This design comes from an exercise in tuning for small area on the open sky130 flow, not from production work.
Where RTL was checked, it was by simulation tests only, not by an equivalence proof against the original.
The series may have gaps, and a smaller design here may also do less where the tests do not look.
Function not checked in run 4: the RTL went through the layout flow alone.
In runs 6 to 13 the design's own scripts or RTL, not TritonCTS, make the clock network.
The flow treats the clock pin as an ideal source. Dropping or thinning the clock tree relies on that and would not hold on a real chip.

$ cat flow/run.sh
#!/bin/bash
# synth_recipe.tcl (not shown) runs the flow's synth.tcl, then flattens the netlist and writes it again
# the make line also repeats each setting of config.mk as NAME=value (left out here)
make -C /OpenROAD-flow-scripts/flow DESIGN_CONFIG=/design/flow/config.mk WORK_HOME=/design/flow/orfs CLKGATE_MAP_FILE= SYNTH_SCRIPT=/design/flow/synth_recipe.tcl finish
$ cat flow/constraint.sdc
create_clock -name core_clock -period 14.0 [get_ports {clk}]
set_input_delay 2.8000 -clock core_clock [delete_from_list [all_inputs] [get_ports {clk}]]
set_output_delay 2.8000 -clock core_clock [all_outputs]
set_load 0.01 [all_outputs]
$ cat flow/config.mk
export PLATFORM = sky130hd
export DESIGN_NAME = top
export DESIGN_NICKNAME = top
export VERILOG_FILES = /design/flow/design.v
export SDC_FILE = /design/flow/constraint.sdc
export NUM_CORES = 4
export LEC_CHECK = 0
export CAP_MARGIN = 20
export CORE_MARGIN = 2
export CORE_UTILIZATION = 40
export SLEW_MARGIN = 20
$ cat flow/design.v
module top(
    input logic clk,         
    input logic rst,         
    output logic RGB_R,      
    output logic RGB_G,      
    output logic RGB_B       
);
    localparam logic [15:0] LFSR_INIT = 16'hb6d4;
    logic [15:0] dc;         
    logic [7:0]  pwm;        
    logic [2:0]  seg;        
    logic [5:0]  x;          
    wire upd_phase = ~|dc[15:3];            
    wire calc      = upd_phase & dc[1];     
    wire wrap      = upd_phase & dc[2];     
    wire fb        = dc[15] ^ dc[8] ^ dc[6] ^ dc[1];
    always_ff @(posedge clk) begin
        if (rst | wrap) dc <= LFSR_INIT;
        else            dc <= {dc[14:0], fb};
    end
    always_ff @(posedge clk) begin
        if (rst)             pwm <= 8'd0;
        else if (!upd_phase) pwm <= pwm + 8'd1;
    end
    wire invalid = seg[2] & seg[1];
    always_ff @(posedge clk) begin
        if (rst) begin
            seg <= 3'd6;
            x   <= 6'd0;
        end else if (calc) begin
            if (invalid) begin
                seg <= 3'd0;
                x   <= 6'd1;
            end else if (x == 6'd59) begin
                x   <= 6'd0;
                seg <= (seg == 3'd5) ? 3'd0 : seg + 3'd1;
            end else begin
                x   <= x + 6'd1;
            end
        end
    end
    wire [7:0] up = {x, 2'b00} + {4'b0, x[5:2]};
    wire ramp_gt = seg[0] ? (pwm > ~up) : (pwm > up);
    wire nz = |pwm;
    always_comb begin
        case (seg)
            3'd0: {RGB_R, RGB_G, RGB_B} = {1'b0,    ramp_gt, nz};
            3'd1: {RGB_R, RGB_G, RGB_B} = {ramp_gt, 1'b0,    nz};
            3'd2: {RGB_R, RGB_G, RGB_B} = {nz,      1'b0,    ramp_gt};
            3'd3: {RGB_R, RGB_G, RGB_B} = {nz,      ramp_gt, 1'b0};
            3'd4: {RGB_R, RGB_G, RGB_B} = {ramp_gt, nz,      1'b0};
            3'd5: {RGB_R, RGB_G, RGB_B} = {1'b0,    nz,      ramp_gt};
            default: {RGB_R, RGB_G, RGB_B} = {nz,   nz,      nz};
        endcase
    end
endmodule
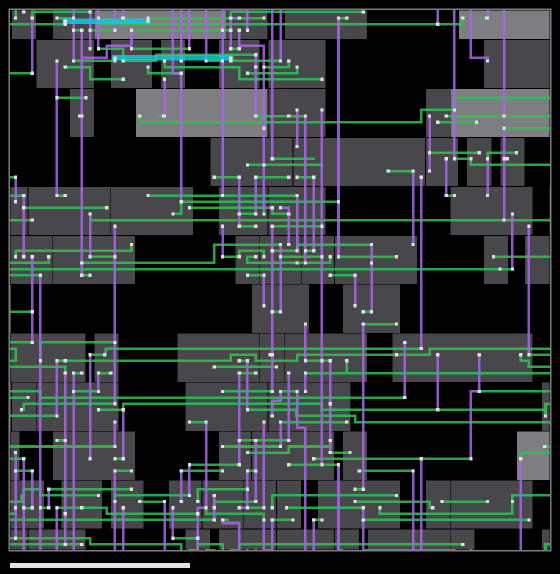
run_1/zoom.png
Scale bar: 10 um. Region (22, 7) to (52, 37) um. Cells in grey, sequential cells in the stronger grey; small squares are vias.
Key: cyan = met3; purple = met2; green = met1
Most frequent: ha_1 (17), inv_1 (9), nand4_1 (6). Netlist names of flops here include `pwm` (2), `x` (2). Sequential cells in the window: 4. 60 logic cells have their middle in the window.

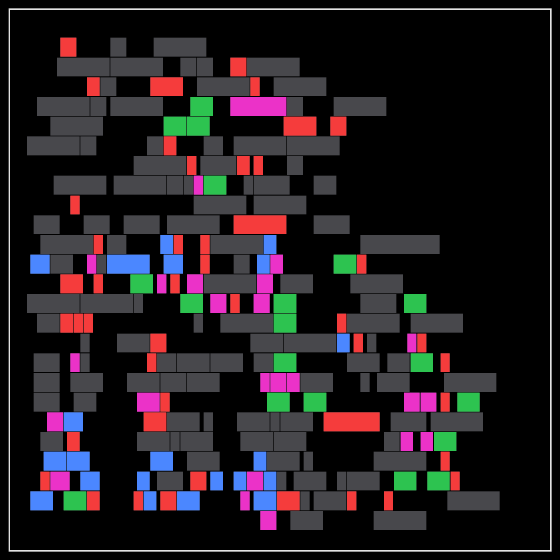
run_1/gate_families.png
Key: red = NOR gates [cells 46, most used nor2_1, where widely spread]; green = XOR/XNOR gates [cells 19, most used xnor2_1]; magenta = NAND gates [cells 24, most used nand4_1]; blue = inverting AOI/OAI gates [cells 21]
multi-input combinational area share: 56.1%
most common cell after layout, fill and taps aside: dfxtp_1
non-filler cells in the finished layout: 287

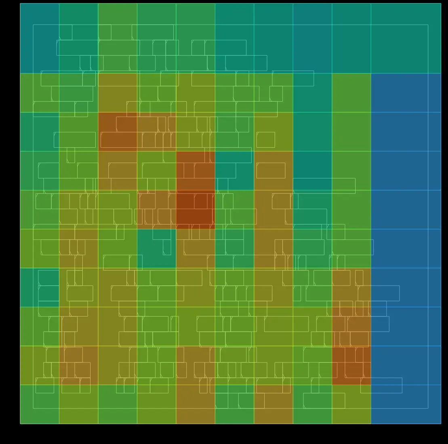
run_1/final_congestion.png
Tot GR Track Use: 14.9%
gr busiest metal: met2
GR met1 Demand/Resource: 19.6%

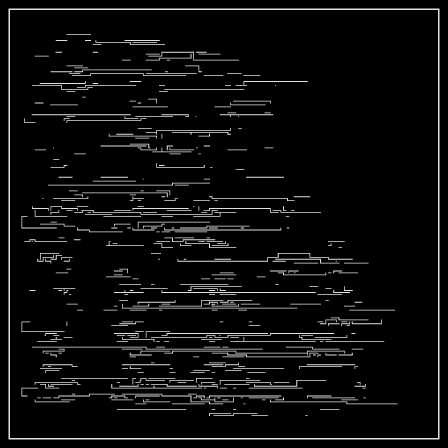
run_1/met1.png
The layer carries 1800 um of wire. The wires run mostly horizontal. 218 nets have wire on it.

==> impl_metrics.tcl, run 1 <==
set metrics [dict create \
    place_ws_ns 7.79 \
    wl_met2_mm 1.58 \
    cts.path.max_buffers 2 \
    cts_root_buf "clkbuf_8" \
    path_buf_inv 1 \
    reg2reg_slack_ns 12.11 \
    postPlaceCellArea_um2 2070 \
    report.final.slew_viol_count 0 \
    worstPathRequired_ns 11.20 \
    diodes 0 \
    yosysUniqueCellTypes 44 \
    drt-pass1-iter-count 4 \
    numPortBuffers 4 \
    place_congestion 0.784 \
    seq_area_share_pct 30.2 \
    inv_count 16 \
    outcome "timing/DRC/antenna clean" \
    post-dp-hpwl_mm 2.67 \
    post_cts_buffers 0 \
    layout_min_cycle_time_ns 6.53 \
    timing.rr.end "dc[11]" \
    largest_cell_class "multi-input combinational cells" \
    synthSimpleGateAreaFrac_pct 25.8 \
    clkTransAtPathRegs_ns 0.07 \
    drt-total-wl_mm 3.51 \
    seq_area_um2 661 \
    largestRegisters "dc x16, pwm x8, x x6" \
    min-delay-start "dc[0]" \
    cts_buffers 5 \
    cpMostUsedCell "ha_1" \
    cts_sinks 33 \
    synth-xor-area-share_pct 8.37 \
    use_met2_pct 23.1 \
    synth_warnings 1 \
    start_util_pct 41.8 \
    min_path_cells 1 \
    fin_crit_sh_pct 46.6 \
    synth-edff-count 0 \
    top_layer "met4" \
    flops_and_latches 33 \
    num_tap_cells 67 \
    routed_via_density 5.03 \
    worstPathArrival_ns 3.73 \
    fill_cells 488 \
    synth.top_cell.area_share_pct 33.2 \
    clock_area_share_pct 5.26 \
    synth-compound-area-share_pct 11.0 \
    max_cap_violations 0 \
    placementRows 25 \
    synth_ff_type "dfxtp_1" \
    worstSetupPathType "reg2out" \
    cp.depth 12 \
    nets 246 \
    slew_headroom_pct 38.8 \
]
==> run 2: changes to the inputs <==
--- a/flow/config.mk
+++ b/flow/config.mk
@@ -5,6 +5,7 @@
 export SDC_FILE = /design/flow/constraint.sdc
 export NUM_CORES = 4
 export LEC_CHECK = 0
+export ABC_AREA = 1
 export CAP_MARGIN = 20
 export CORE_MARGIN = 2
 export CORE_UTILIZATION = 40
==> impl_metrics.tcl, run 2 <==
set metrics [dict create \
    synth-compound-area-share_pct 7.40 \
    min_path_cells 2 \
    worstPathArrival_ns 3.00 \
    use_met2_pct 24.1 \
    postPlaceCellArea_um2 2210 \
    clock_area_share_pct 4.96 \
    final_common_cell "nand2_1" \
    place_congestion 0.818 \
    num_tap_cells 70 \
    synth.top_cell.area_share_pct 31.0 \
    reg2reg_slack_ns 12.32 \
    layout_min_cycle_time_ns 5.80 \
    seq_area_share_pct 28.4 \
    diodes 0 \
    min-delay-start "dc[0]" \
    yosysSeqAreaShare_pct 31.0 \
    track_usage_pct 15.1 \
    synth-xor-area-share_pct 4.11 \
    cts_root_buf "clkbuf_8" \
    largestRegisters "dc x16, pwm x8, x x6" \
    multi_input_area_share_pct 53.5 \
    report.final.slew_viol_count 0 \
    cts_sinks 33 \
    seq_area_um2 661 \
    post_cts_buffers 0 \
    drt-pass1-iter-count 4 \
    start_util_pct 41.5 \
    cts_buffers 5 \
    clkTransAtPathRegs_ns 0.07 \
    worstPathRequired_ns 11.20 \
    synth-edff-count 0 \
    slew_headroom_pct 73.7 \
    outcome "timing/DRC/antenna clean" \
    synth_ff_type "dfxtp_1" \
    yosysUniqueCellTypes 28 \
    stdcell_count 383 \
    flops_and_latches 33 \
    fin_crit_sh_pct 41.4 \
    cts.path.max_buffers 2 \
    max_cap_violations 0 \
    synthSimpleGateAreaFrac_pct 31.8 \
    inv_count 47 \
    numPortBuffers 4 \
    globalRouteMet1Util_pct 19.7 \
    wl_met2_mm 1.74 \
    placementRows 26 \
    cp.depth 15 \
]
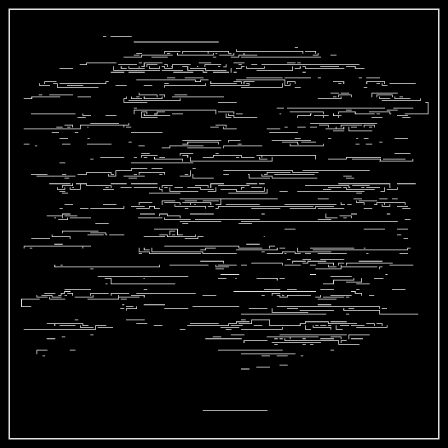
run_2/met1.png
The layer carries 2080 um of wire. The longest straight run is 28.1 um. The layer holds 52% of the routed length. The wires run mostly horizontal.

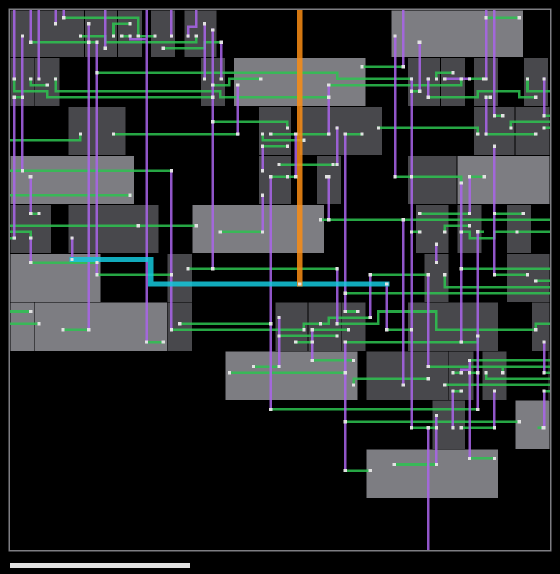
run_2/zoom.png
Scale bar: 10 um. Region (23, 8) to (53, 38) um. Cells in grey, sequential cells in the stronger grey; small squares are vias.
Key: purple = met2; cyan = met3; orange = met4; green = met1
47 logic cells have their middle in the window. Sequential cells in the window: 9. Netlist names of flops here include `pwm` (5), `dc` (2), `x` (2). Most frequent: nand2_1 (10), dfxtp_1 (9), a21oi_1 (6).

==> run 3: changes to the inputs <==
--- a/flow/config.mk
+++ b/flow/config.mk
@@ -9,4 +9,7 @@
 export CAP_MARGIN = 20
 export CORE_MARGIN = 2
 export CORE_UTILIZATION = 40
+export CTS_BUF_LIST = sky130_fd_sc_hd__clkbuf_8
+export CTS_CLUSTER_DIAMETER = 200
+export CTS_CLUSTER_SIZE = 50
 export SLEW_MARGIN = 20
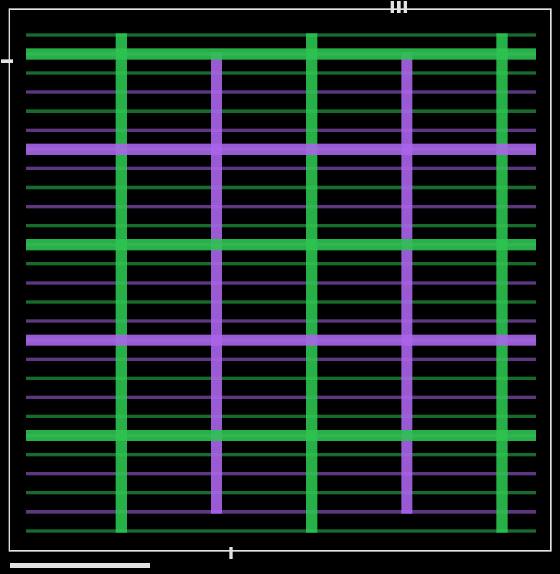
run_3/pdn.png
Scale bar: 20 um. Pins as bars on the die edge.
Key: purple = VDD; green = VSS
5 straps on met5. The core has 26 rows.
die width: 77.0 um
Core Box Area: 5140 um^2
Chip Height: 77.0 um

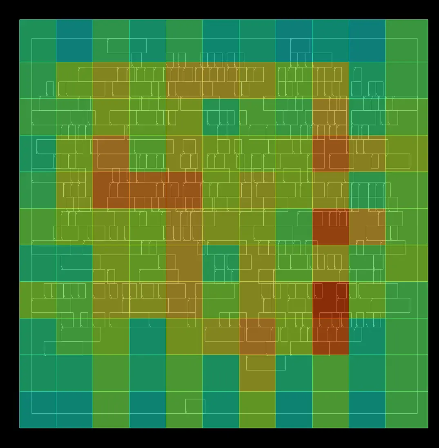
run_3/final_congestion.png
M3 GR Usage: 3.88%
fin util: 45.2%

==> impl_metrics.tcl, run 3 <==
set metrics [dict create \
    cts_root_buf "clkbuf_8" \
    antenna_found_initial 0 \
    synthArstFlopShare_pct 0 \
    buf_share_pct 1.72 \
    cts_sinks 33 \
    cp.depth 15 \
    postCtsHoldBufs 0 \
    synth.top_cell.area_share_pct 31.0 \
    num_tap_cells 70 \
    min-delay-start "dc[0]" \
    timing.hold.ws_ns 0.415 \
    placementRows 26 \
    clock_area_share_pct 4.96 \
    layout_min_cycle_time_ns 5.80 \
    seq_area_um2 661 \
    place_congestion 0.818 \
    worstPathRequired_ns 11.20 \
    use_met2_pct 24.1 \
    final_common_cell "nand2_1" \
    drt-pass1-iter-count 4 \
    seq_area_share_pct 28.4 \
    synth_ff_type "dfxtp_1" \
    inv_count 47 \
    outcome "timing/DRC/antenna clean" \
    start_util_pct 41.5 \
    yosysUniqueCellTypes 28 \
    post_cts_buffers 0 \
    yosysSeqAreaShare_pct 31.0 \
    slew_headroom_pct 73.7 \
    worstSetupPathType "reg2out" \
    synth-xor-area-share_pct 4.11 \
    reg2reg_slack_ns 12.32 \
    synth-compound-area-share_pct 7.40 \
    flops_and_latches 33 \
    postPlaceCellArea_um2 2210 \
    min_path_cells 2 \
    clkTransAtPathRegs_ns 0.07 \
    multi_input_area_share_pct 53.5 \
    max_cap_violations 0 \
    wl_met2_mm 1.74 \
    diodes 0 \
    worstPathArrival_ns 3.00 \
    synth-edff-count 0 \
    fin_crit_sh_pct 41.4 \
    synthSimpleGateAreaFrac_pct 31.8 \
    track_usage_pct 15.1 \
]
==> run 4: changes to the inputs <==
==> flow/design.v (replaced) <==
module top(
    input logic clk,         
    input logic rst,         
    output logic RGB_R,      
    output logic RGB_G,      
    output logic RGB_B       
);
    localparam CLK_FREQ = 12_000_000;  
    localparam PWM_RESOLUTION = 8;   
    localparam PWM_MAX = (1 << PWM_RESOLUTION) - 1;   
    localparam PWM_CYCLES = 256;   
    localparam DEGREES_MAX = 360;
    localparam CYCLES_PER_DEGREE = CLK_FREQ / DEGREES_MAX;   
    typedef enum logic [1:0] {
        STATE_PWM_COUNT,
        STATE_DEGREE_COUNT,
        STATE_HSV_CALC,
        STATE_PWM_OUTPUT
    } state_t;
    logic [PWM_RESOLUTION-1:0] pwm_counter;
    logic [PWM_RESOLUTION-1:0] red_pwm_value, green_pwm_value, blue_pwm_value;
    logic [31:0] degree_counter;
    logic [8:0] current_degree;
    state_t current_state;
    state_t next_state;
    always_ff @(posedge clk) begin
        if (rst) current_state <= STATE_PWM_COUNT;
        else current_state <= next_state;
    end
    always_comb begin  
        case (current_state)
            STATE_PWM_COUNT: begin
                if (degree_counter == CYCLES_PER_DEGREE - 1) begin
                    next_state = STATE_DEGREE_COUNT;
                end else begin
                    next_state = STATE_PWM_COUNT;
                end
            end
            STATE_DEGREE_COUNT: begin
                next_state = STATE_HSV_CALC;
            end
            STATE_HSV_CALC: begin
                next_state = STATE_PWM_OUTPUT;
            end
            STATE_PWM_OUTPUT: begin
                next_state = STATE_PWM_COUNT;
            end
            default: begin
                next_state = STATE_PWM_COUNT;
            end
        endcase
    end
    always_ff @(posedge clk) begin
        if (rst) begin
            pwm_counter <= 0;
            degree_counter <= 0;
            current_degree <= 0;
            red_pwm_value <= 0;
            green_pwm_value <= 0;
            blue_pwm_value <= 0;
        end else
        case (current_state)
            STATE_PWM_COUNT: begin
                pwm_counter <= pwm_counter + 1;                
                if (degree_counter == CYCLES_PER_DEGREE - 1) begin
                    degree_counter <= 0;
                end else begin
                    degree_counter <= degree_counter + 1;
                end
            end
            STATE_DEGREE_COUNT: begin
                if (current_degree == DEGREES_MAX - 1) begin
                    current_degree <= 0;
                end else begin
                    current_degree <= current_degree + 1;
                end
            end
            STATE_HSV_CALC: begin
                if (current_degree < 60) begin
                    red_pwm_value <= PWM_MAX;
                end else if (current_degree < 120) begin
                    red_pwm_value <= PWM_MAX - ((current_degree - 60) * PWM_MAX / 60);
                end else if (current_degree < 240) begin
                    red_pwm_value <= 0;
                end else if (current_degree < 300) begin
                    red_pwm_value <= (current_degree - 240) * PWM_MAX / 60;
                end else begin
                    red_pwm_value <= PWM_MAX;
                end
                if (current_degree < 60) begin
                    green_pwm_value <= current_degree * PWM_MAX / 60;
                end else if (current_degree < 180) begin
                    green_pwm_value <= PWM_MAX;
                end else if (current_degree < 240) begin
                    green_pwm_value <= PWM_MAX - ((current_degree - 180) * PWM_MAX / 60);
                end else begin
                    green_pwm_value <= 0;
                end
                if (current_degree < 120) begin
                    blue_pwm_value <= 0;
                end else if (current_degree < 180) begin
                    blue_pwm_value <= (current_degree - 120) * PWM_MAX / 60;
                end else if (current_degree < 300) begin
                    blue_pwm_value <= PWM_MAX;
                end else begin
                    blue_pwm_value <= PWM_MAX - ((current_degree - 300) * PWM_MAX / 60);
                end
            end
            STATE_PWM_OUTPUT: begin
            end
        endcase
    end
    assign RGB_R = (pwm_counter > red_pwm_value) ? 1'b1 : 1'b0;
    assign RGB_G = (pwm_counter > green_pwm_value) ? 1'b1 : 1'b0;
    assign RGB_B = (pwm_counter > blue_pwm_value) ? 1'b1 : 1'b0;
endmodule
==> flow/config.mk (replaced) <==
export PLATFORM = sky130hd
export DESIGN_NAME = top
export DESIGN_NICKNAME = top
export VERILOG_FILES = /design/flow/design.v
export SDC_FILE = /design/flow/constraint.sdc
export NUM_CORES = 4
export LEC_CHECK = 0
export CAP_MARGIN = 20
export CORE_MARGIN = 2
export CORE_UTILIZATION = 40
export SLEW_MARGIN = 20
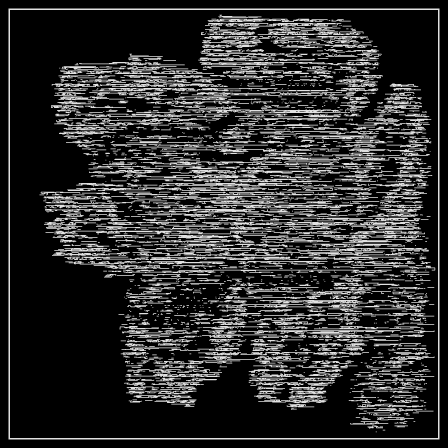
run_4/met1.png
The layer carries 36.2 mm of wire. 3790 nets have wire on it. The wires run mostly horizontal. The layer holds 48% of the routed length.
wirelength, routed: 74.8 mm
DR vias: 25800
GR met1 Demand/Resource: 28.9%

==> impl_metrics.tcl, run 4 <==
set metrics [dict create \
    outcome "timing/DRC/antenna clean" \
    num_tap_cells 940 \
    postCtsHoldBufs 0 \
    postPlaceCellArea_um2 28800 \
    clock_area_share_pct 1.06 \
    seq_area_um2 1500 \
    die_w_um 269 \
    antenna_found_initial 0 \
    drt-pass1-iter-count 5 \
    min-delay-start "green_pwm_value[2]" \
    synth_ff_type "dfxtp_1" \
    diodes 0 \
    track_usage_pct 20.4 \
    clkTransAtPathRegs_ns 0.08 \
    synthSimpleGateAreaFrac_pct 18.3 \
    worstPathArrival_ns 13.05 \
    multi_input_area_share_pct 82.9 \
    post_cts_buffers 0 \
    synth-xor-area-share_pct 8.60 \
    inv_count 489 \
    yosysUniqueCellTypes 159 \
    die_height_um 269 \
    synthArstFlopShare_pct 0 \
    synth-edff-count 0 \
    buf_share_pct 0.550 \
    start_util_pct 40.3 \
    core-area_um2 69800 \
    min_path_cells 2 \
    fin_crit_sh_pct 91.5 \
    reg2reg_slack_ns 1.18 \
    cts_root_buf "clkbuf_16" \
    yosysSeqAreaShare_pct 5.35 \
    final_common_cell "inv_1" \
    worstPathRequired_ns 14.23 \
    placementRows 97 \
    timing.hold.ws_ns 0.465 \
    wl_met2_mm 33.9 \
    use_met2_pct 33.8 \
    synth-compound-area-share_pct 30.0 \
    worstSetupPathType "reg2reg" \
    max_cap_violations 0 \
]
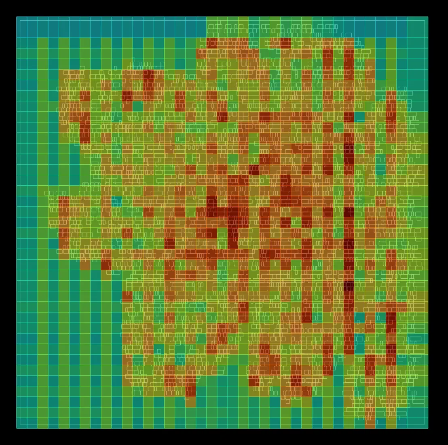
run_4/final_congestion.png
fin util: 41.7%
M3 GR Usage: 2.24%

--- run 5 (changed files replaced; the others as in run 4) ---
removed: flow/run.sh
==> flow/design.v <==
module top(
    input logic clk,         
    input logic rst,         
    output logic RGB_R,      
    output logic RGB_G,      
    output logic RGB_B       
);
    localparam logic [15:0] DC_INIT = 16'hb6d4 ^ 16'haaaa;
    logic [15:0] dc;         
    logic [7:0]  pwm;        
    logic [2:0]  seg;        
    logic [5:0]  x;          
    wire upd_phase = (dc[15:3] == 13'h1555);    
    wire calc      = upd_phase & ~dc[1];        
    wire wrap      = upd_phase & dc[2];         
    wire fb        = dc[15] ^ dc[8] ^ dc[6] ^ dc[1];
    always_ff @(posedge clk) begin
        if (rst | wrap) dc <= DC_INIT;
        else            dc <= {~dc[14:0], fb};
    end
    always_ff @(posedge clk) begin
        if (rst)             pwm <= 8'd0;
        else if (!upd_phase) pwm <= pwm + 8'd1;
    end
    wire invalid = seg[2] & seg[1];
    wire x_last  = x[5] & x[4] & x[3] & x[1] & x[0];    
    always_ff @(posedge clk) begin
        if (rst) begin
            seg <= 3'd6;
            x   <= 6'd0;
        end else if (calc) begin
            x <= x_last ? 6'd0 : x + 6'd1;
            if (invalid | x_last)
                seg <= (seg[2] & (seg[1] | seg[0])) ? 3'd0 : seg + 3'd1;
        end
    end
    wire [7:0] up = {x, 2'b00} + {4'b0, x[5:2]};
    wire [8:0] sum = {1'b0, pwm} + {1'b0, up ^ {8{~seg[0]}}};
    wire ramp_gt = sum[8];
    wire nz = |pwm;
    always_comb begin
        case (seg)
            3'd0: {RGB_R, RGB_G, RGB_B} = {1'b0,    ramp_gt, nz};
            3'd1: {RGB_R, RGB_G, RGB_B} = {ramp_gt, 1'b0,    nz};
            3'd2: {RGB_R, RGB_G, RGB_B} = {nz,      1'b0,    ramp_gt};
            3'd3: {RGB_R, RGB_G, RGB_B} = {nz,      ramp_gt, 1'b0};
            3'd4: {RGB_R, RGB_G, RGB_B} = {ramp_gt, nz,      1'b0};
            3'd5: {RGB_R, RGB_G, RGB_B} = {1'b0,    nz,      ramp_gt};
            default: {RGB_R, RGB_G, RGB_B} = {nz,   nz,      nz};
        endcase
    end
endmodule
==> flow/flow/run.sh <==
#!/bin/bash
# Own layout flow: the standard synthesis, then its combinational logic
# re-mapped by ABC for area (registers kept as they are), then the standard
# layout with a smaller clock tree, small port buffers and power recovery.
set -euo pipefail
R=orfs/results/sky130hd/top/base
LIB=$FLOW_HOME/platforms/sky130hd/lib/sky130_fd_sc_hd__tt_025C_1v80.lib

bash standard.sh synth > 1_synth_standard.log 2>&1
cp $R/1_2_yosys.v $R/1_2_yosys_standard.v

python3 flow/gen_models.py $LIB models.v > gen_models.log 2>&1
DU=""
for c in $(sed -n '/^export DONT_USE_CELLS/,/^#/p' $FLOW_HOME/platforms/sky130hd/config.mk | grep -o 'sky130_fd_sc_hd__[a-z0-9_]*'); do
  DU="$DU -dont_use $c"
done
ABC_SCRIPT="+strash;&get,-n;&deepsyn,-T,${RESYN_SECONDS:-30};&put;&get,-n;&dch,-f;&nf,-R,1000;&put"
yosys -l resyn.log -p "
read_verilog models.v
read_verilog flow/dff_stub.v
read_verilog $R/1_2_yosys_standard.v
hierarchy -top $FLOW_TOP
flatten
opt -purge
techmap
opt -fast
abc -script $ABC_SCRIPT -liberty $LIB $DU
opt_clean -purge
setundef -zero
hilomap -singleton -hicell sky130_fd_sc_hd__conb_1 HI -locell sky130_fd_sc_hd__conb_1 LO
splitnets
opt_clean -purge
rename -hide w:*.*
tee -o resyn_stat.txt stat -liberty $LIB
write_verilog -noattr -nohex -nodec $R/1_2_yosys.v
" > /dev/null 2>&1
touch $R/1_2_yosys.v

bash standard.sh \
  CTS_ARGS="-sink_clustering_enable -repair_clock_nets -dont_use_dummy_load -sink_clustering_size 50 -sink_clustering_max_diameter 1000 -buf_list sky130_fd_sc_hd__clkbuf_8" \
  BUFFER_PORTS_ARGS="-buffer_cell sky130_fd_sc_hd__buf_1" \
  RECOVER_POWER=100 \
  finish > 2_layout_standard.log 2>&1
==> flow/flow/dff_stub.v <==
(* blackbox *)
module sky130_fd_sc_hd__dfxtp_1(input CLK, input D, output Q);
endmodule
==> flow/flow/gen_models.py <==
# Write Verilog models of the combinational sky130hd cells from the liberty file.
import re,sys
lib=open(sys.argv[1]).read()
out=[]
# split into cells
for m in re.finditer(r'\n    cell \("(\w+)"\) \{(.*?)\n    \}', lib, re.S):
    name, body = m.group(1), m.group(2)
    if re.search(r'\n\s*(ff|latch|statetable)\s*\(', body): continue
    pins=[]; funcs={}
    for pm in re.finditer(r'\n        pin \("(\w+)"\) \{(.*?)\n        \}', body, re.S):
        pn, pb = pm.group(1), pm.group(2)
        d=re.search(r'direction : "(\w+)"',pb).group(1)
        f=re.search(r'function : "([^"]*)"',pb)
        pins.append((pn,d))
        if d=='output':
            if not f: break
            funcs[pn]=f.group(1)
    else:
        outs=[p for p,d in pins if d=='output']
        if not outs or any(o not in funcs for o in outs): continue
        if any('VPWR' in f or 'VGND' in f for f in funcs.values()): continue
        ports=", ".join(("input " if d=='input' else "output ")+p for p,d in pins)
        out.append("module %s(%s);"%(name,ports))
        for o in outs:
            f=funcs[o].replace('!','~').replace('+','|').replace('*','&')
            out.append("  assign %s = %s;"%(o,f))
        out.append("endmodule")
open(sys.argv[2],'w').write("\n".join(out)+"\n")
print(len([l for l in out if l.startswith('module')]),"models")
==> flow/standard.sh <==
#!/bin/bash
# synth_recipe.tcl (not shown) runs the flow's synth.tcl, then flattens the netlist and writes it again
# the make line also repeats each setting of config.mk as NAME=value (left out here)
make -C /OpenROAD-flow-scripts/flow DESIGN_CONFIG=/design/flow/config.mk WORK_HOME=/design/flow/orfs CLKGATE_MAP_FILE= SYNTH_SCRIPT=/design/flow/synth_recipe.tcl "${@:-finish}"
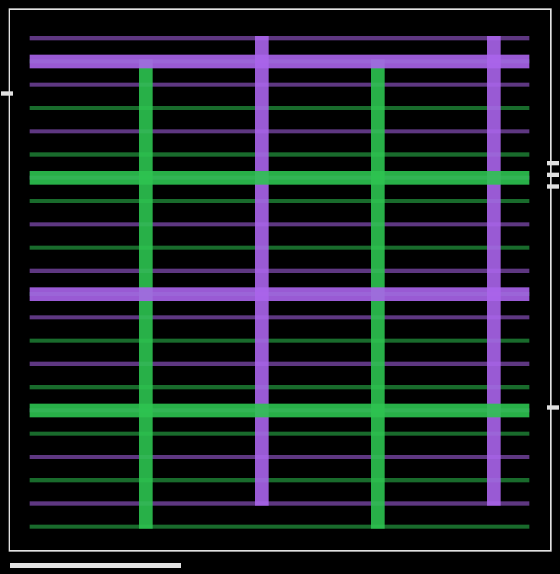
run_5/pdn.png
Scale bar: 20 um. Pins as bars on the die edge.
Key: green = VSS; purple = VDD
22 met1 rails follow the rows. 4 straps on met4. 5 signal pins sit on the boundary.
Core Box Area: 3340 um^2
die width: 63.1 um
Chip Height: 63.1 um

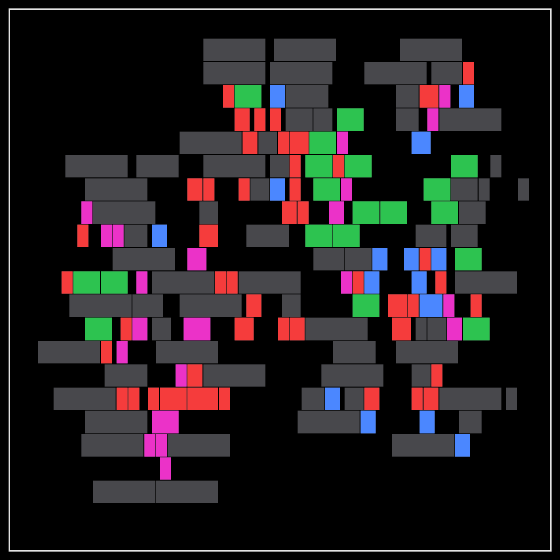
run_5/gate_families.png
Key: magenta = NAND gates [cells 21, most used nand2_1]; blue = inverting AOI/OAI gates [cells 15, most used a21oi_1]; red = NOR gates [cells 46, most used nor2_1]; green = XOR/XNOR gates [cells 19, most used xnor2_1]

==> impl_metrics.tcl, run 5 <==
set metrics [dict create \
    outcome "timing/DRC/antenna clean" \
    crit_family "compound AO/OA/AOI/OAI gates" \
    utilization_pct 46.2 \
    timing.hold.ws_ns 0.365 \
    buf_share_pct 0.975 \
    worstPathArrival_ns 2.77 \
    synth_warnings 1 \
    multi_input_area_share_pct 47.7 \
    diodes 0 \
    use_met2_pct 22.9 \
    grt_pass1_wl_mm 4.40 \
    antenna_found_initial 0 \
    r2r-start "dc[10]" \
    fin_area_um2 1540 \
    drt-pass1-iter-count 4 \
    postPlaceCellArea_um2 1470 \
    wl_met3_um 74 \
    post_cts_buffers 0 \
    cts_root_buf "clkbuf_8" \
    clkTransAtPathRegs_ns 0.05 \
    setup_slack_ns 8.43 \
    fin_crit_sh_pct 39.8 \
    fin_tns_setup_ns 0 \
    layout_common_cells "dfxtp_1 (33), nor2_1 (29), nand2_1 (15)" \
    hold_violations 0 \
    worstPathRequired_ns 11.20 \
    placementRows 21 \
    vias 1084 \
    reg2reg_slack_ns 11.73 \
    num_tap_cells 46 \
    path_buf_inv 1 \
    cts_tree "built" \
    met3_usage_pct 5.36 \
    track_usage_pct 14.1 \
    syn2layout_area_growth_pct 10.1 \
    clock_area_share_pct 4.47 \
    start_util_pct 41.9 \
    wl_met2_mm 1.18 \
    seq_area_um2 661 \
    dr.first_iter.drc_count 61 \
    drt-total-wl_mm 2.47 \
    report.final.slew_viol_count 0 \
    min-delay-start "dc[0]" \
    min_path_cells 1 \
    postCtsHoldBufs 0 \
    worstSetupPathType "reg2out" \
    cp-startpoint "seg[0]" \
    critical_path.max_stage_delay_ns 0.57 \
    globalRouteMet1Util_pct 16.2 \
    max_cap_violations 0 \
    inv_count 1 \
    timing.rr.end "pwm[6]" \
    final_common_cell "dfxtp_1" \
]
==> run 6: changes to the inputs <==
==> flow/flow/run.sh (replaced) <==
#!/bin/bash
# Own layout flow: the standard synthesis, then its combinational logic
# re-mapped by ABC for area (registers kept as they are), then the standard
# floorplan and placement with small port buffers, a clock step of its own
# (two clock buffers driven by the clock port), and the standard routing.
set -euo pipefail
R=orfs/results/sky130hd/top/base
LIB=$FLOW_HOME/platforms/sky130hd/lib/sky130_fd_sc_hd__tt_025C_1v80.lib
MAKE_VARS=(BUFFER_PORTS_ARGS="-buffer_cell sky130_fd_sc_hd__buf_1" RECOVER_POWER=100)

bash standard.sh synth > 1_synth_standard.log 2>&1
cp $R/1_2_yosys.v $R/1_2_yosys_standard.v

python3 flow/gen_models.py $LIB models.v > gen_models.log 2>&1
DU=""
for c in $(sed -n '/^export DONT_USE_CELLS/,/^#/p' $FLOW_HOME/platforms/sky130hd/config.mk | grep -o 'sky130_fd_sc_hd__[a-z0-9_]*'); do
  DU="$DU -dont_use $c"
done
ABC_SCRIPT="+strash;&get,-n;&deepsyn,-T,${RESYN_SECONDS:-10};&put;&get,-n;&dch,-f;&nf,-R,1000;&put"
yosys -l resyn.log -p "
read_verilog models.v
read_verilog flow/dff_stub.v
read_verilog $R/1_2_yosys_standard.v
hierarchy -top $FLOW_TOP
flatten
opt -purge
techmap
opt -fast
abc -script $ABC_SCRIPT -liberty $LIB $DU
opt_clean -purge
setundef -zero
hilomap -singleton -hicell sky130_fd_sc_hd__conb_1 HI -locell sky130_fd_sc_hd__conb_1 LO
splitnets
opt_clean -purge
rename -hide w:*.*
tee -o resyn_stat.txt stat -liberty $LIB
write_verilog -noattr -nohex -nodec $R/1_2_yosys.v
" > /dev/null 2>&1
touch $R/1_2_yosys.v

bash standard.sh "${MAKE_VARS[@]}" place > 2_place_standard.log 2>&1

FLOW_RESULTS=$R FLOW_FLOW_DIR=flow CLOCK_BUF=sky130_fd_sc_hd__clkbuf_8 CLOCK_NBUF=2 \
  openroad -no_init -exit flow/clock.tcl > 3_clock.log 2>&1

bash standard.sh "${MAKE_VARS[@]}" finish > 4_route_standard.log 2>&1
==> flow/flow/clock.tcl (new file) <==
# Clock tree step in place of ORFS's CTS: a few clock buffers driven by the
# clock port, each driving an equal share of the registers.
set R $::env(FLOW_RESULTS)
set P $::env(FLOW_HOME)/platforms/sky130hd
read_liberty $P/lib/sky130_fd_sc_hd__tt_025C_1v80.lib
read_db $R/3_place.odb
read_sdc $R/3_place.sdc
source $P/setRC.tcl
source $::env(FLOW_FLOW_DIR)/clock_buffers.tcl
my_clock_buffers $::env(CLOCK_BUF) $::env(CLOCK_NBUF)
detailed_placement
check_placement -verbose
set_propagated_clock [all_clocks]
estimate_parasitics -placement
report_clock_skew
report_checks -path_delay min_max
foreach p [get_pins */CLK] { puts "clock pin slew [get_full_name $p] [get_property $p slew_max]" }
write_db $R/4_1_cts.odb
write_sdc -no_timestamp $R/4_cts.sdc
==> flow/flow/clock_buffers.tcl (new file) <==
# Clock distribution for a small design: the clock port drives NBUF clock
# buffers, each placed at the centroid of the clock sinks it drives. The sinks
# are split into NBUF groups of equal size by position (along the longer side
# of their bounding box), so all registers see about the same clock arrival.
proc my_clock_buffers { master_name nbuf } {
  set block [ord::get_db_block]
  set master [[ord::get_db] findMaster $master_name]
  set clknet [[$block findBTerm clk] getNet]
  set sinks {}
  set xs {}; set ys {}
  foreach it [$clknet getITerms] {
    set loc [[$it getInst] getLocation]
    lappend sinks [list $it [lindex $loc 0] [lindex $loc 1]]
    lappend xs [lindex $loc 0]; lappend ys [lindex $loc 1]
  }
  set xs [lsort -integer $xs]; set ys [lsort -integer $ys]
  set w [expr {[lindex $xs end] - [lindex $xs 0]}]
  set h [expr {[lindex $ys end] - [lindex $ys 0]}]
  set key [expr {$w >= $h ? 1 : 2}]
  set sinks [lsort -integer -index $key $sinks]
  set n [llength $sinks]
  for {set b 0} {$b < $nbuf} {incr b} {
    set lo [expr {($b * $n) / $nbuf}]
    set hi [expr {(($b + 1) * $n) / $nbuf - 1}]
    set net [odb::dbNet_create $block "clknet_leaf_$b"]
    $net setSigType CLOCK
    set sx 0; set sy 0
    foreach s [lrange $sinks $lo $hi] {
      lassign $s it x y
      set sx [expr {$sx + $x}]; set sy [expr {$sy + $y}]
      $it disconnect
      $it connect $net
    }
    set cnt [expr {$hi - $lo + 1}]
    set buf [odb::dbInst_create $block $master "clkbuf_leaf_$b"]
    [$buf findITerm A] connect $clknet
    [$buf findITerm X] connect $net
    $buf setLocation [expr {$sx / $cnt}] [expr {$sy / $cnt}]
    $buf setPlacementStatus PLACED
    puts "my_clock_buffers: $master_name clkbuf_leaf_$b drives $cnt sinks"
  }
}
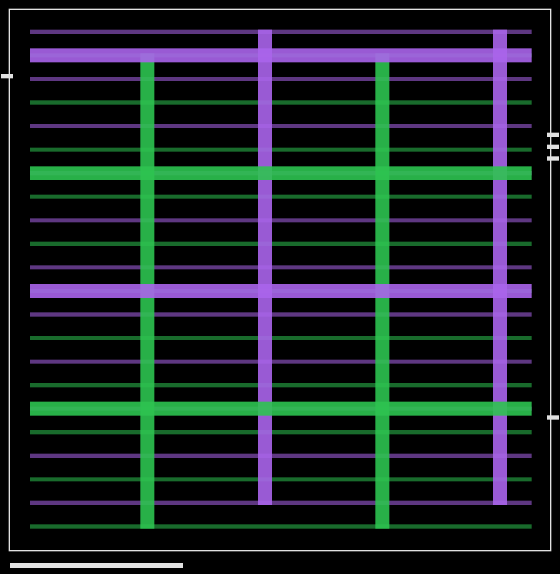
run_6/pdn.png
Scale bar: 20 um. Pins as bars on the die edge.
Key: green = VSS; purple = VDD
4 straps on met5. 5 signal pins sit on the boundary. 4 straps on met4. The core has 21 rows. 22 met1 rails follow the rows.

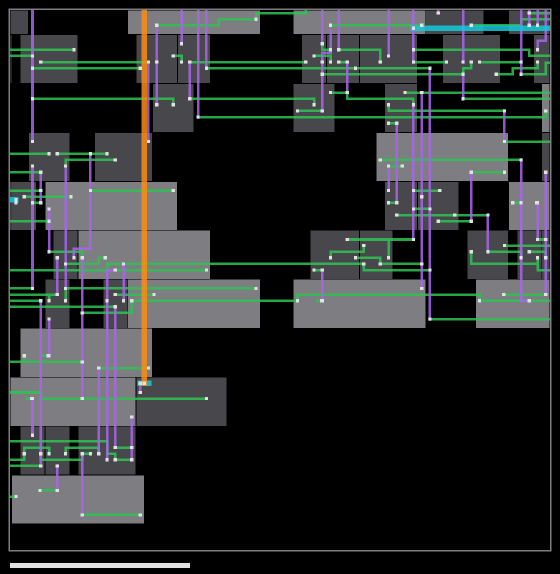
run_6/zoom.png
Scale bar: 10 um. Region (16, 4) to (46, 34) um. Cells in grey, sequential cells in the stronger grey; small squares are vias.
Key: cyan = met3; orange = met4; green = met1; purple = met2
Netlist names of flops here include `dc` (6), `pwm` (3). 35 logic cells have their middle in the window. Most frequent: dfxtp_1 (9), nor2_1 (5). Sequential cells in the window: 9.

==> impl_metrics.tcl, run 6 <==
set metrics [dict create \
    utilization_pct 44.2 \
    fin_area_um2 1460 \
    drt-total-wl_mm 2.33 \
    start_util_pct 41.2 \
    r2r-start "dc[10]" \
    met3_usage_pct 0.543 \
    dr.first_iter.drc_count 37 \
    drt-pass1-iter-count 4 \
    setup_slack_ns 8.80 \
    max_cap_violations 0 \
    report.final.slew_viol_count 0 \
    vias 1005 \
    syn2layout_area_growth_pct 7.35 \
    cp_max_fo 7 \
    num_tap_cells 46 \
    final_common_cell "dfxtp_1" \
    track_usage_pct 12.1 \
    hold_violations 0 \
    layout_common_cells "dfxtp_1 (33), nor2_1 (18), a21oi_1 (13)" \
    die_w_um 62.4 \
    fin_crit_sh_pct 37.1 \
    synth_warnings 1 \
    stdcell_count 198 \
    grt_pass1_wl_mm 4.11 \
    outcome "timing/DRC/antenna clean" \
    worstPathRequired_ns 11.20 \
    wl_met2_um 995 \
    min-delay-start "dc[0]" \
    globalRouteMet1Util_pct 17.3 \
    core-area_um2 3310 \
    antenna_found_initial 0 \
    reg2reg_slack_ns 11.09 \
    inv_count 0 \
    worstPathArrival_ns 2.40 \
    fin_tns_setup_ns 0 \
    grt_busiest_layer "met2" \
    worstSetupPathType "reg2out" \
    diodes 0 \
    wl_met3_um 48 \
    multi_input_area_share_pct 48.0 \
    use_met2_pct 20.8 \
    min_path_cells 1 \
    seq_area_um2 661 \
    clkTransAtPathRegs_ns 0.10 \
    crit_family "compound AO/OA/AOI/OAI gates" \
    cp-startpoint "x[0]" \
    placementRows 21 \
]
==> run 7: changes to the inputs <==
==> flow/design.v (replaced) <==
module top(
    input logic clk,         
    input logic rst,         
    output logic RGB_R,      
    output logic RGB_G,      
    output logic RGB_B       
);
    localparam logic [15:0] DC_INIT = 16'hb6d4 ^ 16'haaaa;
    logic [15:0] dc;         
    logic [7:0]  pwm;        
    logic [2:0]  seg;        
    logic [5:0]  x;          
    wire upd_phase = (dc[15:3] == 13'h1555);    
    wire calc      = upd_phase & ~dc[1];        
    wire wrap      = upd_phase & dc[2];         
    wire fb        = dc[15] ^ dc[8] ^ dc[6] ^ dc[1];
    always_ff @(posedge clk) begin
        if (rst | wrap) dc <= DC_INIT;
        else            dc <= {~dc[14:0], fb};
    end
    always_ff @(posedge clk) begin
        if (rst)             pwm <= 8'd0;
        else if (!upd_phase) pwm <= pwm + 8'd1;
    end
    localparam logic [2:0] SEG0 = 3'd0;
    localparam logic [2:0] SEG1 = 3'd1;
    localparam logic [2:0] SEG2 = 3'd2;
    localparam logic [2:0] SEG3 = 3'd3;
    localparam logic [2:0] SEG4 = 3'd4;
    localparam logic [2:0] SEG5 = 3'd5;
    localparam logic [2:0] SEG_NONE = 3'd6;
    logic invalid, odd;
    logic [2:0] seg_next;
    logic ramp_gt, nz;
    wire x_last  = x[5] & x[4] & x[3] & x[1] & x[0];    
    always_ff @(posedge clk) begin
        if (rst) begin
            seg <= SEG_NONE;
            x   <= 6'd0;
        end else if (calc) begin
            x <= x_last ? 6'd0 : x + 6'd1;
            if (invalid | x_last)
                seg <= seg_next;
        end
    end
    wire [7:0] up = {x, 2'b00} + {4'b0, x[5:2]};
    wire [8:0] sum = {1'b0, pwm} + {1'b0, up ^ {8{~odd}}};
    assign ramp_gt = sum[8];
    assign nz = |pwm;
    always_comb begin
        case (seg)
            SEG0:     begin invalid = 1'b0; odd = 1'b0; seg_next = SEG1; {RGB_R, RGB_G, RGB_B} = {1'b0, ramp_gt, nz}; end
            SEG1:     begin invalid = 1'b0; odd = 1'b1; seg_next = SEG2; {RGB_R, RGB_G, RGB_B} = {ramp_gt, 1'b0, nz}; end
            SEG2:     begin invalid = 1'b0; odd = 1'b0; seg_next = SEG3; {RGB_R, RGB_G, RGB_B} = {nz, 1'b0, ramp_gt}; end
            SEG3:     begin invalid = 1'b0; odd = 1'b1; seg_next = SEG4; {RGB_R, RGB_G, RGB_B} = {nz, ramp_gt, 1'b0}; end
            SEG4:     begin invalid = 1'b0; odd = 1'b0; seg_next = SEG5; {RGB_R, RGB_G, RGB_B} = {ramp_gt, nz, 1'b0}; end
            SEG5:     begin invalid = 1'b0; odd = 1'b1; seg_next = SEG0; {RGB_R, RGB_G, RGB_B} = {1'b0, nz, ramp_gt}; end
            default:  begin invalid = 1'b1; odd = 1'b0; seg_next = SEG0; {RGB_R, RGB_G, RGB_B} = {nz, nz, nz}; end
        endcase
    end
endmodule
==> flow/flow/run.sh (replaced) <==
#!/bin/bash
# Own layout flow: the standard synthesis, then its combinational logic
# re-mapped by ABC for area (registers kept as they are, see resyn.py), then
# the standard floorplan and placement with small port buffers, a clock step
# of its own (clock.tcl: three clock buffers driven by the clock port), and the
# standard routing and finishing.
set -euo pipefail
R=orfs/results/sky130hd/top/base
LIB=$FLOW_HOME/platforms/sky130hd/lib/sky130_fd_sc_hd__tt_025C_1v80.lib
MAKE_VARS=(BUFFER_PORTS_ARGS="-buffer_cell sky130_fd_sc_hd__buf_1" RECOVER_POWER=100)

bash standard.sh synth > 1_synth_standard.log 2>&1
cp $R/1_2_yosys.v $R/1_2_yosys_standard.v

python3 flow/resyn.py $LIB $FLOW_HOME/platforms/sky130hd/config.mk "$FLOW_TOP" \
  $R/1_2_yosys_standard.v $R/1_2_yosys.v 16 "${NUM_CORES:-4}" > 1_resyn.log 2>&1
touch $R/1_2_yosys.v

bash standard.sh "${MAKE_VARS[@]}" place > 2_place_standard.log 2>&1

FLOW_RESULTS=$R FLOW_FLOW_DIR=flow CLOCK_BUF=sky130_fd_sc_hd__clkbuf_4 CLOCK_NBUF=3 \
  openroad -no_init -exit flow/clock.tcl > 3_clock.log 2>&1

bash standard.sh "${MAKE_VARS[@]}" finish > 4_route_standard.log 2>&1
==> flow/flow/resyn.py (new file) <==
#!/usr/bin/env python3
# Re-map the combinational logic of the standard synthesis netlist with ABC,
# keeping every register instance as it is. Several ABC runs (different
# random seeds of &deepsyn) are made and the one with the smallest cell area
# is kept.
# usage: resyn.py LIB PLATFORM_CONFIG TOP IN.v OUT.v NSEEDS NJOBS
import concurrent.futures as cf
import os, re, subprocess, sys

lib, platform_cfg, top, src, dst = sys.argv[1:6]
nseeds, njobs = int(sys.argv[6]), int(sys.argv[7])
here = os.path.dirname(os.path.abspath(__file__))

# cell areas from the liberty file
area = {}
cur = None
for line in open(lib):
    m = re.match(r'\s*cell\s*\(\s*"?(\w+)"?\s*\)', line)
    if m:
        cur = m.group(1)
        continue
    m = re.match(r'\s*area\s*:\s*([\d.]+)', line)
    if m and cur and cur not in area:
        area[cur] = float(m.group(1))

# the platform's don't-use cells
txt = open(platform_cfg).read()
blk = txt[txt.index('export DONT_USE_CELLS'):]
blk = blk[:blk.index('\n#')]
dont_use = " ".join("-dont_use " + c for c in re.findall(r'sky130_fd_sc_hd__\w+', blk))

subprocess.run([sys.executable, os.path.join(here, 'gen_models.py'), lib, 'resyn_models.v'], check=True)

def cost(v):
    return sum(area[c] for c in re.findall(r'^\s*(sky130_fd_sc_hd__\w+)\s', open(v).read(), re.M))

def run(seed):
    out = "resyn_seed%d.v" % seed
    script = ("+strash;&get,-n;&deepsyn,-I,1,-J,20,-S,%d;&put;"
              "&get,-n;&dch,-f;&nf,-p,-R,1000;&put" % seed)
    cmds = f"""
read_verilog resyn_models.v
read_verilog {here}/dff_stub.v
read_verilog {src}
hierarchy -top {top}
flatten
opt -purge
techmap
opt -fast
abc -script {script} -liberty {lib} {dont_use}
opt_clean -purge
setundef -zero
hilomap -singleton -hicell sky130_fd_sc_hd__conb_1 HI -locell sky130_fd_sc_hd__conb_1 LO
splitnets
opt_clean -purge
rename -hide w:*.*
write_verilog -noattr -nohex -nodec {out}
"""
    with open("resyn_seed%d.log" % seed, "w") as log:
        r = subprocess.run(["yosys", "-p", cmds], stdout=log, stderr=subprocess.STDOUT)
    if r.returncode != 0 or not os.path.exists(out):
        return (float('inf'), seed, out)
    return (cost(out), seed, out)

with cf.ThreadPoolExecutor(njobs) as ex:
    results = sorted(ex.map(run, range(nseeds)))
for a, s, o in results:
    print("seed %d: area %.2f" % (s, a))
best = results[0]
if best[0] == float('inf'):
    sys.exit("no ABC run succeeded")
pass
with open(best[2]) as f, open(dst, "w") as g:
    g.write(f.read())
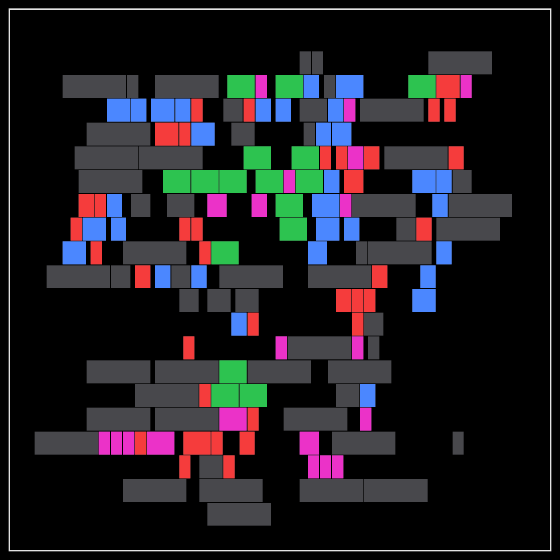
run_7/gate_families.png
Key: blue = inverting AOI/OAI gates [cells 31, most used a21oi_1]; red = NOR gates [cells 36, most used nor2_1]; magenta = NAND gates [cells 20, most used nand2_1]; green = XOR/XNOR gates [cells 16, most used xnor2_1]

==> impl_metrics.tcl, run 7 <==
set metrics [dict create \
    outcome "timing/DRC/antenna clean" \
    inv_count 4 \
    grt_pass1_wl_mm 4.02 \
    wl_met2_um 970 \
    num_tap_cells 44 \
    synth_warnings 1 \
    multi_input_area_share_pct 46.2 \
    drt-pass1-iter-count 4 \
    vias 1036 \
    r2r-start "dc[10]" \
    utilization_pct 45.7 \
    final_common_cell "dfxtp_1" \
    setup_slack_ns 8.68 \
    clkTransAtPathRegs_ns 0.11 \
    stdcell_count 203 \
    layout_common_cells "dfxtp_1 (33), nor2_1 (24), nand2_1 (14), a21oi_1 (14), xnor2_1 (9)" \
    core-area_um2 3130 \
    cp-startpoint "x[4]" \
    syn2layout_area_growth_pct 6.93 \
    start_util_pct 42.7 \
    worstPathArrival_ns 2.52 \
    dr.first_iter.drc_count 44 \
    fin_area_um2 1430 \
    hold_violations 0 \
    fin_tns_setup_ns 0 \
    wl_met3_um 51 \
    grt_busiest_layer "met2" \
    worstSetupPathType "reg2out" \
    track_usage_pct 13.1 \
    placementRows 20 \
    use_met2_pct 20.5 \
    crit_family "compound AO/OA/AOI/OAI gates" \
    reg2reg_slack_ns 11.83 \
    drt-total-wl_mm 2.30 \
    die_w_um 61.8 \
]
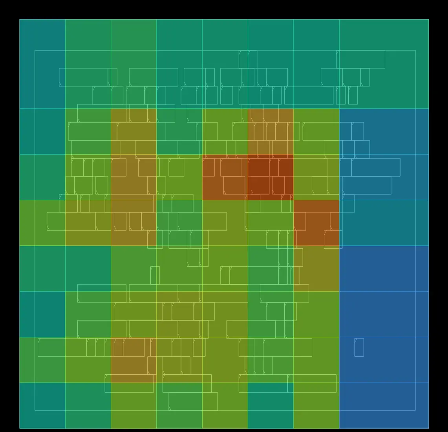
run_7/final_congestion.png
GR met1 Demand/Resource: 20.3%
M3 GR Usage: 1.04%

==> run 8: changes to the inputs <==
--- a/flow/config.mk
+++ b/flow/config.mk
@@ -7,5 +7,6 @@
 export LEC_CHECK = 0
 export CAP_MARGIN = 20
 export CORE_MARGIN = 2
-export CORE_UTILIZATION = 40
+export CORE_UTILIZATION = 60
+export PLACE_DENSITY = 0.9
 export SLEW_MARGIN = 20
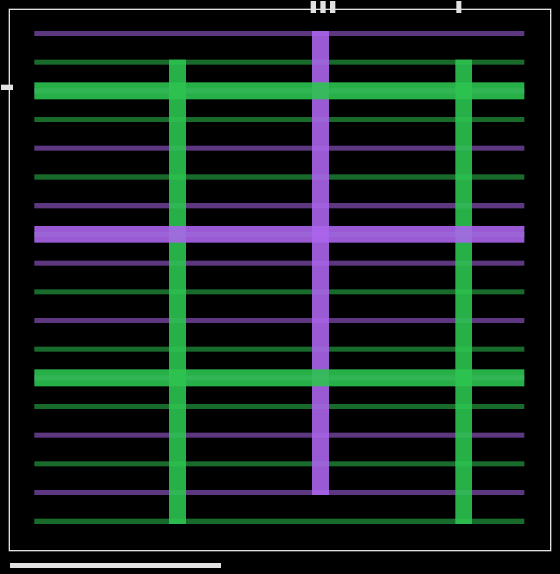
run_8/pdn.png
Scale bar: 20 um. Pins as bars on the die edge.
Key: purple = VDD; green = VSS
3 straps on met5. 18 met1 rails follow the rows. 5 signal pins sit on the boundary.

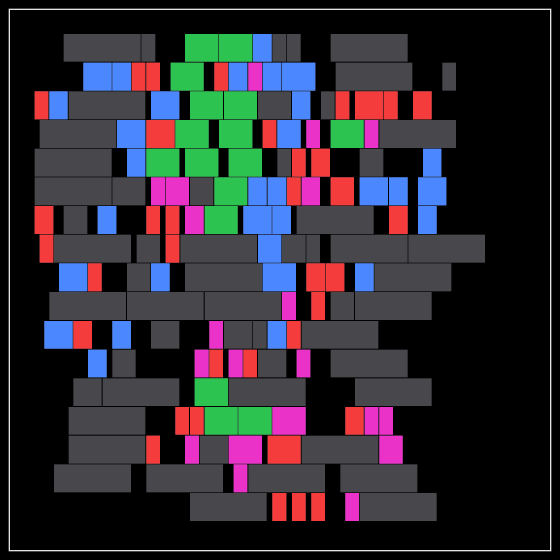
run_8/gate_families.png
Key: blue = inverting AOI/OAI gates [cells 31, most used a21oi_1]; green = XOR/XNOR gates [cells 16, most used xnor2_1]; red = NOR gates [cells 36, most used nor2_1]; magenta = NAND gates [cells 20, most used nand2_1]
non-filler cells in the finished layout: 187
multi-input combinational area share: 46.9%

==> impl_metrics.tcl, run 8 <==
set metrics [dict create \
    worstPathRequired_ns 11.20 \
    crit_family "compound AO/OA/AOI/OAI gates" \
    worstSetupPathType "reg2out" \
    die_w_um 51.2 \
    cp-startpoint "x[4]" \
    setup_slack_ns 8.64 \
    outcome "timing/DRC/antenna clean" \
    wl_met3_um 67 \
    path_cells "and3_1, nor2_1, nor2_1, xnor2_1, o22ai_1, a21oi_1, a21oi_1, nor2_1, a221oi_1, o21ai_0, clkinv_1, o21ai_0, buf_1" \
    fin_area_um2 1410 \
    layout_common_cells "dfxtp_1 (33), nor2_1 (24), nand2_1 (14), a21oi_1 (14), xnor2_1 (9)" \
    cp_slowest_cell "dfxtp_1" \
    start_util_pct 62.2 \
    vias 1101 \
    cp.depth 13 \
    cp_max_fo 7 \
    layout_min_cycle_time_ns 5.36 \
    die_height_um 51.2 \
    globalRouteMet1Util_pct 28.2 \
    core-area_um2 2150 \
    track_usage_pct 22.4 \
    use_met2_pct 39.4 \
    fin_crit_sh_pct 38.3 \
    placementRows 17 \
    ant_nets 0 \
    grt_busiest_layer "met2" \
    clkTransAtPathRegs_ns 0.10 \
    final_common_cell "dfxtp_1" \
    drt-met1-wl_mm 1.17 \
    drt-total-wl_mm 2.57 \
    seq_area_share_pct 46.9 \
    syn_avg_cell_area_um2 8.79 \
    routed_via_density 5.89 \
    grt_pass1_wl_mm 4.60 \
    worstPathArrival_ns 2.56 \
    largestRegisters "dc x16, pwm x8, x x6" \
    num_tap_cells 28 \
    grt_pass1_vias 1044 \
    wl_met2_mm 1.27 \
    drc 0 \
    met3_usage_pct 2.34 \
    cp-start-kind "flop" \
    utilization_pct 65.6 \
    drt-pass1-iter-count 4 \
    dr.first_iter.drc_count 41 \
    hold_violations 0 \
    r2r-start "dc[10]" \
    synth_warnings 1 \
    reg2reg_slack_ns 11.76 \
    largest_reg_flops 16 \
    inv_count 4 \
    fin_tns_setup_ns 0 \
    syn2layout_area_growth_pct 5.43 \
    seq_area_um2 661 \
]
run_8/final_congestion.png
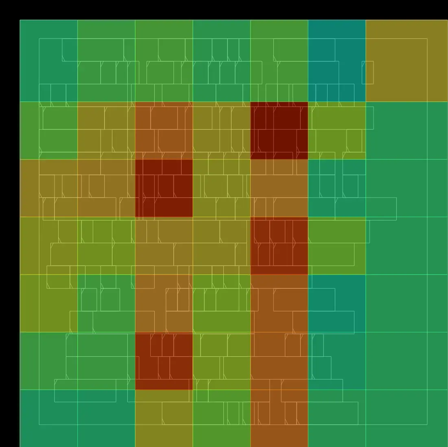

==> run 9: changes to the inputs <==
--- a/flow/flow/run.sh
+++ b/flow/flow/run.sh
@@ -2,7 +2,7 @@
 # Own layout flow: the standard synthesis, then its combinational logic
 # re-mapped by ABC for area (registers kept as they are, see resyn.py), then
 # the standard floorplan and placement with small port buffers, a clock step
-# of its own (clock.tcl: three clock buffers driven by the clock port), and the
+# of its own (clock.tcl: two clock buffers driven by the clock port), and the
 # standard routing and finishing.
 set -euo pipefail
 R=orfs/results/sky130hd/top/base
@@ -18,7 +18,7 @@
 
 bash standard.sh "${MAKE_VARS[@]}" place > 2_place_standard.log 2>&1
 
-FLOW_RESULTS=$R FLOW_FLOW_DIR=flow CLOCK_BUF=sky130_fd_sc_hd__clkbuf_4 CLOCK_NBUF=3 \
+FLOW_RESULTS=$R FLOW_FLOW_DIR=flow CLOCK_BUF=sky130_fd_sc_hd__clkbuf_8 CLOCK_NBUF=2 \
   openroad -no_init -exit flow/clock.tcl > 3_clock.log 2>&1
 
 bash standard.sh "${MAKE_VARS[@]}" finish > 4_route_standard.log 2>&1
--- a/flow/config.mk
+++ b/flow/config.mk
@@ -7,6 +7,5 @@
 export LEC_CHECK = 0
 export CAP_MARGIN = 20
 export CORE_MARGIN = 2
-export CORE_UTILIZATION = 60
-export PLACE_DENSITY = 0.9
+export CORE_UTILIZATION = 40
 export SLEW_MARGIN = 20
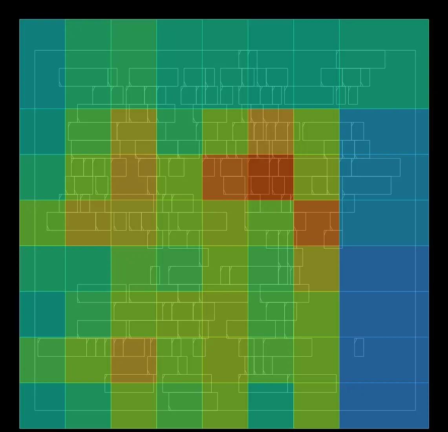
run_9/final_congestion.png
fin util: 45.8%
Tot GR Track Use: 12.7%
WL/cell: 11.3 um
GR met1 Demand/Resource: 19.5%

==> impl_metrics.tcl, run 9 <==
set metrics [dict create \
    worstPathArrival_ns 2.51 \
    seq_area_share_pct 46.1 \
    crit_family "compound AO/OA/AOI/OAI gates" \
    max_freq_ghz 0.188 \
    worstSetupPathType "reg2out" \
    cp_max_fo 7 \
    met3_usage_pct 1.04 \
    grt_pass1_wl_mm 3.88 \
    core-area_um2 3130 \
    fin_crit_sh_pct 37.9 \
    fin_area_um2 1430 \
    drc 0 \
    grt_busiest_layer "met2" \
    regMostFlops "dc" \
    placementRows 20 \
    largest_cell_class "sequential cells" \
    cp.depth 13 \
    hold_violations 0 \
    outcome "timing/DRC/antenna clean" \
    top_layer "met4" \
    use_met2_pct 20.0 \
    layout_common_cells "dfxtp_1 (33), nor2_1 (24), nand2_1 (14), a21oi_1 (14), xnor2_1 (9)" \
    drt-pass1-iter-count 4 \
    die_height_um 61.8 \
    dr.first_iter.drc_count 40 \
    drt-total-wl_mm 2.28 \
    largestRegisters "dc x16, pwm x8, x x6" \
    cp-start-kind "flop" \
    syn_avg_cell_area_um2 8.79 \
    synth_warnings 1 \
    largest_reg_flops 16 \
    timing.rr.end "x[4]" \
    grt_pass1_vias 903 \
    vias 1039 \
    die_w_um 61.8 \
    hold_path.class "reg2reg" \
    r2r-start "dc[10]" \
    seq_area_um2 661 \
    cp-startpoint "x[4]" \
    final_common_cell "dfxtp_1" \
    syn2layout_area_growth_pct 7.30 \
    drt-met1-wl_mm 1.23 \
    inv_count 4 \
    stdcell_count 202 \
    routed_via_density 5.14 \
    num_tap_cells 44 \
    setup_slack_ns 8.69 \
    fin_tns_setup_ns 0 \
    layout_min_cycle_time_ns 5.31 \
    path_cells "and3_1, nor2_1, nor2_1, xnor2_1, o22ai_1, a21oi_1, a21oi_1, nor2_1, a221oi_1, o21ai_0, clkinv_1, o21ai_0, buf_1" \
    clkTransAtPathRegs_ns 0.11 \
    cp_slowest_cell "dfxtp_1" \
    ant_nets 0 \
]
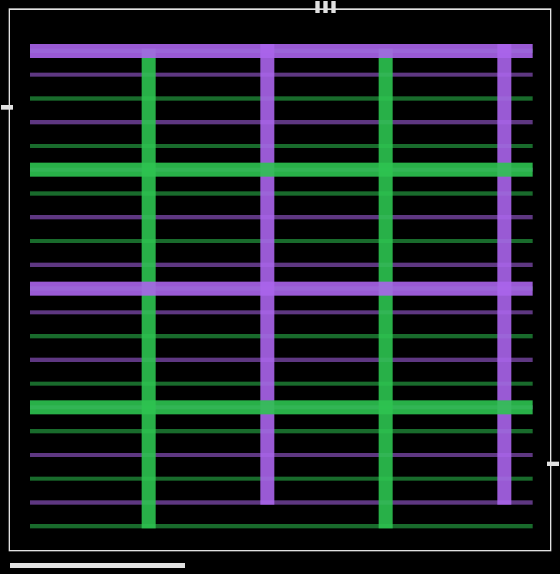
run_9/pdn.png
Scale bar: 20 um. Pins as bars on the die edge.
Key: purple = VDD; green = VSS
21 met1 rails follow the rows. The core has 20 rows.

==> run 10: changes to the inputs <==
--- a/flow/flow/run.sh
+++ b/flow/flow/run.sh
@@ -2,7 +2,7 @@
 # Own layout flow: the standard synthesis, then its combinational logic
 # re-mapped by ABC for area (registers kept as they are, see resyn.py), then
 # the standard floorplan and placement with small port buffers, a clock step
-# of its own (clock.tcl: two clock buffers driven by the clock port), and the
+# of its own (clock.tcl: one clock buffer driven by the clock port), and the
 # standard routing and finishing.
 set -euo pipefail
 R=orfs/results/sky130hd/top/base
@@ -18,7 +18,7 @@
 
 bash standard.sh "${MAKE_VARS[@]}" place > 2_place_standard.log 2>&1
 
-FLOW_RESULTS=$R FLOW_FLOW_DIR=flow CLOCK_BUF=sky130_fd_sc_hd__clkbuf_8 CLOCK_NBUF=2 \
+FLOW_RESULTS=$R FLOW_FLOW_DIR=flow CLOCK_BUF=sky130_fd_sc_hd__clkbuf_16 CLOCK_NBUF=1 \
   openroad -no_init -exit flow/clock.tcl > 3_clock.log 2>&1
 
 bash standard.sh "${MAKE_VARS[@]}" finish > 4_route_standard.log 2>&1
==> impl_metrics.tcl, run 10 <==
set metrics [dict create \
    die_w_um 61.8 \
    grt_pass1_vias 882 \
    die_height_um 61.8 \
    seq_area_um2 661 \
    met3_usage_pct 1.04 \
    setup_slack_ns 8.68 \
    grt_busiest_layer "met2" \
    timing.rr.end "x[4]" \
    dr.first_iter.drc_count 63 \
    cp.depth 13 \
    fin_area_um2 1430 \
    syn_avg_cell_area_um2 8.79 \
    use_met2_pct 20.0 \
    placementRows 20 \
    r2r-start "dc[10]" \
    path_cells "and3_1, nor2_1, nor2_1, xnor2_1, o22ai_1, a21oi_1, a21oi_1, nor2_1, a221oi_1, o21ai_0, clkinv_1, o21ai_0, buf_1" \
    ant_nets 0 \
    routed_via_density 5.11 \
    largestRegisters "dc x16, pwm x8, x x6" \
    outcome "timing/DRC/antenna clean" \
    largest_cell_class "sequential cells" \
    grt_pass1_wl_mm 3.85 \
    fin_crit_sh_pct 38.0 \
    cp_max_fo 7 \
    num_tap_cells 44 \
    vias 1027 \
    clkTransAtPathRegs_ns 0.11 \
    worstPathArrival_ns 2.52 \
    layout_common_cells "dfxtp_1 (33), nor2_1 (24), nand2_1 (14), a21oi_1 (14), xnor2_1 (9)" \
    drt-met1-wl_mm 1.20 \
    core-area_um2 3130 \
    seq_area_share_pct 46.2 \
    cp-startpoint "x[4]" \
    regMostFlops "dc" \
    stdcell_count 201 \
    layout_min_cycle_time_ns 5.32 \
    drc 0 \
    inv_count 4 \
]
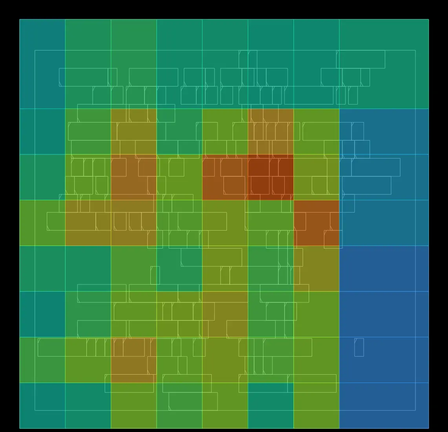
run_10/final_congestion.png
WL/cell: 11.2 um
Tot GR Track Use: 12.5%

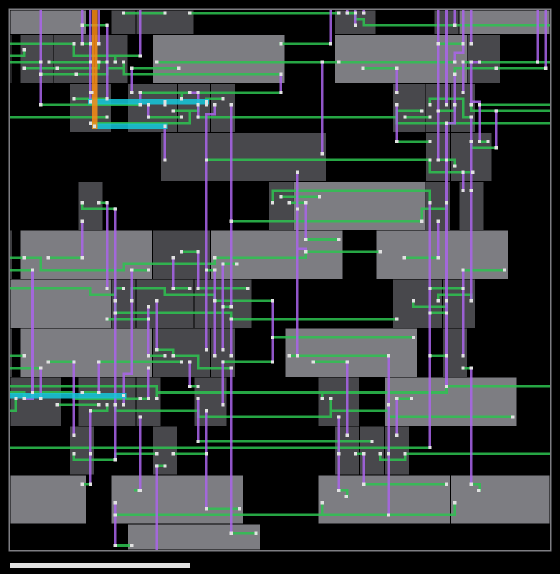
run_10/zoom.png
Scale bar: 10 um. Region (16, 4) to (46, 34) um. Cells in grey, sequential cells in the stronger grey; small squares are vias.
Key: orange = met4; purple = met2; cyan = met3; green = met1
Netlist names of flops here include `dc` (13). Most frequent: dfxtp_1 (15), nor2_1 (10), nand2_1 (6). 52 logic cells have their middle in the window. Sequential cells in the window: 15.

run_10/gate_families.png
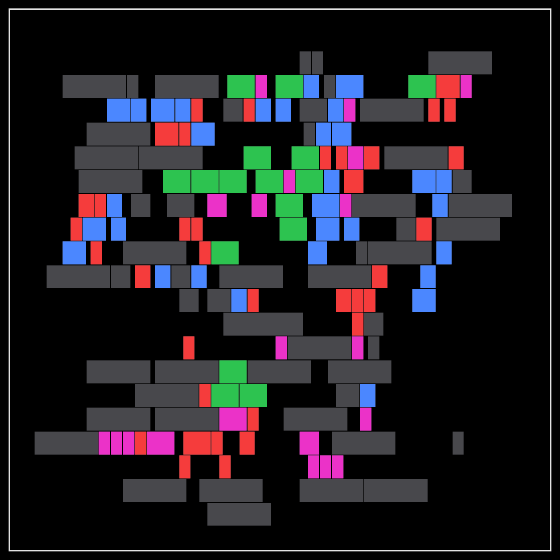

==> run 11: changes to the inputs <==
--- a/flow/design.v
+++ b/flow/design.v
@@ -5,15 +5,17 @@
     output logic RGB_G,      
     output logic RGB_B       
 );
-    localparam logic [15:0] DC_INIT = 16'hb6d4 ^ 16'haaaa;
+    localparam logic [15:0] DC_INIT  = 16'hc206 ^ 16'haaaa;
+    localparam logic [15:0] UPD_MASK = 16'hf9df;
+    localparam logic [15:0] UPD_VAL  = (16'h01ff ^ 16'haaaa) & UPD_MASK;
     logic [15:0] dc;         
     logic [7:0]  pwm;        
     logic [2:0]  seg;        
     logic [5:0]  x;          
-    wire upd_phase = (dc[15:3] == 13'h1555);    
-    wire calc      = upd_phase & ~dc[1];        
-    wire wrap      = upd_phase & dc[2];         
-    wire fb        = dc[15] ^ dc[8] ^ dc[6] ^ dc[1];
+    wire upd_phase = ((dc & UPD_MASK) == UPD_VAL);   
+    wire calc      = upd_phase & ~dc[9] & ~dc[10];   
+    wire wrap      = upd_phase & dc[10];   
+    wire fb        = ~(dc[15] ^ dc[8]);   
     always_ff @(posedge clk) begin
         if (rst | wrap) dc <= DC_INIT;
         else            dc <= {~dc[14:0], fb};
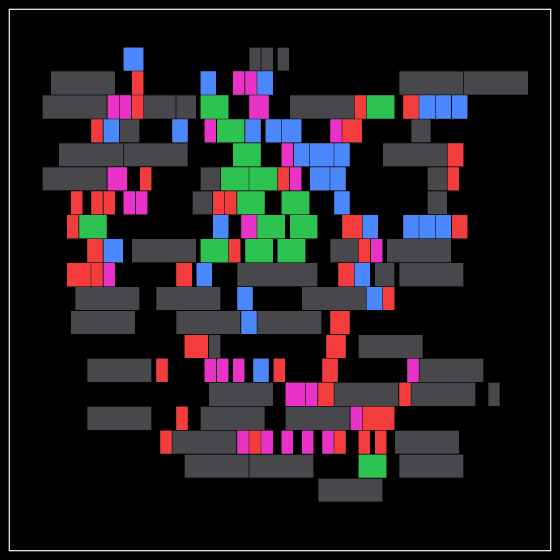
run_11/gate_families.png
Key: green = XOR/XNOR gates [cells 15, most used xnor2_1]; magenta = NAND gates [cells 27, most used nand2_1]; blue = inverting AOI/OAI gates [cells 29]; red = NOR gates [cells 41, most used nor2_1]
non-filler cells in the finished layout: 205
multi-input combinational area share: 46.1%

==> impl_metrics.tcl, run 11 <==
set metrics [dict create \
    outcome "timing/DRC/antenna clean" \
    grt_pass1_vias 935 \
    cp_max_fo 9 \
    fin_crit_sh_pct 36.6 \
    syn_avg_cell_area_um2 8.43 \
    layout_min_cycle_time_ns 5.12 \
    setup_slack_ns 8.88 \
    track_usage_pct 13.8 \
    dr.first_iter.drc_count 49 \
    seq_area_um2 661 \
    largest_cell_class "sequential cells" \
    core-area_um2 3080 \
    wl_per_cell_um 11.4 \
    fin_area_um2 1410 \
    use_met2_pct 23.6 \
    met3_usage_pct 0.630 \
    layout_common_cells "dfxtp_1 (33), nor2_1 (26), nand2_1 (23)" \
    clkTransAtPathRegs_ns 0.11 \
    die_w_um 61.3 \
    cp-startpoint "seg[0]" \
    seq_area_share_pct 46.9 \
    largestRegisters "dc x16, pwm x8, x x6" \
    worstPathArrival_ns 2.32 \
    inv_count 1 \
    routed_via_density 5.10 \
    timing.rr.end "seg[2]" \
    ant_nets 0 \
    r2r-start "dc[15]" \
]
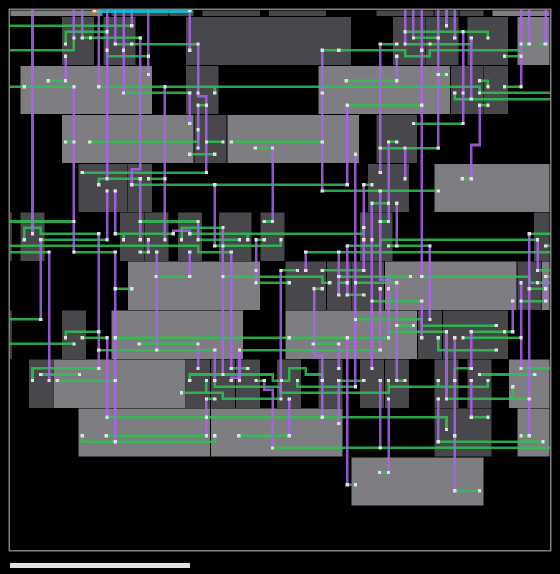
run_11/zoom.png
Scale bar: 10 um. Region (16, 3) to (46, 33) um. Cells in grey, sequential cells in the stronger grey; small squares are vias.
Key: orange = met4; purple = met2; cyan = met3; green = met1
Sequential cells in the window: 13. Most frequent: dfxtp_1 (13), nand2_1 (11), nor2_1 (10). 53 logic cells have their middle in the window. Netlist names of flops here include `dc` (9), `pwm` (2), `x` (2).

run_11/final_congestion.png
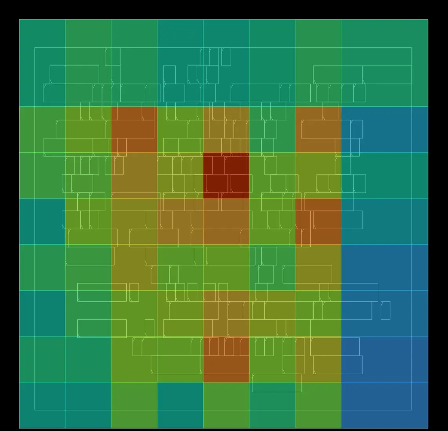

==> run 12: changes to the inputs <==
==> flow/flow/run.sh (replaced) <==
#!/bin/bash
# Own layout flow: the standard synthesis, then its combinational logic
# re-mapped by ABC for area (registers kept as they are, see resyn.py), then
# the standard floorplan and placement with small port buffers, a clock step
# of its own (clock.tcl: two clock buffers driven by the clock port), and the
# standard routing and finishing.
set -euo pipefail
R=orfs/results/sky130hd/top/base
LIB=$FLOW_HOME/platforms/sky130hd/lib/sky130_fd_sc_hd__tt_025C_1v80.lib
MAKE_VARS=(BUFFER_PORTS_ARGS="-buffer_cell sky130_fd_sc_hd__buf_1" RECOVER_POWER=100)

bash standard.sh synth > 1_synth_standard.log 2>&1
cp $R/1_2_yosys.v $R/1_2_yosys_standard.v

python3 flow/resyn.py $LIB $FLOW_HOME/platforms/sky130hd/config.mk "$FLOW_TOP" \
  $R/1_2_yosys_standard.v $R/1_2_yosys.v 64 "${NUM_CORES:-4}" > 1_resyn.log 2>&1
touch $R/1_2_yosys.v

bash standard.sh "${MAKE_VARS[@]}" place > 2_place_standard.log 2>&1

FLOW_RESULTS=$R FLOW_FLOW_DIR=flow CLOCK_BUF=sky130_fd_sc_hd__buf_6 CLOCK_NBUF=2 \
  openroad -no_init -exit flow/clock.tcl > 3_clock.log 2>&1

bash standard.sh "${MAKE_VARS[@]}" finish > 4_route_standard.log 2>&1
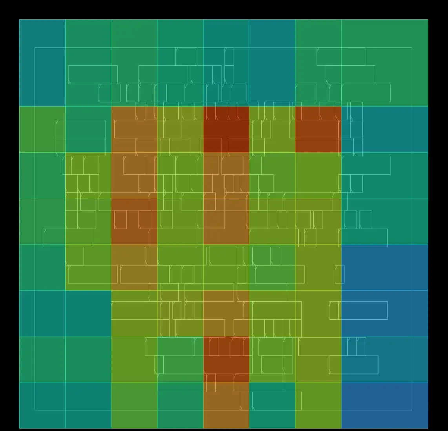
run_12/final_congestion.png
Tot GR Track Use: 14.2%
M3 GR Usage: 0.840%
WL/cell: 11.5 um
met2 GRT Util: 22.9%

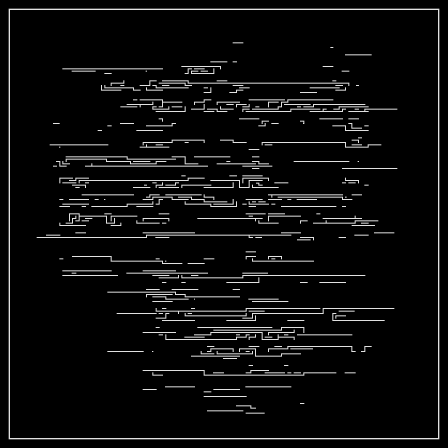
run_12/met1.png
154 nets have wire on it. The longest straight run is 23.0 um. The layer carries 1210 um of wire. The wires run mostly horizontal.
DR vias: 1025
GR met1 Demand/Resource: 21.6%
wirelength, routed: 2.31 mm

==> impl_metrics.tcl, run 12 <==
set metrics [dict create \
    outcome "timing/DRC/antenna clean" \
    fin_crit_sh_pct 37.6 \
    core-area_um2 3080 \
    grt_pass1_vias 946 \
    reg2reg_slack_ns 11.13 \
    dp_cells 199 \
    synth_warnings 1 \
    fin_tns_setup_ns 0 \
    cp_slowest_cell "dfxtp_1" \
    inv_count 3 \
    largest_cell_class "sequential cells" \
    die_w_um 61.3 \
    dr.first_iter.drc_count 43 \
    layout_min_cycle_time_ns 5.27 \
    syn2layout_area_growth_pct 7.05 \
    cp-startpoint "x[4]" \
    drt-met1-wl_mm 1.21 \
    grt_overflow 0 \
    final_common_cell "dfxtp_1" \
    seq_area_share_pct 47.0 \
    syn_avg_cell_area_um2 8.70 \
    worstPathArrival_ns 2.47 \
    ant_nets 0 \
    stdcell_count 201 \
    seq_area_um2 661 \
    flops_and_latches 33 \
    clkLatencyLatePin_ns 0.14 \
    layout_common_cells "dfxtp_1 (33), nor2_1 (22), nand2_1 (17)" \
    routed_via_density 5.10 \
    min_to "dc[14]" \
    cp.depth 13 \
    multi_input_area_share_pct 45.6 \
    io_pins 5 \
    ff2ff_path_depth 8 \
    largestRegisters "dc x16, pwm x8, x x6" \
    r2r-start "dc[15]" \
    fin_area_um2 1410 \
    timing.rr.end "seg[2]" \
    clkTransAtPathRegs_ns 0.10 \
    wl_met3_um 47 \
    cp_max_fo 9 \
    setup_slack_ns 8.73 \
]
run_12/gate_families.png
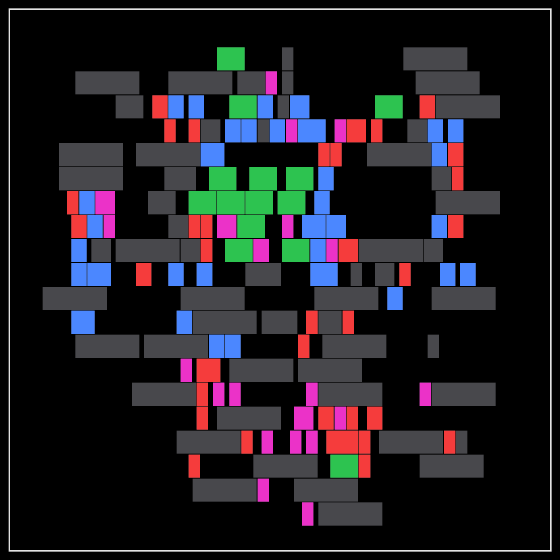

==> run 13: changes to the inputs <==
--- a/flow/flow/resyn.py
+++ b/flow/flow/resyn.py
@@ -2,7 +2,8 @@
 # Re-map the combinational logic of the standard synthesis netlist with ABC,
 # keeping every register instance as it is. Several ABC runs (different
 # random seeds of &deepsyn) are made and the one with the smallest cell area
-# is kept.
+# is kept. ABC's mfs3 uses only combinational don't-cares (registers are free
+# inputs), so the result is combinationally equivalent to the input.
 # usage: resyn.py LIB PLATFORM_CONFIG TOP IN.v OUT.v NSEEDS NJOBS
 import concurrent.futures as cf
 import os, re, subprocess, sys
@@ -37,7 +38,7 @@
 def run(seed):
     out = "resyn_seed%d.v" % seed
     script = ("+strash;&get,-n;&deepsyn,-I,1,-J,20,-S,%d;&put;"
-              "&get,-n;&dch,-f;&nf,-p,-R,1000;&put" % seed)
+              "&get,-n;&dch,-f;&nf,-p,-R,1000;&put;mfs3,-a;mfs3,-ar" % seed)
     cmds = f"""
 read_verilog resyn_models.v
 read_verilog {here}/dff_stub.v
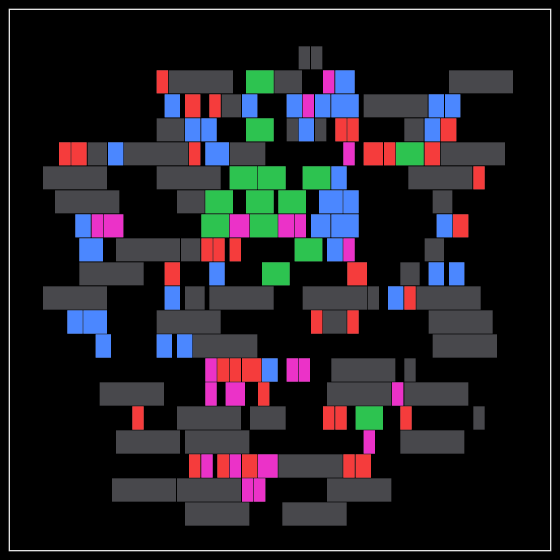
run_13/gate_families.png
Key: red = NOR gates [cells 35, most used nor2_1]; magenta = NAND gates [cells 21, most used nand2_1]; blue = inverting AOI/OAI gates [cells 34, most used a21oi_1]; green = XOR/XNOR gates [cells 14]
non-filler cells in the finished layout: 202
multi-input combinational area share: 45.4%

==> impl_metrics.tcl, run 13 <==
set metrics [dict create \
    drt-met1-wl_mm 1.24 \
    vias 1064 \
    path_cells "and3_1, nor2_1, nor2_1, xnor2_1, o22ai_1, a21oi_1, a21oi_1, nor2_1, a221oi_1, o21ai_0, clkinv_1, o21ai_0, buf_1" \
    setup_slack_ns 8.72 \
    layout_min_cycle_time_ns 5.28 \
    r2r-start "dc[15]" \
    nets 162 \
    final_common_cell "dfxtp_1" \
    dr.first_iter.drc_count 49 \
    top_layer "met4" \
    drt-total-wl_mm 2.39 \
    wl_per_cell_um 11.8 \
    timing.rr.end "seg[2]" \
    cp_slowest_cell "dfxtp_1" \
    inv_count 3 \
    synth_warnings 1 \
    report.final.slew_viol_count 0 \
    use_met2_pct 22.9 \
    cp_max_fo 9 \
    syn_avg_cell_area_um2 8.60 \
    min-delay-start "dc[5]" \
    dp_cells 200 \
    globalRouteMet1Util_pct 20.4 \
    grt_pass1_vias 920 \
    fin_crit_sh_pct 37.7 \
    cpMostUsedCell "nor2_1" \
    clkTransAtPathRegs_ns 0.11 \
    worstPathArrival_ns 2.48 \
    diodes 0 \
    clkLatencyLatePin_ns 0.14 \
    setup_violations 0 \
    ff2ff_path_depth 8 \
    min_to "dc[6]" \
    flops_and_latches 33 \
    seq_area_um2 661 \
    track_usage_pct 13.8 \
    seq_area_share_pct 47.2 \
    ant_nets 0 \
    syn2layout_area_growth_pct 7.08 \
    cp.depth 13 \
    outcome "timing/DRC/antenna clean" \
    wl_met3_um 55 \
    placementRows 20 \
    largest_cell_class "sequential cells" \
    io_pins 5 \
    cp-startpoint "x[4]" \
    layout_common_cells "dfxtp_1 (33), nor2_1 (24), nand2_1 (16)" \
    routed_via_density 5.27 \
    grt_overflow 0 \
    fin_tns_setup_ns 0 \
    reg2reg_slack_ns 11.44 \
    largestRegisters "dc x16, pwm x8, x x6" \
]
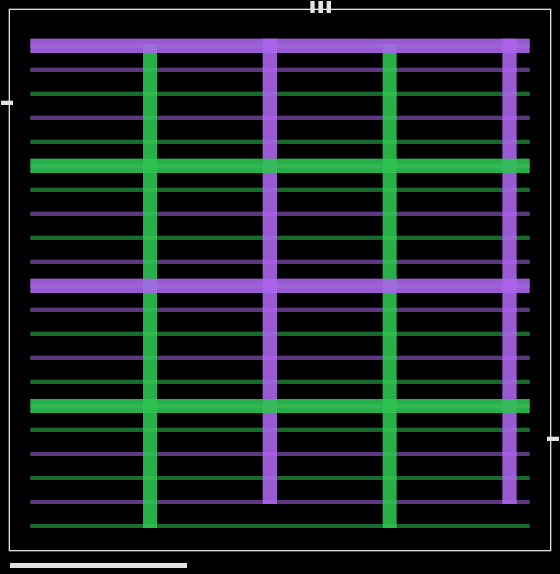
run_13/pdn.png
Scale bar: 20 um. Pins as bars on the die edge.
Key: green = VSS; purple = VDD
4 straps on met4. The core has 20 rows.
Core Box Area: 3080 um^2
die width: 61.2 um
Chip Height: 61.2 um


==> screenshots <==
Logic cells by family.
Plate I
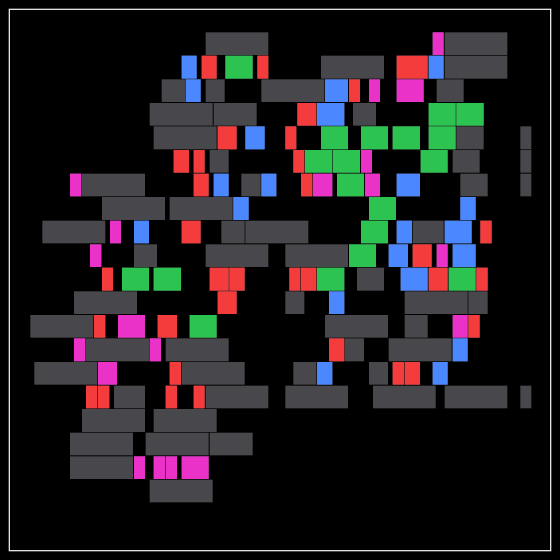
Plate II
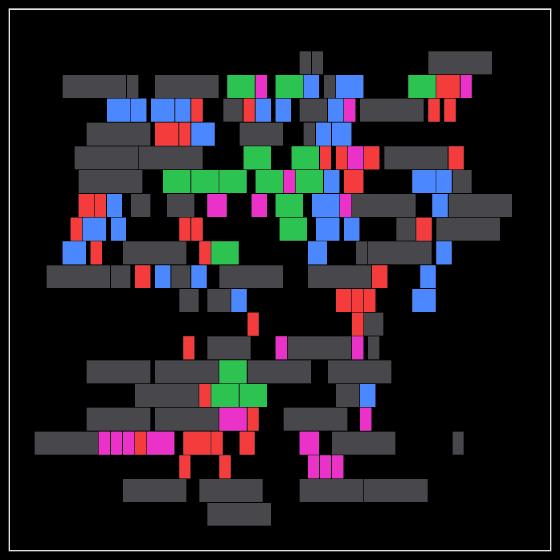
Plate III
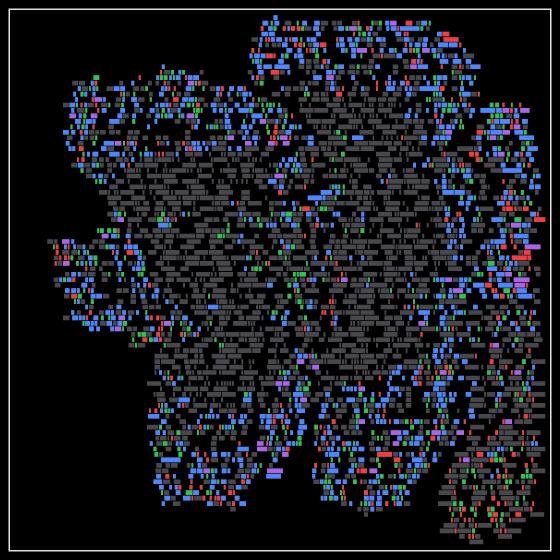
Plate IV
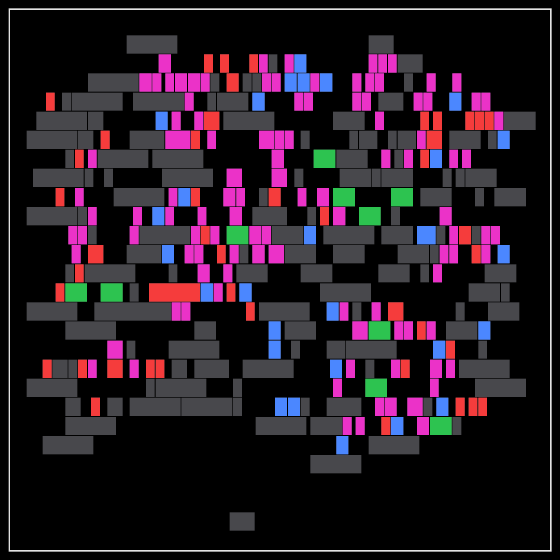
Plate I comes from run 6.
Plate III comes from run 4.
Plate IV comes from run 2.
Plate II comes from run 9.

-- separate check: timing with driven ports --
The flow's constraints put no driver on any port. The routed layouts listed below were extracted and timed again, unchanged, in two steps. Step 1 assumes that a clkbuf_16 drives the clock port and a buf_2 every other input. Step 2 times the ports against the registers' clock, not the clock port: input delays grow and output delays shrink by t, the midpoint of the rising clock arrivals with the driver on. Slacks: ideal ports / drivers / drivers and shift; pairs: ideal ports / drivers.
run	t (ns)	setup slack, ns	hold slack, ns	worst setup path after step 2	pins driven straight from the clock port
run 1	0.307	7.473 / 7.442 / 7.749	0.439 / 0.439 / 0.439	register to output	1
run 2	0.309	8.204 / 8.178 / 8.487	0.415 / 0.415 / 0.415	register to output	1
run 3	0.309	8.204 / 8.178 / 8.487	0.415 / 0.415 / 0.415	register to output	1
run 4	0.400	1.184 / 1.184 / 1.184	0.465 / 0.465 / 0.465	register to register	1
run 5	0.295	8.429 / 8.406 / 8.701	0.365 / 0.365 / 0.365	register to output	1
run 6	0.186	8.800 / 8.767 / 8.953	0.378 / 0.378 / 0.378	register to output	2
run 7	0.201	8.675 / 8.642 / 8.843	0.380 / 0.380 / 0.380	register to output	3
run 8	0.197	8.637 / 8.607 / 8.804	0.393 / 0.393 / 0.393	register to output	3
run 9	0.187	8.690 / 8.657 / 8.844	0.375 / 0.375 / 0.375	register to output	2
run 10	0.200	8.680 / 8.650 / 8.850	0.380 / 0.380 / 0.380	register to output	1
run 11	0.200	8.878 / 8.848 / 9.048	0.394 / 0.394 / 0.394	register to output	1
run 12	0.165	8.731 / 8.699 / 8.864	0.392 / 0.392 / 0.392	register to output	2
run 13	0.170	8.716 / 8.680 / 8.850	0.394 / 0.394 / 0.394	register to output	2
After both steps setup and hold are still met in every run listed.
